This design comes from an exercise in tuning for small area on the open sky130 flow, not from production work.
Function was checked by simulation only, so behaviour that the tests miss may differ from the original.
The series may have gaps, and a smaller design here may also do less where the tests do not look.

$ cat flow/design.v
parameter int DATA_WIDTH     = 16;  
parameter int OUTPUT_WIDTH   = 18;  
parameter int PIPELINE_DEPTH = 16;  
`timescale 1ns/1ps
module algorithm_core (
  input  logic            clk,
  input  logic            rst_n,
  input  logic            in_valid,
  output logic            in_ready,
  input  logic signed [DATA_WIDTH*2-1:0] in_data,  
  output logic            out_valid,
  input  logic            out_ready,
  output logic signed [OUTPUT_WIDTH*2-1:0] out_data
);
  localparam int DEPTH = PIPELINE_DEPTH;
  localparam int PTR_BITS = $clog2(DEPTH);
  logic [PTR_BITS:0] wr_ptr, rd_ptr;
  logic [DATA_WIDTH*2-1:0] mem [0:DEPTH-1];
  logic empty, full, push, pop;
  assign empty = (wr_ptr == rd_ptr);
  assign full  = (wr_ptr[PTR_BITS] != rd_ptr[PTR_BITS]) &&
                 (wr_ptr[PTR_BITS-1:0] == rd_ptr[PTR_BITS-1:0]);
  assign in_ready  = !full;
  assign out_valid = !empty;
  assign push = in_valid && !full;
  assign pop  = out_ready && !empty;
  always_ff @(posedge clk or negedge rst_n) begin
    if (!rst_n) begin
      wr_ptr <= '0;
      rd_ptr <= '0;
    end else begin
      if (push) wr_ptr <= wr_ptr + 1'b1;
      if (pop)  rd_ptr <= rd_ptr + 1'b1;
    end
  end
  always_ff @(posedge clk) begin
    if (push) mem[wr_ptr[PTR_BITS-1:0]] <= in_data;
  end
  logic [DATA_WIDTH*2-1:0] head;
  logic [1:0] k;
  logic [DEPTH-1:0] rd_sel;
  always_comb begin
    head = '0;
    for (int j = 0; j < DEPTH; j++) begin
      rd_sel[j] = (rd_ptr[PTR_BITS-1:0] == j);
      head = head | ({(DATA_WIDTH*2){rd_sel[j]}} & mem[j]);
    end
  end
  assign k = rd_ptr[1:0];
  logic [DATA_WIDTH-1:0] a, b;
  assign a = head[DATA_WIDTH*2-1 -: DATA_WIDTH];
  assign b = head[DATA_WIDTH-1 -: DATA_WIDTH];
  logic [16:0] q_r, q_i;
  wire r_0 = (k == 2'd0) ? 1'b0 : (k == 2'd1) ? b[0] : (k == 2'd2) ? 1'b0 : 1'b0;
  wire r_1 = (k == 2'd0) ? 1'b0 : (k == 2'd1) ? b[1] : (k == 2'd2) ? b[0] : 1'b0;
  wire r_2 = (k == 2'd0) ? 1'b0 : (k == 2'd1) ? b[2] : (k == 2'd2) ? b[1] : b[0];
  wire r_3 = (k == 2'd0) ? 1'b0 : (k == 2'd1) ? b[3] : (k == 2'd2) ? b[2] : b[1];
  wire r_4 = (k == 2'd0) ? 1'b0 : (k == 2'd1) ? b[4] : (k == 2'd2) ? b[3] : b[2];
  wire r_5 = (k == 2'd0) ? 1'b0 : (k == 2'd1) ? b[5] : (k == 2'd2) ? b[4] : b[3];
  wire r_6 = (k == 2'd0) ? 1'b0 : (k == 2'd1) ? b[6] : (k == 2'd2) ? b[5] : b[4];
  wire r_7 = (k == 2'd0) ? 1'b0 : (k == 2'd1) ? b[7] : (k == 2'd2) ? b[6] : b[5];
  wire r_8 = (k == 2'd0) ? 1'b1 : (k == 2'd1) ? b[8] : (k == 2'd2) ? b[7] : b[6];
  wire r_9 = (k == 2'd0) ? 1'b0 : (k == 2'd1) ? b[9] : (k == 2'd2) ? b[8] : b[7];
  wire r_10 = (k == 2'd0) ? 1'b0 : (k == 2'd1) ? b[10] : (k == 2'd2) ? b[9] : b[8];
  wire r_11 = (k == 2'd0) ? 1'b1 : (k == 2'd1) ? b[11] : (k == 2'd2) ? b[10] : b[9];
  wire r_12 = (k == 2'd0) ? 1'b0 : (k == 2'd1) ? b[12] : (k == 2'd2) ? b[11] : b[10];
  wire r_13 = (k == 2'd0) ? 1'b0 : (k == 2'd1) ? b[13] : (k == 2'd2) ? b[12] : b[11];
  wire r_14 = (k == 2'd0) ? 1'b1 : (k == 2'd1) ? b[14] : (k == 2'd2) ? b[13] : b[12];
  wire r_15 = (k == 2'd0) ? 1'b0 : (k == 2'd1) ? b[15] : (k == 2'd2) ? b[14] : b[13];
  wire r_16 = (k == 2'd0) ? 1'b1 : (k == 2'd1) ? b[15] : (k == 2'd2) ? b[15] : b[14];
  wire r_17 = (k == 2'd0) ? 1'b1 : (k == 2'd1) ? ~b[15] : (k == 2'd2) ? ~b[15] : ~b[15];
  wire r_18 = (k == 2'd0) ? 1'b0 : (k == 2'd1) ? b[0] : (k == 2'd2) ? 1'b0 : b[0];
  wire r_19 = (k == 2'd0) ? 1'b0 : (k == 2'd1) ? b[1] : (k == 2'd2) ? b[0] : b[1];
  wire r_20 = (k == 2'd0) ? 1'b0 : (k == 2'd1) ? b[2] : (k == 2'd2) ? b[1] : b[2];
  wire r_21 = (k == 2'd0) ? 1'b0 : (k == 2'd1) ? b[3] : (k == 2'd2) ? b[2] : b[3];
  wire r_22 = (k == 2'd0) ? 1'b0 : (k == 2'd1) ? b[4] : (k == 2'd2) ? b[3] : b[4];
  wire r_23 = (k == 2'd0) ? 1'b0 : (k == 2'd1) ? b[5] : (k == 2'd2) ? b[4] : b[5];
  wire r_24 = (k == 2'd0) ? 1'b0 : (k == 2'd1) ? b[6] : (k == 2'd2) ? b[5] : b[6];
  wire r_25 = (k == 2'd0) ? 1'b0 : (k == 2'd1) ? b[7] : (k == 2'd2) ? b[6] : b[7];
  wire r_26 = (k == 2'd0) ? 1'b0 : (k == 2'd1) ? b[8] : (k == 2'd2) ? b[7] : b[8];
  wire r_27 = (k == 2'd0) ? 1'b0 : (k == 2'd1) ? b[9] : (k == 2'd2) ? b[8] : b[9];
  wire r_28 = (k == 2'd0) ? 1'b0 : (k == 2'd1) ? b[10] : (k == 2'd2) ? b[9] : b[10];
  wire r_29 = (k == 2'd0) ? 1'b0 : (k == 2'd1) ? b[11] : (k == 2'd2) ? b[10] : b[11];
  wire r_30 = (k == 2'd0) ? 1'b0 : (k == 2'd1) ? b[12] : (k == 2'd2) ? b[11] : b[12];
  wire r_31 = (k == 2'd0) ? 1'b0 : (k == 2'd1) ? b[13] : (k == 2'd2) ? b[12] : b[13];
  wire r_32 = (k == 2'd0) ? 1'b0 : (k == 2'd1) ? b[14] : (k == 2'd2) ? b[13] : b[14];
  wire r_33 = (k == 2'd0) ? 1'b0 : (k == 2'd1) ? b[15] : (k == 2'd2) ? b[14] : b[15];
  wire r_34 = (k == 2'd0) ? 1'b1 : (k == 2'd1) ? ~b[15] : (k == 2'd2) ? ~b[15] : ~b[15];
  wire r_35 = (k == 2'd0) ? 1'b0 : (k == 2'd1) ? b[0] : (k == 2'd2) ? 1'b1 : 1'b0;
  wire r_36 = (k == 2'd0) ? 1'b0 : (k == 2'd1) ? b[1] : (k == 2'd2) ? b[0] : 1'b1;
  wire r_37 = (k == 2'd0) ? 1'b0 : (k == 2'd1) ? b[2] : (k == 2'd2) ? b[1] : b[0];
  wire r_38 = (k == 2'd0) ? 1'b0 : (k == 2'd1) ? b[3] : (k == 2'd2) ? b[2] : b[1];
  wire r_39 = (k == 2'd0) ? 1'b0 : (k == 2'd1) ? b[4] : (k == 2'd2) ? b[3] : b[2];
  wire r_40 = (k == 2'd0) ? 1'b0 : (k == 2'd1) ? b[5] : (k == 2'd2) ? b[4] : b[3];
  wire r_41 = (k == 2'd0) ? 1'b0 : (k == 2'd1) ? b[6] : (k == 2'd2) ? b[5] : b[4];
  wire r_42 = (k == 2'd0) ? 1'b0 : (k == 2'd1) ? b[7] : (k == 2'd2) ? b[6] : b[5];
  wire r_43 = (k == 2'd0) ? 1'b0 : (k == 2'd1) ? b[8] : (k == 2'd2) ? b[7] : b[6];
  wire r_44 = (k == 2'd0) ? 1'b0 : (k == 2'd1) ? b[9] : (k == 2'd2) ? b[8] : b[7];
  wire r_45 = (k == 2'd0) ? 1'b0 : (k == 2'd1) ? b[10] : (k == 2'd2) ? b[9] : b[8];
  wire r_46 = (k == 2'd0) ? 1'b0 : (k == 2'd1) ? b[11] : (k == 2'd2) ? b[10] : b[9];
  wire r_47 = (k == 2'd0) ? 1'b0 : (k == 2'd1) ? b[12] : (k == 2'd2) ? b[11] : b[10];
  wire r_48 = (k == 2'd0) ? 1'b0 : (k == 2'd1) ? b[13] : (k == 2'd2) ? b[12] : b[11];
  wire r_49 = (k == 2'd0) ? 1'b0 : (k == 2'd1) ? b[14] : (k == 2'd2) ? b[13] : b[12];
  wire r_50 = (k == 2'd0) ? 1'b0 : (k == 2'd1) ? b[15] : (k == 2'd2) ? b[14] : b[13];
  wire r_51 = (k == 2'd0) ? 1'b0 : (k == 2'd1) ? b[15] : (k == 2'd2) ? b[15] : b[14];
  wire r_52 = (k == 2'd0) ? 1'b1 : (k == 2'd1) ? ~b[15] : (k == 2'd2) ? ~b[15] : ~b[15];
  wire r_53 = (k == 2'd0) ? 1'b0 : (k == 2'd1) ? b[0] : (k == 2'd2) ? b[0] : 1'b1;
  wire r_54 = (k == 2'd0) ? 1'b0 : (k == 2'd1) ? b[1] : (k == 2'd2) ? b[1] : ~b[0];
  wire r_55 = (k == 2'd0) ? 1'b0 : (k == 2'd1) ? b[2] : (k == 2'd2) ? b[2] : ~b[1];
  wire r_56 = (k == 2'd0) ? 1'b0 : (k == 2'd1) ? b[3] : (k == 2'd2) ? b[3] : ~b[2];
  wire r_57 = (k == 2'd0) ? 1'b0 : (k == 2'd1) ? b[4] : (k == 2'd2) ? b[4] : ~b[3];
  wire r_58 = (k == 2'd0) ? 1'b0 : (k == 2'd1) ? b[5] : (k == 2'd2) ? b[5] : ~b[4];
  wire r_59 = (k == 2'd0) ? 1'b0 : (k == 2'd1) ? b[6] : (k == 2'd2) ? b[6] : ~b[5];
  wire r_60 = (k == 2'd0) ? 1'b0 : (k == 2'd1) ? b[7] : (k == 2'd2) ? b[7] : ~b[6];
  wire r_61 = (k == 2'd0) ? 1'b0 : (k == 2'd1) ? b[8] : (k == 2'd2) ? b[8] : ~b[7];
  wire r_62 = (k == 2'd0) ? 1'b0 : (k == 2'd1) ? b[9] : (k == 2'd2) ? b[9] : ~b[8];
  wire r_63 = (k == 2'd0) ? 1'b0 : (k == 2'd1) ? b[10] : (k == 2'd2) ? b[10] : ~b[9];
  wire r_64 = (k == 2'd0) ? 1'b0 : (k == 2'd1) ? b[11] : (k == 2'd2) ? b[11] : ~b[10];
  wire r_65 = (k == 2'd0) ? 1'b0 : (k == 2'd1) ? b[12] : (k == 2'd2) ? b[12] : ~b[11];
  wire r_66 = (k == 2'd0) ? 1'b0 : (k == 2'd1) ? b[13] : (k == 2'd2) ? b[13] : ~b[12];
  wire r_67 = (k == 2'd0) ? 1'b0 : (k == 2'd1) ? b[14] : (k == 2'd2) ? b[14] : ~b[13];
  wire r_68 = (k == 2'd0) ? 1'b0 : (k == 2'd1) ? b[15] : (k == 2'd2) ? b[15] : ~b[14];
  wire r_69 = (k == 2'd0) ? 1'b1 : (k == 2'd1) ? ~b[15] : (k == 2'd2) ? ~b[15] : b[15];
  wire r_70 = (k == 2'd0) ? 1'b0 : (k == 2'd1) ? ~a[0] : (k == 2'd2) ? 1'b1 : 1'b0;
  wire r_71 = (k == 2'd0) ? 1'b0 : (k == 2'd1) ? ~a[1] : (k == 2'd2) ? 1'b0 : 1'b1;
  wire r_72 = (k == 2'd0) ? 1'b0 : (k == 2'd1) ? ~a[2] : (k == 2'd2) ? ~a[0] : 1'b0;
  wire r_73 = (k == 2'd0) ? 1'b0 : (k == 2'd1) ? ~a[3] : (k == 2'd2) ? ~a[1] : ~a[0];
  wire r_74 = (k == 2'd0) ? 1'b0 : (k == 2'd1) ? ~a[4] : (k == 2'd2) ? ~a[2] : ~a[1];
  wire r_75 = (k == 2'd0) ? 1'b0 : (k == 2'd1) ? ~a[5] : (k == 2'd2) ? ~a[3] : ~a[2];
  wire r_76 = (k == 2'd0) ? 1'b0 : (k == 2'd1) ? ~a[6] : (k == 2'd2) ? ~a[4] : ~a[3];
  wire r_77 = (k == 2'd0) ? 1'b0 : (k == 2'd1) ? ~a[7] : (k == 2'd2) ? ~a[5] : ~a[4];
  wire r_78 = (k == 2'd0) ? 1'b0 : (k == 2'd1) ? ~a[8] : (k == 2'd2) ? ~a[6] : ~a[5];
  wire r_79 = (k == 2'd0) ? 1'b0 : (k == 2'd1) ? ~a[9] : (k == 2'd2) ? ~a[7] : ~a[6];
  wire r_80 = (k == 2'd0) ? 1'b0 : (k == 2'd1) ? ~a[10] : (k == 2'd2) ? ~a[8] : ~a[7];
  wire r_81 = (k == 2'd0) ? 1'b0 : (k == 2'd1) ? ~a[11] : (k == 2'd2) ? ~a[9] : ~a[8];
  wire r_82 = (k == 2'd0) ? 1'b0 : (k == 2'd1) ? ~a[12] : (k == 2'd2) ? ~a[10] : ~a[9];
  wire r_83 = (k == 2'd0) ? 1'b0 : (k == 2'd1) ? ~a[13] : (k == 2'd2) ? ~a[11] : ~a[10];
  wire r_84 = (k == 2'd0) ? 1'b0 : (k == 2'd1) ? ~a[14] : (k == 2'd2) ? ~a[12] : ~a[11];
  wire r_85 = (k == 2'd0) ? 1'b0 : (k == 2'd1) ? ~a[15] : (k == 2'd2) ? ~a[13] : ~a[12];
  wire r_86 = (k == 2'd0) ? 1'b0 : (k == 2'd1) ? ~a[15] : (k == 2'd2) ? ~a[14] : ~a[13];
  wire r_87 = (k == 2'd0) ? 1'b0 : (k == 2'd1) ? ~a[15] : (k == 2'd2) ? ~a[15] : ~a[14];
  wire r_88 = (k == 2'd0) ? 1'b1 : (k == 2'd1) ? a[15] : (k == 2'd2) ? a[15] : a[15];
  wire r_89 = (k == 2'd0) ? 1'b0 : (k == 2'd1) ? 1'b1 : (k == 2'd2) ? ~a[0] : ~a[0];
  wire r_90 = (k == 2'd0) ? 1'b0 : (k == 2'd1) ? 1'b0 : (k == 2'd2) ? ~a[1] : ~a[1];
  wire r_91 = (k == 2'd0) ? 1'b0 : (k == 2'd1) ? 1'b0 : (k == 2'd2) ? ~a[2] : ~a[2];
  wire r_92 = (k == 2'd0) ? 1'b0 : (k == 2'd1) ? 1'b0 : (k == 2'd2) ? ~a[3] : ~a[3];
  wire r_93 = (k == 2'd0) ? 1'b0 : (k == 2'd1) ? 1'b0 : (k == 2'd2) ? ~a[4] : ~a[4];
  wire r_94 = (k == 2'd0) ? 1'b0 : (k == 2'd1) ? 1'b0 : (k == 2'd2) ? ~a[5] : ~a[5];
  wire r_95 = (k == 2'd0) ? 1'b0 : (k == 2'd1) ? 1'b0 : (k == 2'd2) ? ~a[6] : ~a[6];
  wire r_96 = (k == 2'd0) ? 1'b0 : (k == 2'd1) ? 1'b0 : (k == 2'd2) ? ~a[7] : ~a[7];
  wire r_97 = (k == 2'd0) ? 1'b0 : (k == 2'd1) ? 1'b0 : (k == 2'd2) ? ~a[8] : ~a[8];
  wire r_98 = (k == 2'd0) ? 1'b0 : (k == 2'd1) ? 1'b0 : (k == 2'd2) ? ~a[9] : ~a[9];
  wire r_99 = (k == 2'd0) ? 1'b0 : (k == 2'd1) ? 1'b0 : (k == 2'd2) ? ~a[10] : ~a[10];
  wire r_100 = (k == 2'd0) ? 1'b0 : (k == 2'd1) ? 1'b0 : (k == 2'd2) ? ~a[11] : ~a[11];
  wire r_101 = (k == 2'd0) ? 1'b0 : (k == 2'd1) ? 1'b0 : (k == 2'd2) ? ~a[12] : ~a[12];
  wire r_102 = (k == 2'd0) ? 1'b0 : (k == 2'd1) ? 1'b0 : (k == 2'd2) ? ~a[13] : ~a[13];
  wire r_103 = (k == 2'd0) ? 1'b0 : (k == 2'd1) ? 1'b1 : (k == 2'd2) ? ~a[14] : ~a[14];
  wire r_104 = (k == 2'd0) ? 1'b1 : (k == 2'd1) ? 1'b1 : (k == 2'd2) ? a[15] : a[15];
  wire r_105 = (k == 2'd0) ? 1'b0 : (k == 2'd1) ? 1'b0 : (k == 2'd2) ? 1'b0 : ~a[0];
  wire r_106 = (k == 2'd0) ? 1'b0 : (k == 2'd1) ? 1'b0 : (k == 2'd2) ? 1'b0 : ~a[1];
  wire r_107 = (k == 2'd0) ? 1'b0 : (k == 2'd1) ? 1'b0 : (k == 2'd2) ? 1'b0 : ~a[2];
  wire r_108 = (k == 2'd0) ? 1'b0 : (k == 2'd1) ? 1'b0 : (k == 2'd2) ? 1'b0 : ~a[3];
  wire r_109 = (k == 2'd0) ? 1'b0 : (k == 2'd1) ? 1'b0 : (k == 2'd2) ? 1'b0 : ~a[4];
  wire r_110 = (k == 2'd0) ? 1'b0 : (k == 2'd1) ? 1'b0 : (k == 2'd2) ? 1'b0 : ~a[5];
  wire r_111 = (k == 2'd0) ? 1'b0 : (k == 2'd1) ? 1'b0 : (k == 2'd2) ? 1'b0 : ~a[6];
  wire r_112 = (k == 2'd0) ? 1'b0 : (k == 2'd1) ? 1'b0 : (k == 2'd2) ? 1'b0 : ~a[7];
  wire r_113 = (k == 2'd0) ? 1'b0 : (k == 2'd1) ? 1'b0 : (k == 2'd2) ? 1'b0 : ~a[8];
  wire r_114 = (k == 2'd0) ? 1'b0 : (k == 2'd1) ? 1'b0 : (k == 2'd2) ? 1'b0 : ~a[9];
  wire r_115 = (k == 2'd0) ? 1'b0 : (k == 2'd1) ? 1'b0 : (k == 2'd2) ? 1'b0 : ~a[10];
  wire r_116 = (k == 2'd0) ? 1'b0 : (k == 2'd1) ? 1'b0 : (k == 2'd2) ? 1'b0 : ~a[11];
  wire r_117 = (k == 2'd0) ? 1'b0 : (k == 2'd1) ? 1'b0 : (k == 2'd2) ? 1'b0 : ~a[12];
  wire r_118 = (k == 2'd0) ? 1'b0 : (k == 2'd1) ? 1'b0 : (k == 2'd2) ? 1'b0 : ~a[13];
  wire r_119 = (k == 2'd0) ? 1'b0 : (k == 2'd1) ? 1'b0 : (k == 2'd2) ? 1'b0 : ~a[14];
  wire r_120 = (k == 2'd0) ? 1'b1 : (k == 2'd1) ? 1'b1 : (k == 2'd2) ? 1'b1 : a[15];
  wire r_121 = (k == 2'd3);
  wire r_122 = (k == 2'd2) | (k == 2'd3);
  wire r_123 = (k == 2'd1) | (k == 2'd2) | (k == 2'd3);
  wire r_124 = (k == 2'd1) | (k == 2'd2) | (k == 2'd3);
  wire r_125 = (k == 2'd1) | (k == 2'd2) | (k == 2'd3);
  wire r_126, r_127;
  assign {r_127, r_126} = r_112 + r_95;
  wire r_128, r_129;
  assign {r_129, r_128} = r_113 + r_96 + r_77;
  wire r_130, r_131;
  assign {r_131, r_130} = r_114 + r_97 + r_78;
  wire r_132, r_133;
  assign {r_133, r_132} = r_115 + r_98 + r_79;
  wire r_134, r_135;
  assign {r_135, r_134} = r_116 + r_99 + r_80;
  wire r_136, r_137;
  assign {r_137, r_136} = r_117 + r_100 + r_81;
  wire r_138, r_139;
  assign {r_139, r_138} = r_118 + r_101 + r_82;
  wire r_140, r_141;
  assign {r_141, r_140} = r_65 + r_45;
  wire r_142, r_143;
  assign {r_143, r_142} = r_119 + r_102 + r_83;
  wire r_144, r_145;
  assign {r_145, r_144} = r_66 + r_46 + r_26;
  wire r_146, r_147;
  assign {r_147, r_146} = r_122 + r_120 + r_103;
  wire r_148, r_149;
  assign {r_149, r_148} = r_84 + r_67 + r_47;
  wire r_150, r_151;
  assign {r_151, r_150} = r_27 + r_8;
  wire r_152, r_153;
  assign {r_153, r_152} = r_104 + r_85 + r_68;
  wire r_154, r_155;
  assign {r_155, r_154} = r_48 + r_28 + r_9;
  wire r_156, r_157;
  assign {r_157, r_156} = r_86 + r_69 + r_49;
  wire r_158, r_159;
  assign {r_159, r_158} = r_123 + r_87;
  wire r_160, r_161;
  assign {r_161, r_160} = r_108 + r_91;
  wire r_162, r_163;
  assign {r_163, r_162} = r_109 + r_92 + r_73;
  wire r_164, r_165;
  assign {r_165, r_164} = r_110 + r_93 + r_74;
  wire r_166, r_167;
  assign {r_167, r_166} = r_111 + r_94 + r_75;
  wire r_168, r_169;
  assign {r_169, r_168} = r_58 + r_38;
  wire r_170, r_171;
  assign {r_171, r_170} = r_76 + r_59 + r_39;
  wire r_172, r_173;
  assign {r_173, r_172} = r_19 + r_0 + r_126;
  wire r_174, r_175;
  assign {r_175, r_174} = r_60 + r_40 + r_20;
  wire r_176, r_177;
  assign {r_177, r_176} = r_1 + r_128 + r_127;
  wire r_178, r_179;
  assign {r_179, r_178} = r_61 + r_41 + r_21;
  wire r_180, r_181;
  assign {r_181, r_180} = r_2 + r_130 + r_129;
  wire r_182, r_183;
  assign {r_183, r_182} = r_62 + r_42 + r_22;
  wire r_184, r_185;
  assign {r_185, r_184} = r_3 + r_132 + r_131;
  wire r_186, r_187;
  assign {r_187, r_186} = r_63 + r_43 + r_23;
  wire r_188, r_189;
  assign {r_189, r_188} = r_4 + r_134 + r_133;
  wire r_190, r_191;
  assign {r_191, r_190} = r_64 + r_44 + r_24;
  wire r_192, r_193;
  assign {r_193, r_192} = r_5 + r_136 + r_135;
  wire r_194, r_195;
  assign {r_195, r_194} = r_25 + r_6 + a[0];
  wire r_196, r_197;
  assign {r_197, r_196} = r_140 + r_138 + r_137;
  wire r_198, r_199;
  assign {r_199, r_198} = r_7 + a[1] + r_144;
  wire r_200, r_201;
  assign {r_201, r_200} = r_142 + r_141 + r_139;
  wire r_202, r_203;
  assign {r_203, r_202} = a[2] + r_150 + r_148;
  wire r_204, r_205;
  assign {r_205, r_204} = r_146 + r_145 + r_143;
  wire r_206, r_207;
  assign {r_207, r_206} = a[3] + r_154 + r_152;
  wire r_208, r_209;
  assign {r_209, r_208} = r_151 + r_149 + r_147;
  wire r_210, r_211;
  assign {r_211, r_210} = r_29 + r_10 + a[4];
  wire r_212, r_213;
  assign {r_213, r_212} = r_156 + r_155 + r_153;
  wire r_214, r_215;
  assign {r_215, r_214} = r_50 + r_30 + r_11;
  wire r_216, r_217;
  assign {r_217, r_216} = a[5] + r_158 + r_157;
  wire r_218, r_219;
  assign {r_219, r_218} = r_88 + r_51 + r_31;
  wire r_220, r_221;
  assign {r_221, r_220} = r_12 + a[6] + r_159;
  wire r_222, r_223;
  assign {r_223, r_222} = r_52 + r_32 + r_13;
  wire r_224, r_225;
  assign {r_225, r_224} = r_124 + r_33;
  wire r_226, r_227;
  assign {r_227, r_226} = r_106 + r_89;
  wire r_228, r_229;
  assign {r_229, r_228} = r_107 + r_90 + r_71;
  wire r_230, r_231;
  assign {r_231, r_230} = r_72 + r_55 + r_35;
  wire r_232, r_233;
  assign {r_233, r_232} = r_56 + r_36 + r_162;
  wire r_234, r_235;
  assign {r_235, r_234} = r_57 + r_37 + r_164;
  wire r_236, r_237;
  assign {r_237, r_236} = r_18 + r_168 + r_166;
  wire r_238, r_239;
  assign {r_239, r_238} = r_172 + r_170 + r_169;
  wire r_240, r_241;
  assign {r_241, r_240} = r_176 + r_174 + r_173;
  wire r_242, r_243;
  assign {r_243, r_242} = r_180 + r_178 + r_177;
  wire r_244, r_245;
  assign {r_245, r_244} = r_184 + r_182 + r_181;
  wire r_246, r_247;
  assign {r_247, r_246} = r_188 + r_186 + r_185;
  wire r_248, r_249;
  assign {r_249, r_248} = r_192 + r_190 + r_189;
  wire r_250, r_251;
  assign {r_251, r_250} = r_196 + r_194 + r_193;
  wire r_252, r_253;
  assign {r_253, r_252} = r_200 + r_198 + r_197;
  wire r_254, r_255;
  assign {r_255, r_254} = r_204 + r_202 + r_201;
  wire r_256, r_257;
  assign {r_257, r_256} = r_208 + r_206 + r_205;
  wire r_258, r_259;
  assign {r_259, r_258} = r_212 + r_210 + r_209;
  wire r_260, r_261;
  assign {r_261, r_260} = r_216 + r_214 + r_213;
  wire r_262, r_263;
  assign {r_263, r_262} = r_220 + r_218 + r_217;
  wire r_264, r_265;
  assign {r_265, r_264} = a[7] + r_222 + r_221;
  wire r_266, r_267;
  assign {r_267, r_266} = r_14 + a[8] + r_224;
  wire r_268, r_269;
  assign {r_269, r_268} = r_34 + r_15 + a[9];
  wire r_270, r_271;
  assign {r_271, r_270} = r_125 + r_16;
  wire r_272, r_273;
  assign {r_273, r_272} = r_70 + r_53;
  wire r_274, r_275;
  assign {r_275, r_274} = r_54 + r_228 + r_227;
  wire r_276, r_277;
  assign {r_277, r_276} = r_160 + r_230 + r_229;
  wire r_278, r_279;
  assign {r_279, r_278} = r_161 + r_232 + r_231;
  wire r_280, r_281;
  assign {r_281, r_280} = r_163 + r_234 + r_233;
  wire r_282, r_283;
  assign {r_283, r_282} = r_165 + r_236 + r_235;
  wire r_284, r_285;
  assign {r_285, r_284} = r_167 + r_238 + r_237;
  wire r_286, r_287;
  assign {r_287, r_286} = r_171 + r_240 + r_239;
  wire r_288, r_289;
  assign {r_289, r_288} = r_175 + r_242 + r_241;
  wire r_290, r_291;
  assign {r_291, r_290} = r_179 + r_244 + r_243;
  wire r_292, r_293;
  assign {r_293, r_292} = r_183 + r_246 + r_245;
  wire r_294, r_295;
  assign {r_295, r_294} = r_187 + r_248 + r_247;
  wire r_296, r_297;
  assign {r_297, r_296} = r_191 + r_250 + r_249;
  wire r_298, r_299;
  assign {r_299, r_298} = r_195 + r_252 + r_251;
  wire r_300, r_301;
  assign {r_301, r_300} = r_199 + r_254 + r_253;
  wire r_302, r_303;
  assign {r_303, r_302} = r_203 + r_256 + r_255;
  wire r_304, r_305;
  assign {r_305, r_304} = r_207 + r_258 + r_257;
  wire r_306, r_307;
  assign {r_307, r_306} = r_211 + r_260 + r_259;
  wire r_308, r_309;
  assign {r_309, r_308} = r_215 + r_262 + r_261;
  wire r_310, r_311;
  assign {r_311, r_310} = r_219 + r_264 + r_263;
  wire r_312, r_313;
  assign {r_313, r_312} = r_223 + r_266 + r_265;
  wire r_314, r_315;
  assign {r_315, r_314} = r_225 + r_268 + r_267;
  wire r_316, r_317;
  assign {r_317, r_316} = a[10] + r_270 + r_269;
  wire r_318, r_319;
  assign {r_319, r_318} = r_17 + a[11] + r_271;
  wire r_320, r_321;
  assign {r_321, r_320} = 1'b1 + a[12];
  wire r_322, r_323;
  assign {r_323, r_322} = 1'b1 + a[13];
  wire r_324, r_325;
  assign {r_325, r_324} = 1'b1 + a[14];
  wire [29:0] r_x = {1'b1, r_325, r_323, r_321, r_319, r_317, r_315, r_313, r_311, r_309, r_307, r_305, r_303, r_301, r_299, r_297, r_295, r_293, r_291, r_289, r_287, r_285, r_283, r_281, r_279, r_277, r_275, r_273, r_272, r_105};
  wire [29:0] r_y = {1'b0, ~a[15], r_324, r_322, r_320, r_318, r_316, r_314, r_312, r_310, r_308, r_306, r_304, r_302, r_300, r_298, r_296, r_294, r_292, r_290, r_288, r_286, r_284, r_282, r_280, r_278, r_276, r_274, r_226, r_121};
  wire r_326 = r_105 ^ r_121;
  wire r_327 = r_272 ^ r_226;
  wire r_328 = r_273 ^ r_274;
  wire r_329 = r_275 ^ r_276;
  wire r_330 = r_277 ^ r_278;
  wire r_331 = r_279 ^ r_280;
  wire r_332 = r_281 ^ r_282;
  wire r_333 = r_283 ^ r_284;
  wire r_334 = r_285 ^ r_286;
  wire r_335 = r_287 ^ r_288;
  wire r_336 = r_289 ^ r_290;
  wire r_337 = r_291 ^ r_292;
  wire r_338 = r_293 ^ r_294;
  wire r_339 = r_295 ^ r_296;
  wire r_340 = r_297 ^ r_298;
  wire r_341 = r_299 ^ r_300;
  wire r_342 = r_301 ^ r_302;
  wire r_343 = r_303 ^ r_304;
  wire r_344 = r_305 ^ r_306;
  wire r_345 = r_307 ^ r_308;
  wire r_346 = r_309 ^ r_310;
  wire r_347 = r_311 ^ r_312;
  wire r_348 = r_313 ^ r_314;
  wire r_349 = r_315 ^ r_316;
  wire r_350 = r_317 ^ r_318;
  wire r_351 = r_319 ^ r_320;
  wire r_352 = r_321 ^ r_322;
  wire r_353 = r_323 ^ r_324;
  wire r_354 = r_325 ^ ~a[15];
  wire r_355 = 1'b1 ^ 1'b0;
  wire r_356 = r_105 & r_121;
  wire r_357 = r_272 & r_226;
  wire r_358 = r_273 & r_274;
  wire r_359 = r_275 & r_276;
  wire r_360 = r_277 & r_278;
  wire r_361 = r_279 & r_280;
  wire r_362 = r_281 & r_282;
  wire r_363 = r_283 & r_284;
  wire r_364 = r_285 & r_286;
  wire r_365 = r_287 & r_288;
  wire r_366 = r_289 & r_290;
  wire r_367 = r_291 & r_292;
  wire r_368 = r_293 & r_294;
  wire r_369 = r_295 & r_296;
  wire r_370 = r_297 & r_298;
  wire r_371 = r_299 & r_300;
  wire r_372 = r_301 & r_302;
  wire r_373 = r_303 & r_304;
  wire r_374 = r_305 & r_306;
  wire r_375 = r_307 & r_308;
  wire r_376 = r_309 & r_310;
  wire r_377 = r_311 & r_312;
  wire r_378 = r_313 & r_314;
  wire r_379 = r_315 & r_316;
  wire r_380 = r_317 & r_318;
  wire r_381 = r_319 & r_320;
  wire r_382 = r_321 & r_322;
  wire r_383 = r_323 & r_324;
  wire r_384 = r_325 & ~a[15];
  wire r_385 = 1'b1 & 1'b0;
  wire r_386 = r_357 | (r_327 & r_356);
  wire r_387 = r_327 & r_326;
  wire r_388 = r_359 | (r_329 & r_358);
  wire r_389 = r_329 & r_328;
  wire r_390 = r_361 | (r_331 & r_360);
  wire r_391 = r_331 & r_330;
  wire r_392 = r_363 | (r_333 & r_362);
  wire r_393 = r_333 & r_332;
  wire r_394 = r_365 | (r_335 & r_364);
  wire r_395 = r_335 & r_334;
  wire r_396 = r_367 | (r_337 & r_366);
  wire r_397 = r_337 & r_336;
  wire r_398 = r_369 | (r_339 & r_368);
  wire r_399 = r_339 & r_338;
  wire r_400 = r_371 | (r_341 & r_370);
  wire r_401 = r_341 & r_340;
  wire r_402 = r_373 | (r_343 & r_372);
  wire r_403 = r_343 & r_342;
  wire r_404 = r_375 | (r_345 & r_374);
  wire r_405 = r_345 & r_344;
  wire r_406 = r_377 | (r_347 & r_376);
  wire r_407 = r_347 & r_346;
  wire r_408 = r_379 | (r_349 & r_378);
  wire r_409 = r_349 & r_348;
  wire r_410 = r_381 | (r_351 & r_380);
  wire r_411 = r_351 & r_350;
  wire r_412 = r_383 | (r_353 & r_382);
  wire r_413 = r_353 & r_352;
  wire r_414 = r_385 | (r_355 & r_384);
  wire r_415 = r_355 & r_354;
  wire r_416 = r_388 | (r_389 & r_386);
  wire r_417 = r_389 & r_387;
  wire r_418 = r_392 | (r_393 & r_390);
  wire r_419 = r_393 & r_391;
  wire r_420 = r_396 | (r_397 & r_394);
  wire r_421 = r_397 & r_395;
  wire r_422 = r_400 | (r_401 & r_398);
  wire r_423 = r_401 & r_399;
  wire r_424 = r_404 | (r_405 & r_402);
  wire r_425 = r_405 & r_403;
  wire r_426 = r_408 | (r_409 & r_406);
  wire r_427 = r_409 & r_407;
  wire r_428 = r_412 | (r_413 & r_410);
  wire r_429 = r_413 & r_411;
  wire r_430 = r_418 | (r_419 & r_416);
  wire r_431 = r_419 & r_417;
  wire r_432 = r_422 | (r_423 & r_420);
  wire r_433 = r_423 & r_421;
  wire r_434 = r_426 | (r_427 & r_424);
  wire r_435 = r_427 & r_425;
  wire r_436 = r_432 | (r_433 & r_430);
  wire r_437 = r_433 & r_431;
  wire r_438 = r_434 | (r_435 & r_436);
  wire r_439 = r_435 & r_437;
  wire r_440 = r_420 | (r_421 & r_430);
  wire r_441 = r_421 & r_431;
  wire r_442 = r_424 | (r_425 & r_436);
  wire r_443 = r_425 & r_437;
  wire r_444 = r_428 | (r_429 & r_438);
  wire r_445 = r_429 & r_439;
  wire r_446 = r_390 | (r_391 & r_416);
  wire r_447 = r_391 & r_417;
  wire r_448 = r_394 | (r_395 & r_430);
  wire r_449 = r_395 & r_431;
  wire r_450 = r_398 | (r_399 & r_440);
  wire r_451 = r_399 & r_441;
  wire r_452 = r_402 | (r_403 & r_436);
  wire r_453 = r_403 & r_437;
  wire r_454 = r_406 | (r_407 & r_442);
  wire r_455 = r_407 & r_443;
  wire r_456 = r_410 | (r_411 & r_438);
  wire r_457 = r_411 & r_439;
  wire r_458 = r_414 | (r_415 & r_444);
  wire r_459 = r_415 & r_445;
  wire r_460 = r_358 | (r_328 & r_386);
  wire r_461 = r_328 & r_387;
  wire r_462 = r_360 | (r_330 & r_416);
  wire r_463 = r_330 & r_417;
  wire r_464 = r_362 | (r_332 & r_446);
  wire r_465 = r_332 & r_447;
  wire r_466 = r_364 | (r_334 & r_430);
  wire r_467 = r_334 & r_431;
  wire r_468 = r_366 | (r_336 & r_448);
  wire r_469 = r_336 & r_449;
  wire r_470 = r_368 | (r_338 & r_440);
  wire r_471 = r_338 & r_441;
  wire r_472 = r_370 | (r_340 & r_450);
  wire r_473 = r_340 & r_451;
  wire r_474 = r_372 | (r_342 & r_436);
  wire r_475 = r_342 & r_437;
  wire r_476 = r_374 | (r_344 & r_452);
  wire r_477 = r_344 & r_453;
  wire r_478 = r_376 | (r_346 & r_442);
  wire r_479 = r_346 & r_443;
  wire r_480 = r_378 | (r_348 & r_454);
  wire r_481 = r_348 & r_455;
  wire r_482 = r_380 | (r_350 & r_438);
  wire r_483 = r_350 & r_439;
  wire r_484 = r_382 | (r_352 & r_456);
  wire r_485 = r_352 & r_457;
  wire r_486 = r_384 | (r_354 & r_444);
  wire r_487 = r_354 & r_445;
  wire r_488 = r_339 ^ r_470;
  wire r_489 = r_340 ^ r_450;
  wire r_490 = r_341 ^ r_472;
  wire r_491 = r_342 ^ r_436;
  wire r_492 = r_343 ^ r_474;
  wire r_493 = r_344 ^ r_452;
  wire r_494 = r_345 ^ r_476;
  wire r_495 = r_346 ^ r_442;
  wire r_496 = r_347 ^ r_478;
  wire r_497 = r_348 ^ r_454;
  wire r_498 = r_349 ^ r_480;
  wire r_499 = r_350 ^ r_438;
  wire r_500 = r_351 ^ r_482;
  wire r_501 = r_352 ^ r_456;
  wire r_502 = r_353 ^ r_484;
  wire r_503 = r_354 ^ r_444;
  wire r_504 = r_355 ^ r_486;
  assign q_r = {r_504, r_503, r_502, r_501, r_500, r_499, r_498, r_497, r_496, r_495, r_494, r_493, r_492, r_491, r_490, r_489, r_488};
  wire i_0 = (k == 2'd0) ? 1'b0 : (k == 2'd1) ? ~a[0] : (k == 2'd2) ? 1'b1 : 1'b0;
  wire i_1 = (k == 2'd0) ? 1'b0 : (k == 2'd1) ? ~a[1] : (k == 2'd2) ? ~a[0] : 1'b0;
  wire i_2 = (k == 2'd0) ? 1'b0 : (k == 2'd1) ? ~a[2] : (k == 2'd2) ? ~a[1] : ~a[0];
  wire i_3 = (k == 2'd0) ? 1'b0 : (k == 2'd1) ? ~a[3] : (k == 2'd2) ? ~a[2] : ~a[1];
  wire i_4 = (k == 2'd0) ? 1'b0 : (k == 2'd1) ? ~a[4] : (k == 2'd2) ? ~a[3] : ~a[2];
  wire i_5 = (k == 2'd0) ? 1'b0 : (k == 2'd1) ? ~a[5] : (k == 2'd2) ? ~a[4] : ~a[3];
  wire i_6 = (k == 2'd0) ? 1'b0 : (k == 2'd1) ? ~a[6] : (k == 2'd2) ? ~a[5] : ~a[4];
  wire i_7 = (k == 2'd0) ? 1'b0 : (k == 2'd1) ? ~a[7] : (k == 2'd2) ? ~a[6] : ~a[5];
  wire i_8 = (k == 2'd0) ? 1'b1 : (k == 2'd1) ? ~a[8] : (k == 2'd2) ? ~a[7] : ~a[6];
  wire i_9 = (k == 2'd0) ? 1'b0 : (k == 2'd1) ? ~a[9] : (k == 2'd2) ? ~a[8] : ~a[7];
  wire i_10 = (k == 2'd0) ? 1'b0 : (k == 2'd1) ? ~a[10] : (k == 2'd2) ? ~a[9] : ~a[8];
  wire i_11 = (k == 2'd0) ? 1'b1 : (k == 2'd1) ? ~a[11] : (k == 2'd2) ? ~a[10] : ~a[9];
  wire i_12 = (k == 2'd0) ? 1'b0 : (k == 2'd1) ? ~a[12] : (k == 2'd2) ? ~a[11] : ~a[10];
  wire i_13 = (k == 2'd0) ? 1'b0 : (k == 2'd1) ? ~a[13] : (k == 2'd2) ? ~a[12] : ~a[11];
  wire i_14 = (k == 2'd0) ? 1'b1 : (k == 2'd1) ? ~a[14] : (k == 2'd2) ? ~a[13] : ~a[12];
  wire i_15 = (k == 2'd0) ? 1'b0 : (k == 2'd1) ? ~a[15] : (k == 2'd2) ? ~a[14] : ~a[13];
  wire i_16 = (k == 2'd0) ? 1'b1 : (k == 2'd1) ? ~a[15] : (k == 2'd2) ? ~a[15] : ~a[14];
  wire i_17 = (k == 2'd0) ? 1'b1 : (k == 2'd1) ? a[15] : (k == 2'd2) ? a[15] : a[15];
  wire i_18 = (k == 2'd0) ? 1'b0 : (k == 2'd1) ? ~a[0] : (k == 2'd2) ? 1'b0 : ~a[0];
  wire i_19 = (k == 2'd0) ? 1'b0 : (k == 2'd1) ? ~a[1] : (k == 2'd2) ? ~a[0] : ~a[1];
  wire i_20 = (k == 2'd0) ? 1'b0 : (k == 2'd1) ? ~a[2] : (k == 2'd2) ? ~a[1] : ~a[2];
  wire i_21 = (k == 2'd0) ? 1'b0 : (k == 2'd1) ? ~a[3] : (k == 2'd2) ? ~a[2] : ~a[3];
  wire i_22 = (k == 2'd0) ? 1'b0 : (k == 2'd1) ? ~a[4] : (k == 2'd2) ? ~a[3] : ~a[4];
  wire i_23 = (k == 2'd0) ? 1'b0 : (k == 2'd1) ? ~a[5] : (k == 2'd2) ? ~a[4] : ~a[5];
  wire i_24 = (k == 2'd0) ? 1'b0 : (k == 2'd1) ? ~a[6] : (k == 2'd2) ? ~a[5] : ~a[6];
  wire i_25 = (k == 2'd0) ? 1'b0 : (k == 2'd1) ? ~a[7] : (k == 2'd2) ? ~a[6] : ~a[7];
  wire i_26 = (k == 2'd0) ? 1'b0 : (k == 2'd1) ? ~a[8] : (k == 2'd2) ? ~a[7] : ~a[8];
  wire i_27 = (k == 2'd0) ? 1'b0 : (k == 2'd1) ? ~a[9] : (k == 2'd2) ? ~a[8] : ~a[9];
  wire i_28 = (k == 2'd0) ? 1'b0 : (k == 2'd1) ? ~a[10] : (k == 2'd2) ? ~a[9] : ~a[10];
  wire i_29 = (k == 2'd0) ? 1'b0 : (k == 2'd1) ? ~a[11] : (k == 2'd2) ? ~a[10] : ~a[11];
  wire i_30 = (k == 2'd0) ? 1'b0 : (k == 2'd1) ? ~a[12] : (k == 2'd2) ? ~a[11] : ~a[12];
  wire i_31 = (k == 2'd0) ? 1'b0 : (k == 2'd1) ? ~a[13] : (k == 2'd2) ? ~a[12] : ~a[13];
  wire i_32 = (k == 2'd0) ? 1'b0 : (k == 2'd1) ? ~a[14] : (k == 2'd2) ? ~a[13] : ~a[14];
  wire i_33 = (k == 2'd0) ? 1'b0 : (k == 2'd1) ? ~a[15] : (k == 2'd2) ? ~a[14] : ~a[15];
  wire i_34 = (k == 2'd0) ? 1'b1 : (k == 2'd1) ? a[15] : (k == 2'd2) ? a[15] : a[15];
  wire i_35 = (k == 2'd0) ? 1'b0 : (k == 2'd1) ? ~a[0] : (k == 2'd2) ? 1'b1 : 1'b0;
  wire i_36 = (k == 2'd0) ? 1'b0 : (k == 2'd1) ? ~a[1] : (k == 2'd2) ? ~a[0] : 1'b1;
  wire i_37 = (k == 2'd0) ? 1'b0 : (k == 2'd1) ? ~a[2] : (k == 2'd2) ? ~a[1] : ~a[0];
  wire i_38 = (k == 2'd0) ? 1'b0 : (k == 2'd1) ? ~a[3] : (k == 2'd2) ? ~a[2] : ~a[1];
  wire i_39 = (k == 2'd0) ? 1'b0 : (k == 2'd1) ? ~a[4] : (k == 2'd2) ? ~a[3] : ~a[2];
  wire i_40 = (k == 2'd0) ? 1'b0 : (k == 2'd1) ? ~a[5] : (k == 2'd2) ? ~a[4] : ~a[3];
  wire i_41 = (k == 2'd0) ? 1'b0 : (k == 2'd1) ? ~a[6] : (k == 2'd2) ? ~a[5] : ~a[4];
  wire i_42 = (k == 2'd0) ? 1'b0 : (k == 2'd1) ? ~a[7] : (k == 2'd2) ? ~a[6] : ~a[5];
  wire i_43 = (k == 2'd0) ? 1'b0 : (k == 2'd1) ? ~a[8] : (k == 2'd2) ? ~a[7] : ~a[6];
  wire i_44 = (k == 2'd0) ? 1'b0 : (k == 2'd1) ? ~a[9] : (k == 2'd2) ? ~a[8] : ~a[7];
  wire i_45 = (k == 2'd0) ? 1'b0 : (k == 2'd1) ? ~a[10] : (k == 2'd2) ? ~a[9] : ~a[8];
  wire i_46 = (k == 2'd0) ? 1'b0 : (k == 2'd1) ? ~a[11] : (k == 2'd2) ? ~a[10] : ~a[9];
  wire i_47 = (k == 2'd0) ? 1'b0 : (k == 2'd1) ? ~a[12] : (k == 2'd2) ? ~a[11] : ~a[10];
  wire i_48 = (k == 2'd0) ? 1'b0 : (k == 2'd1) ? ~a[13] : (k == 2'd2) ? ~a[12] : ~a[11];
  wire i_49 = (k == 2'd0) ? 1'b0 : (k == 2'd1) ? ~a[14] : (k == 2'd2) ? ~a[13] : ~a[12];
  wire i_50 = (k == 2'd0) ? 1'b0 : (k == 2'd1) ? ~a[15] : (k == 2'd2) ? ~a[14] : ~a[13];
  wire i_51 = (k == 2'd0) ? 1'b0 : (k == 2'd1) ? ~a[15] : (k == 2'd2) ? ~a[15] : ~a[14];
  wire i_52 = (k == 2'd0) ? 1'b1 : (k == 2'd1) ? a[15] : (k == 2'd2) ? a[15] : a[15];
  wire i_53 = (k == 2'd0) ? 1'b0 : (k == 2'd1) ? ~a[0] : (k == 2'd2) ? ~a[0] : 1'b1;
  wire i_54 = (k == 2'd0) ? 1'b0 : (k == 2'd1) ? ~a[1] : (k == 2'd2) ? ~a[1] : a[0];
  wire i_55 = (k == 2'd0) ? 1'b0 : (k == 2'd1) ? ~a[2] : (k == 2'd2) ? ~a[2] : a[1];
  wire i_56 = (k == 2'd0) ? 1'b0 : (k == 2'd1) ? ~a[3] : (k == 2'd2) ? ~a[3] : a[2];
  wire i_57 = (k == 2'd0) ? 1'b0 : (k == 2'd1) ? ~a[4] : (k == 2'd2) ? ~a[4] : a[3];
  wire i_58 = (k == 2'd0) ? 1'b0 : (k == 2'd1) ? ~a[5] : (k == 2'd2) ? ~a[5] : a[4];
  wire i_59 = (k == 2'd0) ? 1'b0 : (k == 2'd1) ? ~a[6] : (k == 2'd2) ? ~a[6] : a[5];
  wire i_60 = (k == 2'd0) ? 1'b0 : (k == 2'd1) ? ~a[7] : (k == 2'd2) ? ~a[7] : a[6];
  wire i_61 = (k == 2'd0) ? 1'b0 : (k == 2'd1) ? ~a[8] : (k == 2'd2) ? ~a[8] : a[7];
  wire i_62 = (k == 2'd0) ? 1'b0 : (k == 2'd1) ? ~a[9] : (k == 2'd2) ? ~a[9] : a[8];
  wire i_63 = (k == 2'd0) ? 1'b0 : (k == 2'd1) ? ~a[10] : (k == 2'd2) ? ~a[10] : a[9];
  wire i_64 = (k == 2'd0) ? 1'b0 : (k == 2'd1) ? ~a[11] : (k == 2'd2) ? ~a[11] : a[10];
  wire i_65 = (k == 2'd0) ? 1'b0 : (k == 2'd1) ? ~a[12] : (k == 2'd2) ? ~a[12] : a[11];
  wire i_66 = (k == 2'd0) ? 1'b0 : (k == 2'd1) ? ~a[13] : (k == 2'd2) ? ~a[13] : a[12];
  wire i_67 = (k == 2'd0) ? 1'b0 : (k == 2'd1) ? ~a[14] : (k == 2'd2) ? ~a[14] : a[13];
  wire i_68 = (k == 2'd0) ? 1'b0 : (k == 2'd1) ? ~a[15] : (k == 2'd2) ? ~a[15] : a[14];
  wire i_69 = (k == 2'd0) ? 1'b1 : (k == 2'd1) ? a[15] : (k == 2'd2) ? a[15] : ~a[15];
  wire i_70 = (k == 2'd0) ? 1'b0 : (k == 2'd1) ? ~b[0] : (k == 2'd2) ? 1'b0 : 1'b0;
  wire i_71 = (k == 2'd0) ? 1'b0 : (k == 2'd1) ? ~b[1] : (k == 2'd2) ? 1'b1 : 1'b0;
  wire i_72 = (k == 2'd0) ? 1'b0 : (k == 2'd1) ? ~b[2] : (k == 2'd2) ? ~b[0] : 1'b0;
  wire i_73 = (k == 2'd0) ? 1'b0 : (k == 2'd1) ? ~b[3] : (k == 2'd2) ? ~b[1] : ~b[0];
  wire i_74 = (k == 2'd0) ? 1'b0 : (k == 2'd1) ? ~b[4] : (k == 2'd2) ? ~b[2] : ~b[1];
  wire i_75 = (k == 2'd0) ? 1'b0 : (k == 2'd1) ? ~b[5] : (k == 2'd2) ? ~b[3] : ~b[2];
  wire i_76 = (k == 2'd0) ? 1'b0 : (k == 2'd1) ? ~b[6] : (k == 2'd2) ? ~b[4] : ~b[3];
  wire i_77 = (k == 2'd0) ? 1'b0 : (k == 2'd1) ? ~b[7] : (k == 2'd2) ? ~b[5] : ~b[4];
  wire i_78 = (k == 2'd0) ? 1'b0 : (k == 2'd1) ? ~b[8] : (k == 2'd2) ? ~b[6] : ~b[5];
  wire i_79 = (k == 2'd0) ? 1'b0 : (k == 2'd1) ? ~b[9] : (k == 2'd2) ? ~b[7] : ~b[6];
  wire i_80 = (k == 2'd0) ? 1'b0 : (k == 2'd1) ? ~b[10] : (k == 2'd2) ? ~b[8] : ~b[7];
  wire i_81 = (k == 2'd0) ? 1'b0 : (k == 2'd1) ? ~b[11] : (k == 2'd2) ? ~b[9] : ~b[8];
  wire i_82 = (k == 2'd0) ? 1'b0 : (k == 2'd1) ? ~b[12] : (k == 2'd2) ? ~b[10] : ~b[9];
  wire i_83 = (k == 2'd0) ? 1'b0 : (k == 2'd1) ? ~b[13] : (k == 2'd2) ? ~b[11] : ~b[10];
  wire i_84 = (k == 2'd0) ? 1'b0 : (k == 2'd1) ? ~b[14] : (k == 2'd2) ? ~b[12] : ~b[11];
  wire i_85 = (k == 2'd0) ? 1'b0 : (k == 2'd1) ? ~b[15] : (k == 2'd2) ? ~b[13] : ~b[12];
  wire i_86 = (k == 2'd0) ? 1'b0 : (k == 2'd1) ? ~b[15] : (k == 2'd2) ? ~b[14] : ~b[13];
  wire i_87 = (k == 2'd0) ? 1'b0 : (k == 2'd1) ? ~b[15] : (k == 2'd2) ? ~b[15] : ~b[14];
  wire i_88 = (k == 2'd0) ? 1'b1 : (k == 2'd1) ? b[15] : (k == 2'd2) ? b[15] : b[15];
  wire i_89 = (k == 2'd0) ? 1'b0 : (k == 2'd1) ? 1'b0 : (k == 2'd2) ? ~b[0] : ~b[0];
  wire i_90 = (k == 2'd0) ? 1'b0 : (k == 2'd1) ? 1'b1 : (k == 2'd2) ? ~b[1] : ~b[1];
  wire i_91 = (k == 2'd0) ? 1'b0 : (k == 2'd1) ? 1'b1 : (k == 2'd2) ? ~b[2] : ~b[2];
  wire i_92 = (k == 2'd0) ? 1'b0 : (k == 2'd1) ? 1'b0 : (k == 2'd2) ? ~b[3] : ~b[3];
  wire i_93 = (k == 2'd0) ? 1'b0 : (k == 2'd1) ? 1'b0 : (k == 2'd2) ? ~b[4] : ~b[4];
  wire i_94 = (k == 2'd0) ? 1'b0 : (k == 2'd1) ? 1'b1 : (k == 2'd2) ? ~b[5] : ~b[5];
  wire i_95 = (k == 2'd0) ? 1'b0 : (k == 2'd1) ? 1'b1 : (k == 2'd2) ? ~b[6] : ~b[6];
  wire i_96 = (k == 2'd0) ? 1'b0 : (k == 2'd1) ? 1'b0 : (k == 2'd2) ? ~b[7] : ~b[7];
  wire i_97 = (k == 2'd0) ? 1'b0 : (k == 2'd1) ? 1'b0 : (k == 2'd2) ? ~b[8] : ~b[8];
  wire i_98 = (k == 2'd0) ? 1'b0 : (k == 2'd1) ? 1'b0 : (k == 2'd2) ? ~b[9] : ~b[9];
  wire i_99 = (k == 2'd0) ? 1'b0 : (k == 2'd1) ? 1'b0 : (k == 2'd2) ? ~b[10] : ~b[10];
  wire i_100 = (k == 2'd0) ? 1'b0 : (k == 2'd1) ? 1'b0 : (k == 2'd2) ? ~b[11] : ~b[11];
  wire i_101 = (k == 2'd0) ? 1'b0 : (k == 2'd1) ? 1'b0 : (k == 2'd2) ? ~b[12] : ~b[12];
  wire i_102 = (k == 2'd0) ? 1'b0 : (k == 2'd1) ? 1'b0 : (k == 2'd2) ? ~b[13] : ~b[13];
  wire i_103 = (k == 2'd0) ? 1'b0 : (k == 2'd1) ? 1'b1 : (k == 2'd2) ? ~b[14] : ~b[14];
  wire i_104 = (k == 2'd0) ? 1'b1 : (k == 2'd1) ? 1'b1 : (k == 2'd2) ? b[15] : b[15];
  wire i_105 = (k == 2'd0) ? 1'b0 : (k == 2'd1) ? 1'b0 : (k == 2'd2) ? 1'b0 : ~b[0];
  wire i_106 = (k == 2'd0) ? 1'b0 : (k == 2'd1) ? 1'b0 : (k == 2'd2) ? 1'b0 : ~b[1];
  wire i_107 = (k == 2'd0) ? 1'b0 : (k == 2'd1) ? 1'b0 : (k == 2'd2) ? 1'b0 : ~b[2];
  wire i_108 = (k == 2'd0) ? 1'b0 : (k == 2'd1) ? 1'b0 : (k == 2'd2) ? 1'b0 : ~b[3];
  wire i_109 = (k == 2'd0) ? 1'b0 : (k == 2'd1) ? 1'b0 : (k == 2'd2) ? 1'b1 : ~b[4];
  wire i_110 = (k == 2'd0) ? 1'b0 : (k == 2'd1) ? 1'b0 : (k == 2'd2) ? 1'b0 : ~b[5];
  wire i_111 = (k == 2'd0) ? 1'b0 : (k == 2'd1) ? 1'b0 : (k == 2'd2) ? 1'b0 : ~b[6];
  wire i_112 = (k == 2'd0) ? 1'b0 : (k == 2'd1) ? 1'b0 : (k == 2'd2) ? 1'b0 : ~b[7];
  wire i_113 = (k == 2'd0) ? 1'b0 : (k == 2'd1) ? 1'b0 : (k == 2'd2) ? 1'b1 : ~b[8];
  wire i_114 = (k == 2'd0) ? 1'b0 : (k == 2'd1) ? 1'b0 : (k == 2'd2) ? 1'b0 : ~b[9];
  wire i_115 = (k == 2'd0) ? 1'b0 : (k == 2'd1) ? 1'b0 : (k == 2'd2) ? 1'b0 : ~b[10];
  wire i_116 = (k == 2'd0) ? 1'b0 : (k == 2'd1) ? 1'b0 : (k == 2'd2) ? 1'b0 : ~b[11];
  wire i_117 = (k == 2'd0) ? 1'b0 : (k == 2'd1) ? 1'b0 : (k == 2'd2) ? 1'b0 : ~b[12];
  wire i_118 = (k == 2'd0) ? 1'b0 : (k == 2'd1) ? 1'b0 : (k == 2'd2) ? 1'b0 : ~b[13];
  wire i_119 = (k == 2'd0) ? 1'b0 : (k == 2'd1) ? 1'b0 : (k == 2'd2) ? 1'b0 : ~b[14];
  wire i_120 = (k == 2'd0) ? 1'b1 : (k == 2'd1) ? 1'b1 : (k == 2'd2) ? 1'b1 : b[15];
  wire i_121 = (k == 2'd3);
  wire i_122 = (k == 2'd3);
  wire i_123 = (k == 2'd3);
  wire i_124 = (k == 2'd3);
  wire i_125 = (k == 2'd2) | (k == 2'd3);
  wire i_126 = (k == 2'd1) | (k == 2'd2) | (k == 2'd3);
  wire i_127 = (k == 2'd1) | (k == 2'd2) | (k == 2'd3);
  wire i_128 = (k == 2'd1) | (k == 2'd2) | (k == 2'd3);
  wire i_129, i_130;
  assign {i_130, i_129} = i_123 + i_111;
  wire i_131, i_132;
  assign {i_132, i_131} = i_112 + i_95 + i_76;
  wire i_133, i_134;
  assign {i_134, i_133} = i_113 + i_96 + i_77;
  wire i_135, i_136;
  assign {i_136, i_135} = i_124 + i_114 + i_97;
  wire i_137, i_138;
  assign {i_138, i_137} = i_78 + i_61;
  wire i_139, i_140;
  assign {i_140, i_139} = i_115 + i_98 + i_79;
  wire i_141, i_142;
  assign {i_142, i_141} = i_62 + i_42;
  wire i_143, i_144;
  assign {i_144, i_143} = i_116 + i_99 + i_80;
  wire i_145, i_146;
  assign {i_146, i_145} = i_63 + i_43;
  wire i_147, i_148;
  assign {i_148, i_147} = i_117 + i_100 + i_81;
  wire i_149, i_150;
  assign {i_150, i_149} = i_64 + i_44;
  wire i_151, i_152;
  assign {i_152, i_151} = i_118 + i_101 + i_82;
  wire i_153, i_154;
  assign {i_154, i_153} = i_65 + i_45 + i_25;
  wire i_155, i_156;
  assign {i_156, i_155} = i_119 + i_102 + i_83;
  wire i_157, i_158;
  assign {i_158, i_157} = i_66 + i_46 + i_26;
  wire i_159, i_160;
  assign {i_160, i_159} = i_125 + i_120 + i_103;
  wire i_161, i_162;
  assign {i_162, i_161} = i_84 + i_67 + i_47;
  wire i_163, i_164;
  assign {i_164, i_163} = i_27 + i_8;
  wire i_165, i_166;
  assign {i_166, i_165} = i_104 + i_85 + i_68;
  wire i_167, i_168;
  assign {i_168, i_167} = i_48 + i_28 + i_9;
  wire i_169, i_170;
  assign {i_170, i_169} = i_86 + i_69 + i_49;
  wire i_171, i_172;
  assign {i_172, i_171} = i_126 + i_87;
  wire i_173, i_174;
  assign {i_174, i_173} = i_108 + i_91;
  wire i_175, i_176;
  assign {i_176, i_175} = i_109 + i_92 + i_73;
  wire i_177, i_178;
  assign {i_178, i_177} = i_122 + i_110 + i_93;
  wire i_179, i_180;
  assign {i_180, i_179} = i_74 + i_57;
  wire i_181, i_182;
  assign {i_182, i_181} = i_94 + i_75 + i_58;
  wire i_183, i_184;
  assign {i_184, i_183} = i_38 + i_18 + i_129;
  wire i_185, i_186;
  assign {i_186, i_185} = i_59 + i_39 + i_19;
  wire i_187, i_188;
  assign {i_188, i_187} = i_0 + i_131 + i_130;
  wire i_189, i_190;
  assign {i_190, i_189} = i_60 + i_40 + i_20;
  wire i_191, i_192;
  assign {i_192, i_191} = i_1 + i_133 + i_132;
  wire i_193, i_194;
  assign {i_194, i_193} = i_41 + i_21 + i_2;
  wire i_195, i_196;
  assign {i_196, i_195} = i_137 + i_135 + i_134;
  wire i_197, i_198;
  assign {i_198, i_197} = i_22 + i_3 + i_141;
  wire i_199, i_200;
  assign {i_200, i_199} = i_139 + i_138 + i_136;
  wire i_201, i_202;
  assign {i_202, i_201} = i_23 + i_4 + i_145;
  wire i_203, i_204;
  assign {i_204, i_203} = i_143 + i_142 + i_140;
  wire i_205, i_206;
  assign {i_206, i_205} = i_24 + i_5 + i_149;
  wire i_207, i_208;
  assign {i_208, i_207} = i_147 + i_146 + i_144;
  wire i_209, i_210;
  assign {i_210, i_209} = i_6 + b[0] + i_153;
  wire i_211, i_212;
  assign {i_212, i_211} = i_151 + i_150 + i_148;
  wire i_213, i_214;
  assign {i_214, i_213} = i_7 + b[1] + i_157;
  wire i_215, i_216;
  assign {i_216, i_215} = i_155 + i_154 + i_152;
  wire i_217, i_218;
  assign {i_218, i_217} = b[2] + i_163 + i_161;
  wire i_219, i_220;
  assign {i_220, i_219} = i_159 + i_158 + i_156;
  wire i_221, i_222;
  assign {i_222, i_221} = b[3] + i_167 + i_165;
  wire i_223, i_224;
  assign {i_224, i_223} = i_164 + i_162 + i_160;
  wire i_225, i_226;
  assign {i_226, i_225} = i_29 + i_10 + b[4];
  wire i_227, i_228;
  assign {i_228, i_227} = i_169 + i_168 + i_166;
  wire i_229, i_230;
  assign {i_230, i_229} = i_50 + i_30 + i_11;
  wire i_231, i_232;
  assign {i_232, i_231} = b[5] + i_171 + i_170;
  wire i_233, i_234;
  assign {i_234, i_233} = i_88 + i_51 + i_31;
  wire i_235, i_236;
  assign {i_236, i_235} = i_12 + b[6] + i_172;
  wire i_237, i_238;
  assign {i_238, i_237} = i_52 + i_32 + i_13;
  wire i_239, i_240;
  assign {i_240, i_239} = i_127 + i_33;
  wire i_241, i_242;
  assign {i_242, i_241} = i_106 + i_89;
  wire i_243, i_244;
  assign {i_244, i_243} = i_107 + i_90 + i_71;
  wire i_245, i_246;
  assign {i_246, i_245} = i_72 + i_55 + i_35;
  wire i_247, i_248;
  assign {i_248, i_247} = i_56 + i_36 + i_175;
  wire i_249, i_250;
  assign {i_250, i_249} = i_37 + i_179 + i_177;
  wire i_251, i_252;
  assign {i_252, i_251} = i_183 + i_181 + i_180;
  wire i_253, i_254;
  assign {i_254, i_253} = i_187 + i_185 + i_184;
  wire i_255, i_256;
  assign {i_256, i_255} = i_191 + i_189 + i_188;
  wire i_257, i_258;
  assign {i_258, i_257} = i_195 + i_193 + i_192;
  wire i_259, i_260;
  assign {i_260, i_259} = i_199 + i_197 + i_196;
  wire i_261, i_262;
  assign {i_262, i_261} = i_203 + i_201 + i_200;
  wire i_263, i_264;
  assign {i_264, i_263} = i_207 + i_205 + i_204;
  wire i_265, i_266;
  assign {i_266, i_265} = i_211 + i_209 + i_208;
  wire i_267, i_268;
  assign {i_268, i_267} = i_215 + i_213 + i_212;
  wire i_269, i_270;
  assign {i_270, i_269} = i_219 + i_217 + i_216;
  wire i_271, i_272;
  assign {i_272, i_271} = i_223 + i_221 + i_220;
  wire i_273, i_274;
  assign {i_274, i_273} = i_227 + i_225 + i_224;
  wire i_275, i_276;
  assign {i_276, i_275} = i_231 + i_229 + i_228;
  wire i_277, i_278;
  assign {i_278, i_277} = i_235 + i_233 + i_232;
  wire i_279, i_280;
  assign {i_280, i_279} = b[7] + i_237 + i_236;
  wire i_281, i_282;
  assign {i_282, i_281} = i_14 + b[8] + i_239;
  wire i_283, i_284;
  assign {i_284, i_283} = i_34 + i_15 + b[9];
  wire i_285, i_286;
  assign {i_286, i_285} = i_128 + i_16;
  wire i_287, i_288;
  assign {i_288, i_287} = i_70 + i_53;
  wire i_289, i_290;
  assign {i_290, i_289} = i_54 + i_243 + i_242;
  wire i_291, i_292;
  assign {i_292, i_291} = i_173 + i_245 + i_244;
  wire i_293, i_294;
  assign {i_294, i_293} = i_174 + i_247 + i_246;
  wire i_295, i_296;
  assign {i_296, i_295} = i_176 + i_249 + i_248;
  wire i_297, i_298;
  assign {i_298, i_297} = i_178 + i_251 + i_250;
  wire i_299, i_300;
  assign {i_300, i_299} = i_182 + i_253 + i_252;
  wire i_301, i_302;
  assign {i_302, i_301} = i_186 + i_255 + i_254;
  wire i_303, i_304;
  assign {i_304, i_303} = i_190 + i_257 + i_256;
  wire i_305, i_306;
  assign {i_306, i_305} = i_194 + i_259 + i_258;
  wire i_307, i_308;
  assign {i_308, i_307} = i_198 + i_261 + i_260;
  wire i_309, i_310;
  assign {i_310, i_309} = i_202 + i_263 + i_262;
  wire i_311, i_312;
  assign {i_312, i_311} = i_206 + i_265 + i_264;
  wire i_313, i_314;
  assign {i_314, i_313} = i_210 + i_267 + i_266;
  wire i_315, i_316;
  assign {i_316, i_315} = i_214 + i_269 + i_268;
  wire i_317, i_318;
  assign {i_318, i_317} = i_218 + i_271 + i_270;
  wire i_319, i_320;
  assign {i_320, i_319} = i_222 + i_273 + i_272;
  wire i_321, i_322;
  assign {i_322, i_321} = i_226 + i_275 + i_274;
  wire i_323, i_324;
  assign {i_324, i_323} = i_230 + i_277 + i_276;
  wire i_325, i_326;
  assign {i_326, i_325} = i_234 + i_279 + i_278;
  wire i_327, i_328;
  assign {i_328, i_327} = i_238 + i_281 + i_280;
  wire i_329, i_330;
  assign {i_330, i_329} = i_240 + i_283 + i_282;
  wire i_331, i_332;
  assign {i_332, i_331} = b[10] + i_285 + i_284;
  wire i_333, i_334;
  assign {i_334, i_333} = i_17 + b[11] + i_286;
  wire i_335, i_336;
  assign {i_336, i_335} = 1'b1 + b[12];
  wire i_337, i_338;
  assign {i_338, i_337} = 1'b1 + b[13];
  wire i_339, i_340;
  assign {i_340, i_339} = 1'b1 + b[14];
  wire [29:0] i_x = {1'b1, i_340, i_338, i_336, i_334, i_332, i_330, i_328, i_326, i_324, i_322, i_320, i_318, i_316, i_314, i_312, i_310, i_308, i_306, i_304, i_302, i_300, i_298, i_296, i_294, i_292, i_290, i_288, i_287, i_105};
  wire [29:0] i_y = {1'b0, ~b[15], i_339, i_337, i_335, i_333, i_331, i_329, i_327, i_325, i_323, i_321, i_319, i_317, i_315, i_313, i_311, i_309, i_307, i_305, i_303, i_301, i_299, i_297, i_295, i_293, i_291, i_289, i_241, i_121};
  wire i_341 = i_105 ^ i_121;
  wire i_342 = i_287 ^ i_241;
  wire i_343 = i_288 ^ i_289;
  wire i_344 = i_290 ^ i_291;
  wire i_345 = i_292 ^ i_293;
  wire i_346 = i_294 ^ i_295;
  wire i_347 = i_296 ^ i_297;
  wire i_348 = i_298 ^ i_299;
  wire i_349 = i_300 ^ i_301;
  wire i_350 = i_302 ^ i_303;
  wire i_351 = i_304 ^ i_305;
  wire i_352 = i_306 ^ i_307;
  wire i_353 = i_308 ^ i_309;
  wire i_354 = i_310 ^ i_311;
  wire i_355 = i_312 ^ i_313;
  wire i_356 = i_314 ^ i_315;
  wire i_357 = i_316 ^ i_317;
  wire i_358 = i_318 ^ i_319;
  wire i_359 = i_320 ^ i_321;
  wire i_360 = i_322 ^ i_323;
  wire i_361 = i_324 ^ i_325;
  wire i_362 = i_326 ^ i_327;
  wire i_363 = i_328 ^ i_329;
  wire i_364 = i_330 ^ i_331;
  wire i_365 = i_332 ^ i_333;
  wire i_366 = i_334 ^ i_335;
  wire i_367 = i_336 ^ i_337;
  wire i_368 = i_338 ^ i_339;
  wire i_369 = i_340 ^ ~b[15];
  wire i_370 = 1'b1 ^ 1'b0;
  wire i_371 = i_105 & i_121;
  wire i_372 = i_287 & i_241;
  wire i_373 = i_288 & i_289;
  wire i_374 = i_290 & i_291;
  wire i_375 = i_292 & i_293;
  wire i_376 = i_294 & i_295;
  wire i_377 = i_296 & i_297;
  wire i_378 = i_298 & i_299;
  wire i_379 = i_300 & i_301;
  wire i_380 = i_302 & i_303;
  wire i_381 = i_304 & i_305;
  wire i_382 = i_306 & i_307;
  wire i_383 = i_308 & i_309;
  wire i_384 = i_310 & i_311;
  wire i_385 = i_312 & i_313;
  wire i_386 = i_314 & i_315;
  wire i_387 = i_316 & i_317;
  wire i_388 = i_318 & i_319;
  wire i_389 = i_320 & i_321;
  wire i_390 = i_322 & i_323;
  wire i_391 = i_324 & i_325;
  wire i_392 = i_326 & i_327;
  wire i_393 = i_328 & i_329;
  wire i_394 = i_330 & i_331;
  wire i_395 = i_332 & i_333;
  wire i_396 = i_334 & i_335;
  wire i_397 = i_336 & i_337;
  wire i_398 = i_338 & i_339;
  wire i_399 = i_340 & ~b[15];
  wire i_400 = 1'b1 & 1'b0;
  wire i_401 = i_372 | (i_342 & i_371);
  wire i_402 = i_342 & i_341;
  wire i_403 = i_374 | (i_344 & i_373);
  wire i_404 = i_344 & i_343;
  wire i_405 = i_376 | (i_346 & i_375);
  wire i_406 = i_346 & i_345;
  wire i_407 = i_378 | (i_348 & i_377);
  wire i_408 = i_348 & i_347;
  wire i_409 = i_380 | (i_350 & i_379);
  wire i_410 = i_350 & i_349;
  wire i_411 = i_382 | (i_352 & i_381);
  wire i_412 = i_352 & i_351;
  wire i_413 = i_384 | (i_354 & i_383);
  wire i_414 = i_354 & i_353;
  wire i_415 = i_386 | (i_356 & i_385);
  wire i_416 = i_356 & i_355;
  wire i_417 = i_388 | (i_358 & i_387);
  wire i_418 = i_358 & i_357;
  wire i_419 = i_390 | (i_360 & i_389);
  wire i_420 = i_360 & i_359;
  wire i_421 = i_392 | (i_362 & i_391);
  wire i_422 = i_362 & i_361;
  wire i_423 = i_394 | (i_364 & i_393);
  wire i_424 = i_364 & i_363;
  wire i_425 = i_396 | (i_366 & i_395);
  wire i_426 = i_366 & i_365;
  wire i_427 = i_398 | (i_368 & i_397);
  wire i_428 = i_368 & i_367;
  wire i_429 = i_400 | (i_370 & i_399);
  wire i_430 = i_370 & i_369;
  wire i_431 = i_403 | (i_404 & i_401);
  wire i_432 = i_404 & i_402;
  wire i_433 = i_407 | (i_408 & i_405);
  wire i_434 = i_408 & i_406;
  wire i_435 = i_411 | (i_412 & i_409);
  wire i_436 = i_412 & i_410;
  wire i_437 = i_415 | (i_416 & i_413);
  wire i_438 = i_416 & i_414;
  wire i_439 = i_419 | (i_420 & i_417);
  wire i_440 = i_420 & i_418;
  wire i_441 = i_423 | (i_424 & i_421);
  wire i_442 = i_424 & i_422;
  wire i_443 = i_427 | (i_428 & i_425);
  wire i_444 = i_428 & i_426;
  wire i_445 = i_433 | (i_434 & i_431);
  wire i_446 = i_434 & i_432;
  wire i_447 = i_437 | (i_438 & i_435);
  wire i_448 = i_438 & i_436;
  wire i_449 = i_441 | (i_442 & i_439);
  wire i_450 = i_442 & i_440;
  wire i_451 = i_447 | (i_448 & i_445);
  wire i_452 = i_448 & i_446;
  wire i_453 = i_449 | (i_450 & i_451);
  wire i_454 = i_450 & i_452;
  wire i_455 = i_435 | (i_436 & i_445);
  wire i_456 = i_436 & i_446;
  wire i_457 = i_439 | (i_440 & i_451);
  wire i_458 = i_440 & i_452;
  wire i_459 = i_443 | (i_444 & i_453);
  wire i_460 = i_444 & i_454;
  wire i_461 = i_405 | (i_406 & i_431);
  wire i_462 = i_406 & i_432;
  wire i_463 = i_409 | (i_410 & i_445);
  wire i_464 = i_410 & i_446;
  wire i_465 = i_413 | (i_414 & i_455);
  wire i_466 = i_414 & i_456;
  wire i_467 = i_417 | (i_418 & i_451);
  wire i_468 = i_418 & i_452;
  wire i_469 = i_421 | (i_422 & i_457);
  wire i_470 = i_422 & i_458;
  wire i_471 = i_425 | (i_426 & i_453);
  wire i_472 = i_426 & i_454;
  wire i_473 = i_429 | (i_430 & i_459);
  wire i_474 = i_430 & i_460;
  wire i_475 = i_373 | (i_343 & i_401);
  wire i_476 = i_343 & i_402;
  wire i_477 = i_375 | (i_345 & i_431);
  wire i_478 = i_345 & i_432;
  wire i_479 = i_377 | (i_347 & i_461);
  wire i_480 = i_347 & i_462;
  wire i_481 = i_379 | (i_349 & i_445);
  wire i_482 = i_349 & i_446;
  wire i_483 = i_381 | (i_351 & i_463);
  wire i_484 = i_351 & i_464;
  wire i_485 = i_383 | (i_353 & i_455);
  wire i_486 = i_353 & i_456;
  wire i_487 = i_385 | (i_355 & i_465);
  wire i_488 = i_355 & i_466;
  wire i_489 = i_387 | (i_357 & i_451);
  wire i_490 = i_357 & i_452;
  wire i_491 = i_389 | (i_359 & i_467);
  wire i_492 = i_359 & i_468;
  wire i_493 = i_391 | (i_361 & i_457);
  wire i_494 = i_361 & i_458;
  wire i_495 = i_393 | (i_363 & i_469);
  wire i_496 = i_363 & i_470;
  wire i_497 = i_395 | (i_365 & i_453);
  wire i_498 = i_365 & i_454;
  wire i_499 = i_397 | (i_367 & i_471);
  wire i_500 = i_367 & i_472;
  wire i_501 = i_399 | (i_369 & i_459);
  wire i_502 = i_369 & i_460;
  wire i_503 = i_354 ^ i_485;
  wire i_504 = i_355 ^ i_465;
  wire i_505 = i_356 ^ i_487;
  wire i_506 = i_357 ^ i_451;
  wire i_507 = i_358 ^ i_489;
  wire i_508 = i_359 ^ i_467;
  wire i_509 = i_360 ^ i_491;
  wire i_510 = i_361 ^ i_457;
  wire i_511 = i_362 ^ i_493;
  wire i_512 = i_363 ^ i_469;
  wire i_513 = i_364 ^ i_495;
  wire i_514 = i_365 ^ i_453;
  wire i_515 = i_366 ^ i_497;
  wire i_516 = i_367 ^ i_471;
  wire i_517 = i_368 ^ i_499;
  wire i_518 = i_369 ^ i_459;
  wire i_519 = i_370 ^ i_501;
  assign q_i = {i_519, i_518, i_517, i_516, i_515, i_514, i_513, i_512, i_511, i_510, i_509, i_508, i_507, i_506, i_505, i_504, i_503};
  function automatic logic [OUTPUT_WIDTH-1:0] scale_sat(input logic [16:0] q);
    if (!q[16] && q[15])      scale_sat = 18'h1ffff;
    else if (q[16] && !q[15]) scale_sat = 18'h20000;
    else                      scale_sat = {q[15:0], 2'b00};
  endfunction
  assign out_data = {scale_sat(q_r), scale_sat(q_i)};
endmodule
`timescale 1ns/1ps
module algorithm_top (
  input  logic            clk,
  input  logic            rst_n,
  input  logic            s_axis_valid,
  output logic            s_axis_ready,
  input  logic signed [DATA_WIDTH*2-1:0] s_axis_data,  
  output logic            m_axis_valid,
  input  logic            m_axis_ready,
  output logic signed [OUTPUT_WIDTH*2-1:0] m_axis_data
);
  algorithm_core core_i (
    .clk      (clk),
    .rst_n    (rst_n),
    .in_valid (s_axis_valid),
    .in_ready (s_axis_ready),
    .in_data  (s_axis_data),
    .out_valid(m_axis_valid),
    .out_ready(m_axis_ready),
    .out_data (m_axis_data)
  );
endmodule
$ cat flow/flow/run.sh
#!/bin/bash
# Own layout flow: the standard ORFS flow (standard.sh) with a few make settings changed:
#  - SYNTH_ARGS=-noabc: skip the quick ABC pass inside Yosys's synth so that the full-adder
#    extraction sees the adder logic as written (registers are unaffected)
#  - port buffers are buf_1 instead of the default choice
#  - clock tree synthesis without dummy loads, with larger sink clusters of clkbuf_16
#  - RECOVER_POWER=100: after global routing, downsize gates on paths with positive slack
set -o pipefail
bash standard.sh \
  SYNTH_ARGS=-noabc \
  BUFFER_PORTS_ARGS="-buffer_cell sky130_fd_sc_hd__buf_1" \
  CTS_ARGS="-sink_clustering_enable -repair_clock_nets -dont_use_dummy_load -sink_clustering_size 25 -sink_clustering_max_diameter 80 -buf_list sky130_fd_sc_hd__clkbuf_16" \
  RECOVER_POWER=100 finish > standard_flow.log 2>&1
$ cat flow/standard.sh
#!/bin/bash
# synth_recipe.tcl (not shown) runs the flow's synth.tcl, then flattens the netlist and writes it again
# the make line also repeats each setting of config.mk as NAME=value (left out here)
make -C /OpenROAD-flow-scripts/flow DESIGN_CONFIG=/design/flow/config.mk WORK_HOME=/design/flow/orfs CLKGATE_MAP_FILE= SYNTH_SCRIPT=/design/flow/synth_recipe.tcl "${@:-finish}"
$ cat flow/config.mk
export PLATFORM = sky130hd
export DESIGN_NAME = algorithm_top
export DESIGN_NICKNAME = algorithm_top
export VERILOG_FILES = /design/flow/design.v
export SDC_FILE = /design/flow/constraint.sdc
export NUM_CORES = 4
export LEC_CHECK = 0
export CAP_MARGIN = 20
export CORE_MARGIN = 2
export CORE_UTILIZATION = 65
export SLEW_MARGIN = 20
$ cat flow/constraint.sdc
create_clock -name core_clock -period 11.0 [get_ports {clk}]
set_input_delay 2.2000 -clock core_clock [delete_from_list [all_inputs] [get_ports {clk}]]
set_output_delay 2.2000 -clock core_clock [all_outputs]
set_load 0.01 [all_outputs]
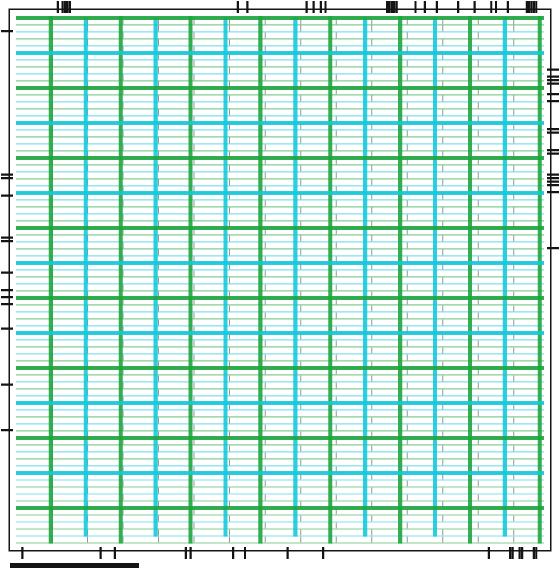
**Above:** run 1 (PDN straps and rails).
The bar under the picture is 50 um long. Pins as bars on the die edge. Tap cells in gray.
VDD: in cyan. VSS: in green.
The core has 75 rows. 15 straps on met4. 76 met1 rails follow the rows. 539 tap cells. 15 straps on met5.
Die X: 209.8 um
Die Ht: 209.8 um
CORE AREA: 41,850 um^2

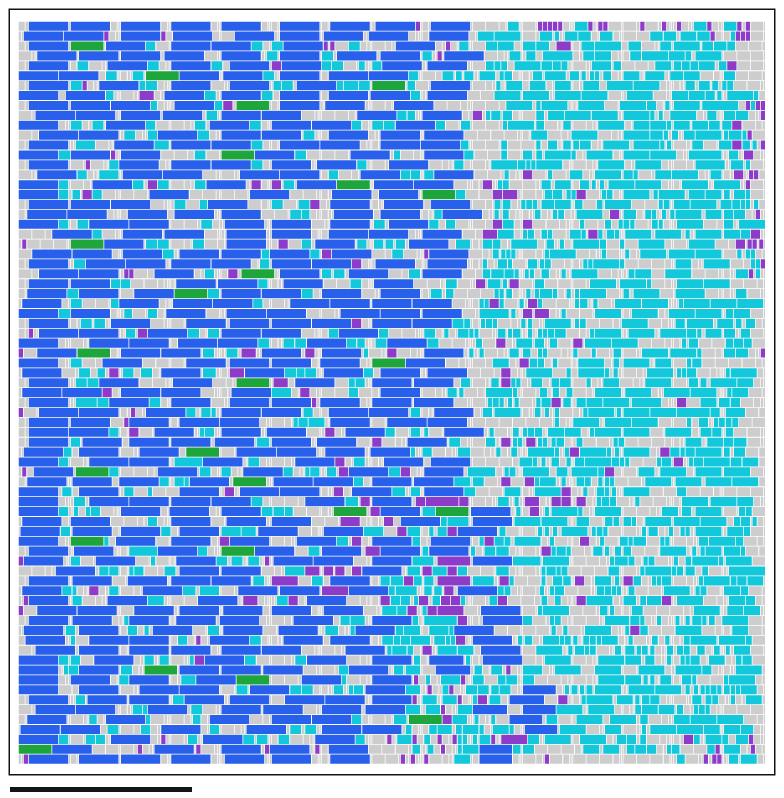
**Above:** run 1 (placed cells, one color a class).
The bar under the picture is 50 um long. Fill, decap, tap and diode cells in gray.
clock-net drivers: in green, cells 24, share of their area 2.0%. remaining logic cells: in cyan, cells 1,315, share of their area 40%. remaining buffers and delay cells: in purple, cells 219, share of their area 4.9%. registers: in blue, cells 522, share of their area 53%.
Finished Cell Area: 30,230 um^2
Std-Cell Rows: 75
final core utilization: 72.22%

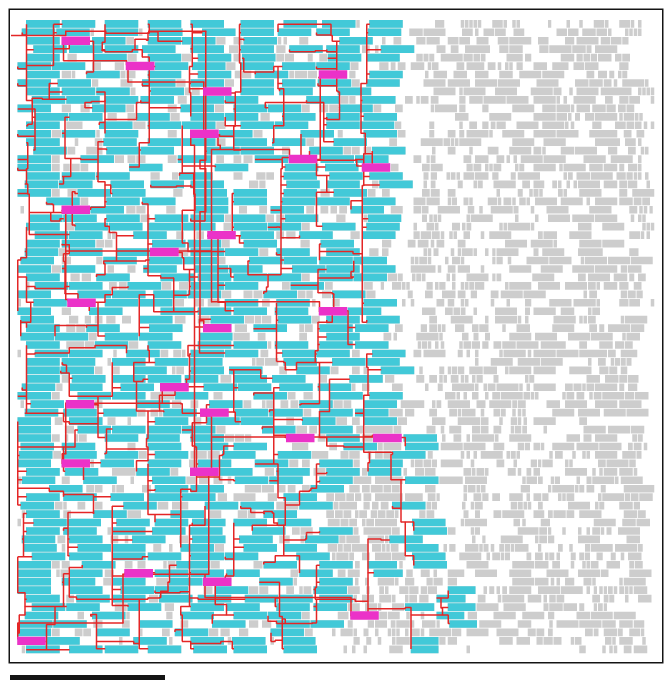
**Above:** run 1 (clock distribution).
The bar under the picture is 50 um long.
clock wires: in red, length 4,420 um. clock-net drivers: in magenta, count 24. flip-flops: in cyan, count 522.
There are 25 routed clock nets.
Max Clock Skew: 18.00 ps
Worst-Skew Late Latency: 560 ps

==> reports/metrics.csv, run 1 <==
stage,metric,value,unit
status,status,finished with violations,
yosys,ys_types,70,
yosys,synthXorXnorAreaFrac,0.9543,%
hold_path,hold-path-endpoint,core_i.wr_ptr[4],
setup_path,critPathKind,reg2out,
flow_run,drv_cap,18,
global_route,antenna_found_initial,3,
timing,fin_tns_setup,0,ps
global_route,grt_pass1_wl,117600,um
die,boundaryPins,74,
yosys,synth_top_family_by_area,adder cells,
cts,clock_path_buffers,3,
yosys,synth_common_cells,"edfxtp_1 (512), nor2_1 (195), fa_1 (193), a22oi_1 (115), nand2_1 (100)",
final_layout,nets,2397,
cts,clock_sinks,522,
cts,cts_resized,20,
timing,drv_slew,531,
setup_path,max_stage_delay,650,ps
yosys,syn-mean-instance-area,14.03,um^2
status,failed_checks,"max-capacitance violations, max-slew violations",
timing,timing.final.ws_setup,232.5,ps
setup_path,crit_required,8800,ps
die,die-area,44020,um^2
global_route,grt_pass1_vias,18230,
setup_path,reg2reg_setup_slack,5630,ps
global_route,track_usage,37.00,%
yosys,ys_warn_count,1,
setup_path,reg2reg_depth,8,
placement,port_buffers,73,
detailed_routing,ant_nets,0,
==> run 1: layout make-up <==
| type | instances | area [um^2] |
|---|---|---|
| Antenna cell | 3 | 7.507 |
| Clock buffer | 24 | 600.6 |
| Fill cell | 2803 | 11630 |
| Inverter | 45 | 176.4 |
| Multi-Input combinational cell | 1270 | 11670 |
| Sequential cell | 522 | 15630 |
| Tap cell | 539 | 674.4 |
| Timing Repair Buffer | 219 | 1461 |
==> run 1: per-layer routing <==
| layer | global-route usage [%] | share of wire [%] | vias up |
|---|---|---|---|
| met4 | 16.17 | 5.0 | 2 |
| met1 | 50.34 | 36 | 9127 |
| met3 | 5.043 | 11 | 222 |
| met2 | 60.82 | 48 | 1191 |
| li1 | - | - | 7660 |
| met5 | 0 | 0.014 | - |
==> run 1: critical path, delay by kind of cell (launching register included) <==
kind	cells	cell delay [ps]
adder cells (fa/ha/maj)	8	3570
AO/OA/AOI/OAI	9	1800
buffers and inverters	6	1110
AND/OR/NAND/NOR	5	1050
flip-flops	1	450
==> run 2, diff against run 1 <==
--- a/flow/config.mk
+++ b/flow/config.mk
@@ -7,5 +7,5 @@
 export LEC_CHECK = 0
 export CAP_MARGIN = 20
 export CORE_MARGIN = 2
-export CORE_UTILIZATION = 65
+export CORE_UTILIZATION = 40
 export SLEW_MARGIN = 20
==> reports/metrics.csv, run 2 <==
stage,metric,value,unit,change
final_layout,multi_input_area,11620,um^2,-0.47%
cts,clock_path_buffers,3,,unchanged
setup_path,crit_required,8800,ps,about the same
die,boundaryPins,74,,unchanged
die,die-area,70950,um^2,+61%
timing,timing.final.ws_setup,263.6,ps,+31.07 ps
final_layout,final_cell_area,30850,um^2,+2.1%
final_layout,nonClkBufAreaFrac,5.588,%,+0.75 points
final_layout,fillers,6075,,+120%
placement,port_buffers,73,,unchanged
cts,cts_resized,23,,+15%
final_layout,design.seq.count,522,,unchanged
cts,clock_sinks,522,,unchanged
detailed_routing,highest_layer,met4,,
final_layout,multi_input_comb_cells,1269,,-0.079%
status,status,finished with violations,,
final_layout,seq-cell-share,50.66,%,-1.1 points
flow_run,drv_cap,16,,-2
status,failed_checks,"max-capacitance violations, max-slew violations",,
timing,drv_slew,506,,-4.7%
global_route,grt_pass1_wl,121800,um,+3.6%
die,die_x,266.4,um,+27%
## run 2: cell counts after synthesis
Identical to the previous run, type by type.
## run 2: worst min-delay path by stage
stage | endpoint | cells after the start | startpoint
3_3_place_gp | core_i.wr_ptr[4] | 1 | core_i.wr_ptr[4]
2_1_floorplan | core_i.wr_ptr[4] | 1 | core_i.wr_ptr[4]
5_1_grt | core_i.rd_ptr[4] | 1 | core_i.rd_ptr[4]
3_5_place_dp | core_i.rd_ptr[4] | 1 | core_i.rd_ptr[4]
4_1_cts | core_i.rd_ptr[4] | 1 | core_i.rd_ptr[4]
6_report | core_i.rd_ptr[4] | 1 | core_i.rd_ptr[4]
## run 2: logic make-up (layout without fill, tap and decap cells)
family / count (synthesis) / after routing / share of synthesized area (%)
compound gates: 460 / 460 / 12.40
xor+xnor: 30 / 30 / 0.9543
fa+ha+maj: 302 / 302 / 18.78
buf+inv: 172 / 314 / 2.658
flops: 522 / 522 / 56.75
mux: 9 / 9 / 0.3318
other cells: 0 / 2 / 0
simple gates: 468 / 468 / 8.130
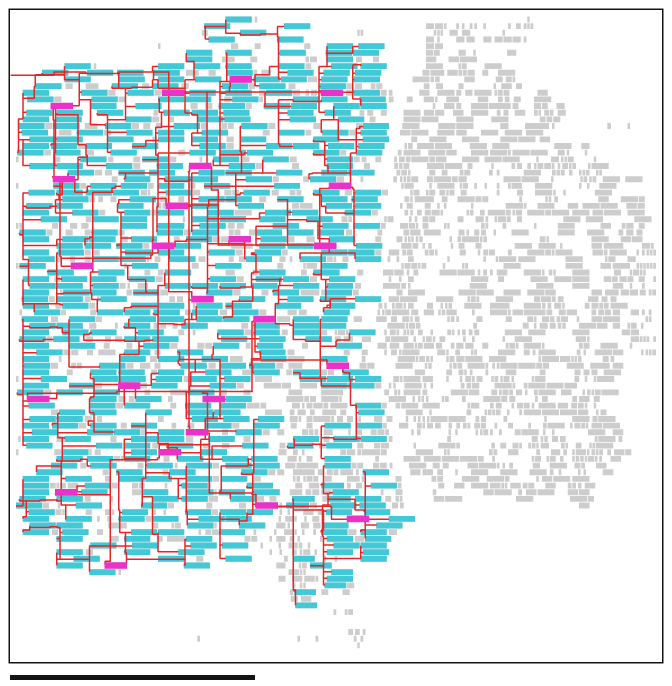
**Above:** run 2 (clock distribution).
The bar under the picture is 100 um long.
clock-net drivers: in magenta, count 24. flip-flops: in cyan, count 522. clock wires: in red, length 4,780 um.
There are 25 routed clock nets.
Max Clock Skew: 19.39 ps
Worst-Skew Late Latency: 570 ps

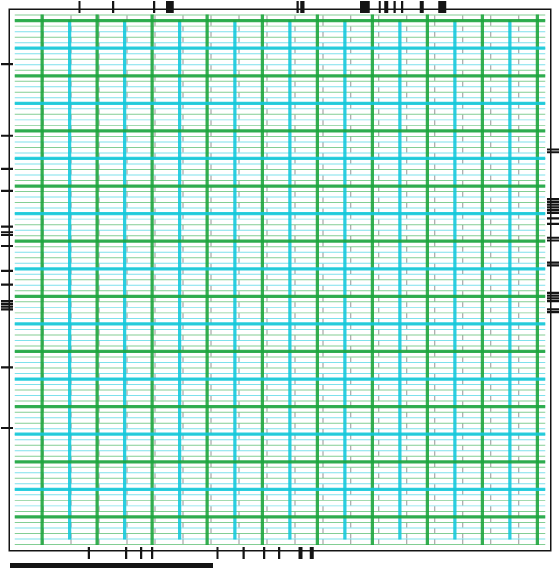
**Above:** run 2 (PDN straps and rails).
The bar under the picture is 100 um long. Pins as bars on the die edge. Tap cells in gray.
CORE AREA: 68,350 um^2
Die Ht: 266.4 um

==> run 3, diff against run 2 <==
--- a/flow/design.v
+++ b/flow/design.v
@@ -13,40 +13,44 @@
   output logic signed [OUTPUT_WIDTH*2-1:0] out_data
 );
   localparam int DEPTH = PIPELINE_DEPTH;
-  localparam int PTR_BITS = $clog2(DEPTH);
-  logic [PTR_BITS:0] wr_ptr, rd_ptr;
+  localparam int CNT_BITS = $clog2(DEPTH) + 1;
+  logic [CNT_BITS-1:0] count;    
+  logic [1:0] rd_k;              
   logic [DATA_WIDTH*2-1:0] mem [0:DEPTH-1];
   logic empty, full, push, pop;
-  assign empty = (wr_ptr == rd_ptr);
-  assign full  = (wr_ptr[PTR_BITS] != rd_ptr[PTR_BITS]) &&
-                 (wr_ptr[PTR_BITS-1:0] == rd_ptr[PTR_BITS-1:0]);
+  assign empty = (count == 0);
+  assign full  = (count == DEPTH);
   assign in_ready  = !full;
   assign out_valid = !empty;
   assign push = in_valid && !full;
   assign pop  = out_ready && !empty;
   always_ff @(posedge clk or negedge rst_n) begin
     if (!rst_n) begin
-      wr_ptr <= '0;
-      rd_ptr <= '0;
+      count <= '0;
+      rd_k  <= '0;
     end else begin
-      if (push) wr_ptr <= wr_ptr + 1'b1;
-      if (pop)  rd_ptr <= rd_ptr + 1'b1;
+      if (push && !pop) count <= count + 1'b1;
+      else if (pop && !push) count <= count - 1'b1;
+      if (pop) rd_k <= rd_k + 1'b1;
     end
   end
   always_ff @(posedge clk) begin
-    if (push) mem[wr_ptr[PTR_BITS-1:0]] <= in_data;
+    if (push) begin
+      mem[0] <= in_data;
+      for (int j = 1; j < DEPTH; j++) mem[j] <= mem[j-1];
+    end
   end
   logic [DATA_WIDTH*2-1:0] head;
   logic [1:0] k;
+  assign k = rd_k;
   logic [DEPTH-1:0] rd_sel;
   always_comb begin
     head = '0;
     for (int j = 0; j < DEPTH; j++) begin
-      rd_sel[j] = (rd_ptr[PTR_BITS-1:0] == j);
+      rd_sel[j] = (count == j + 1);
       head = head | ({(DATA_WIDTH*2){rd_sel[j]}} & mem[j]);
     end
   end
-  assign k = rd_ptr[1:0];
   logic [DATA_WIDTH-1:0] a, b;
   assign a = head[DATA_WIDTH*2-1 -: DATA_WIDTH];
   assign b = head[DATA_WIDTH-1 -: DATA_WIDTH];
==> flow/flow/run.sh (replaced) <==
#!/bin/bash
# Own layout flow: the standard ORFS flow (standard.sh) with a few make settings changed:
#  - SYNTH_ARGS=-noabc: skip the quick ABC pass inside Yosys's synth so that the full-adder
#    extraction sees the adder logic as written (registers are unaffected)
#  - port buffers are buf_1 instead of the default choice
#  - clock tree synthesis without dummy loads, with larger sink clusters of clkbuf_16
set -o pipefail
bash standard.sh \
  SYNTH_ARGS=-noabc \
  BUFFER_PORTS_ARGS="-buffer_cell sky130_fd_sc_hd__buf_1" \
  CTS_ARGS="-sink_clustering_enable -repair_clock_nets -dont_use_dummy_load -sink_clustering_size 25 -sink_clustering_max_diameter 80 -buf_list sky130_fd_sc_hd__clkbuf_16" \
   finish > standard_flow.log 2>&1
==> reports/metrics.csv, run 3 <==
stage,metric,value,unit,change
timing,finalClockSkew,35.15,ps,+15.76 ps
yosys,synthMuxAreaShare,1.742,%,+1.4 points
yosys,synth_top_cell_area_share,55.17,%,
final_layout,multi_input_area,12060,um^2,+3.8%
final_layout,seq-cell-share,49.60,%,-1.1 points
hold_path,min_path_type,reg2reg,,
final_layout,nonClkBufAreaFrac,5.872,%,+0.28 points
setup_path,end_kind,output port,,
yosys,netlist_instances,1947,,
hold_path,worstHoldStart,core_i.mem[13][6],,
cts,cts_buffers,24,,
final_layout,fillers,6100,,+0.41%
yosys,synth_top_family_by_area,adder cells,,
setup_path,crit_required,8800,ps,about the same
timing,drv_slew,0,,-100%
placement,port_buffers,73,,unchanged
yosys,synthAdderAreaFrac,18.79,%,about the same
die,die-area,71790,um^2,+1.2%
cts,insertion_delay,570,ps,about the same
yosys,synthMostInstantiatedCell,edfxtp_1,,
final_layout,multi_input_comb_cells,1262,,-0.55%
hold_path,holdPathStages,0,,-1
setup_path,start_kind,flip-flop,,
status,status,finished clean,,
detailed_routing,highest_layer,met4,,
timing,setup_viol,0,,
final_layout,final_cell_area,31370,um^2,+1.7%
flow_run,drv_cap,0,,-16
die,boundaryPins,74,,unchanged
cts,clock_sinks,519,,-0.57%
yosys,synthXorXnorAreaFrac,0.6915,%,-0.26 points
final_layout,design.seq.count,519,,-0.57%
cts,clock_path_buffers,3,,unchanged
global_route,grt_pass1_wl,116700,um,-4.2%
final_layout,final_util,45.57,%,
## run 3: cell count changes in the layout (fill, tap and decap cells not counted), moves of 9 or more
cell and change:
a22oi_1 +15, buf_1 +33, a221oi_1 -27, nor2_1 -38, mux2_2 +24, a222oi_1 +17
clkbuf_1 -50, a211oi_1 -9, nor2b_1 -16, a22o_1 -38, nand2_1 +12
## run 3: how the worst max path moves through the flow
stage	from	to	slack, ps	cells past startpoint
after floorplan	s_axis_valid	core_i.count[2]	-190	5
after global placement	core_i.count[0]	m_axis_data[25]	-600	26
after detailed placement	core_i.count[0]	m_axis_data[25]	-640	26
after CTS	core_i.count[0]	m_axis_data[28]	7	27
after global routing	core_i.count[2]	m_axis_data[3]	-20	28
final	core_i.count[0]	m_axis_data[3]	230	28
## run 3: repair_timing
action	in CTS	in global routing
setup buffers	27	38
gates cloned	1	2
endpoints found under the setup margin	35	34
pin swaps	18	46
gates resized for setup	48	81
hold buffers	0	0
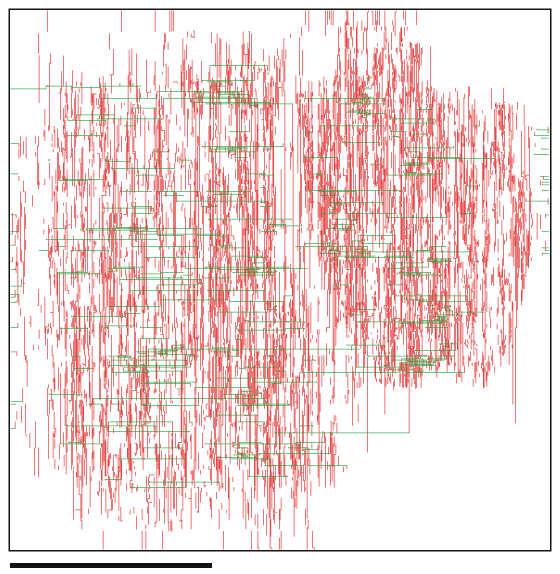
**Above:** run 3 (metal layers overlaid).
The bar under the picture is 100 um long. Two of the layers only.
M2: in red, wire length 37.2 mm. M3: in green, wire length 5,230 um.
WL/cell: 26.06 um
via count: 17.85k
wirelength, routed: 78,580 um
GRT Util Overall: 21.66%

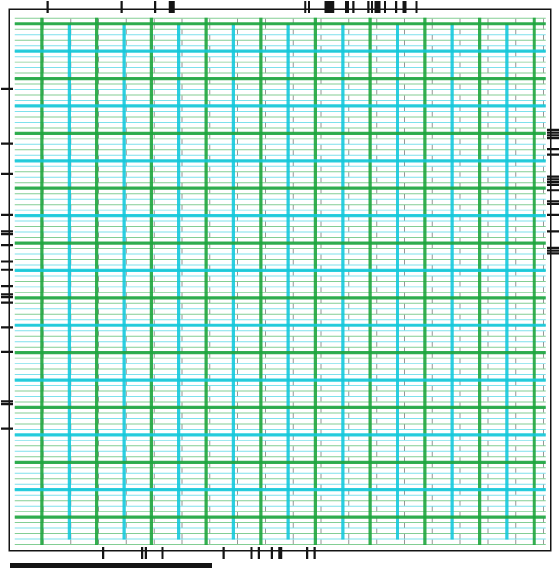
**Above:** run 3 (PDN straps and rails).
The bar under the picture is 100 um long. Pins as bars on the die edge. Tap cells in gray.
VDD: in cyan. VSS: in green.
19 straps on met4. The core has 96 rows. 74 signal pins sit on the boundary.
Die Ht: 267.9 um
CORE AREA: 68,830 um^2
Die X: 267.9 um

==> run 4, diff against run 3 <==
--- a/flow/config.mk
+++ b/flow/config.mk
@@ -5,7 +5,8 @@
 export SDC_FILE = /design/flow/constraint.sdc
 export NUM_CORES = 4
 export LEC_CHECK = 0
-export CAP_MARGIN = 20
+export CAP_MARGIN = 5
 export CORE_MARGIN = 2
 export CORE_UTILIZATION = 40
-export SLEW_MARGIN = 20
+export GPL_TIMING_DRIVEN = 0
+export SLEW_MARGIN = 5
==> reports/metrics.csv, run 4 <==
stage,metric,value,unit,change
yosys,synthMostInstantiatedCell,edfxtp_1,,
timing,setup_viol,0,,unchanged
die,die_y,267.9,um,unchanged
hold_path,min_path_type,reg2reg,,
final_layout,multi_input_area,12220,um^2,+1.3%
final_layout,nonClkBufAreaFrac,7.907,%,+2.0 points
detailed_routing,highest_layer,met4,,
detailed_routing,vias,18580,,+4.0%
final_layout,final_util,46.83,%,+1.3 points
cts,cts_resized,180,,+280%
flow_run,drv_cap,0,,unchanged
setup_path,crit_required,8800,ps,about the same
cts,hold_buffers,0,,unchanged
detailed_routing,routedWlPerCell,28.14,um,+8.0%
setup_path,start_kind,flip-flop,,
yosys,synth_top_cell_area_share,55.17,%,unchanged
global_route,grt_pass1_wl,126300,um,+8.2%
die,die-area,71790,um^2,unchanged
final_layout,multi_input_comb_cells,1261,,-0.079%
status,status,finished clean,,
final_layout,final_cell_area,32230,um^2,+2.8%
[run 4: cell count changes in the layout (fill, tap and decap cells not counted), sizes merged]
cell / change
buf: +20
clkinvlp: +1
inv: -1
clkbuf: +56
and4b: -1
dlymetal6s2s: -1
[run 4: cell families after synthesis]
| logic type | after synthesis | synth area share (%) |
|---|---|---|
| flip-flops | 519 | 55.80 |
| AND/OR/NAND/NOR | 448 | 8.513 |
| AO/OA/AOI/OAI | 439 | 11.69 |
| adder cells (fa/ha/maj) | 308 | 18.79 |
| buffers and inverters | 167 | 2.775 |
| multiplexers | 44 | 1.742 |
| XOR/XNOR | 22 | 0.6914 |
[run 4: worst max path at each step]
| stage | slack (ps) | depth (start not counted) | from | end |
|---|---|---|---|---|
| floorplan | -190 | 5 | s_axis_valid | core_i.count[2] |
| global placement | -2980 | 6 | s_axis_valid | core_i.count[2] |
| detailed placement | -2120 | 26 | core_i.count[0] | m_axis_data[21] |
| CTS | -20 | 28 | core_i.count[0] | m_axis_data[21] |
| global route | -20 | 29 | core_i.count[3] | m_axis_data[21] |
| finish | 290 | 28 | core_i.count[3] | m_axis_data[27] |
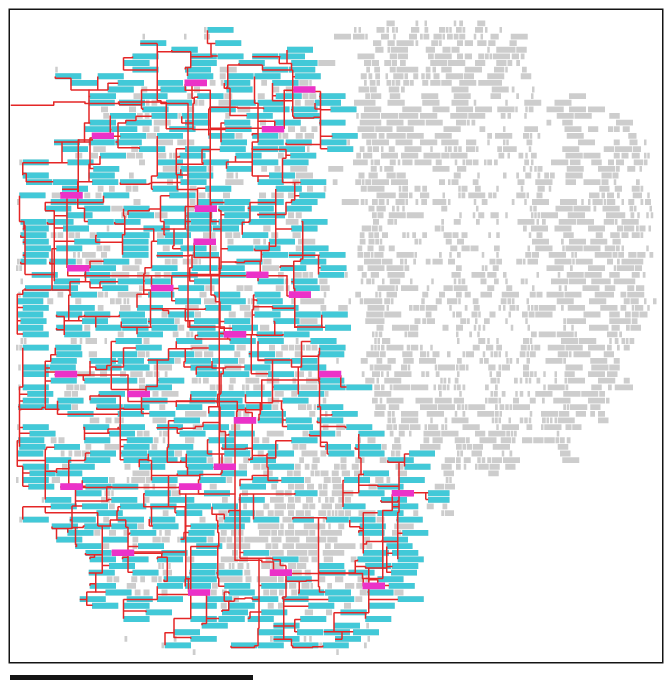
**Above:** run 4 (clock distribution).
The bar under the picture is 100 um long.
Max Clock Skew: 47.55 ps
Worst-Skew Late Latency: 590 ps

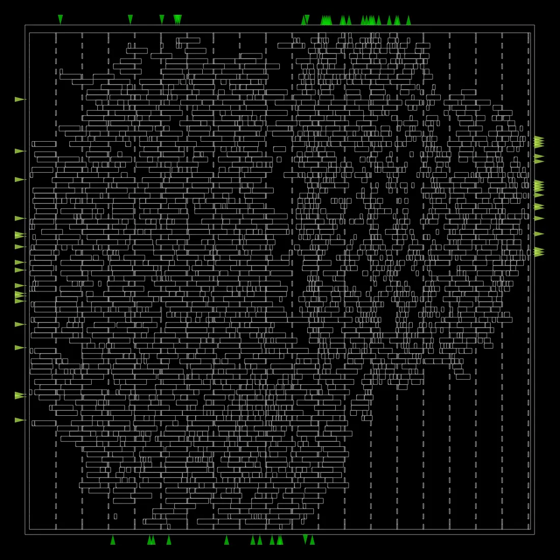
**Above:** run 4 (cell placement).
Filler cells: 6,066
FF+latch count: 519
Finished Layout Cells: 3,089
Well Taps: 931

what the ideal ports hide:
How much do the figures lean on ideal ports? The routed layouts below were timed once more, with nothing changed but the port constraints.
Step 1, drivers: a clkbuf_16 drives clk and a buf_2 each remaining input, both assumed.
Step 2 times the ports against the registers' clock, not the clock port: input delays grow and output delays shrink by t, the midpoint of the rising clock arrivals with the driver on.
Three values: no drivers, after step 1, after step 2; two values: the first two.
| run | shift t [ns] | setup slack, ns | hold WS [ns] | cell pins on the clock port's net |
|---|---|---|---|---|
| run 1 | 0.602 | 0.233 / 0.180 / 0.782 | 0.492 / 0.492 / 0.492 | 1 |
| run 2 | 0.611 | 0.264 / 0.211 / 0.822 | 0.491 / 0.491 / 0.491 | 1 |
| run 3 | 0.612 | 0.229 / 0.176 / 0.788 | 0.439 / 0.439 / 0.439 | 1 |
| run 4 | 0.618 | 0.286 / 0.231 / 0.849 | 0.437 / 0.437 / 0.437 | 1 |
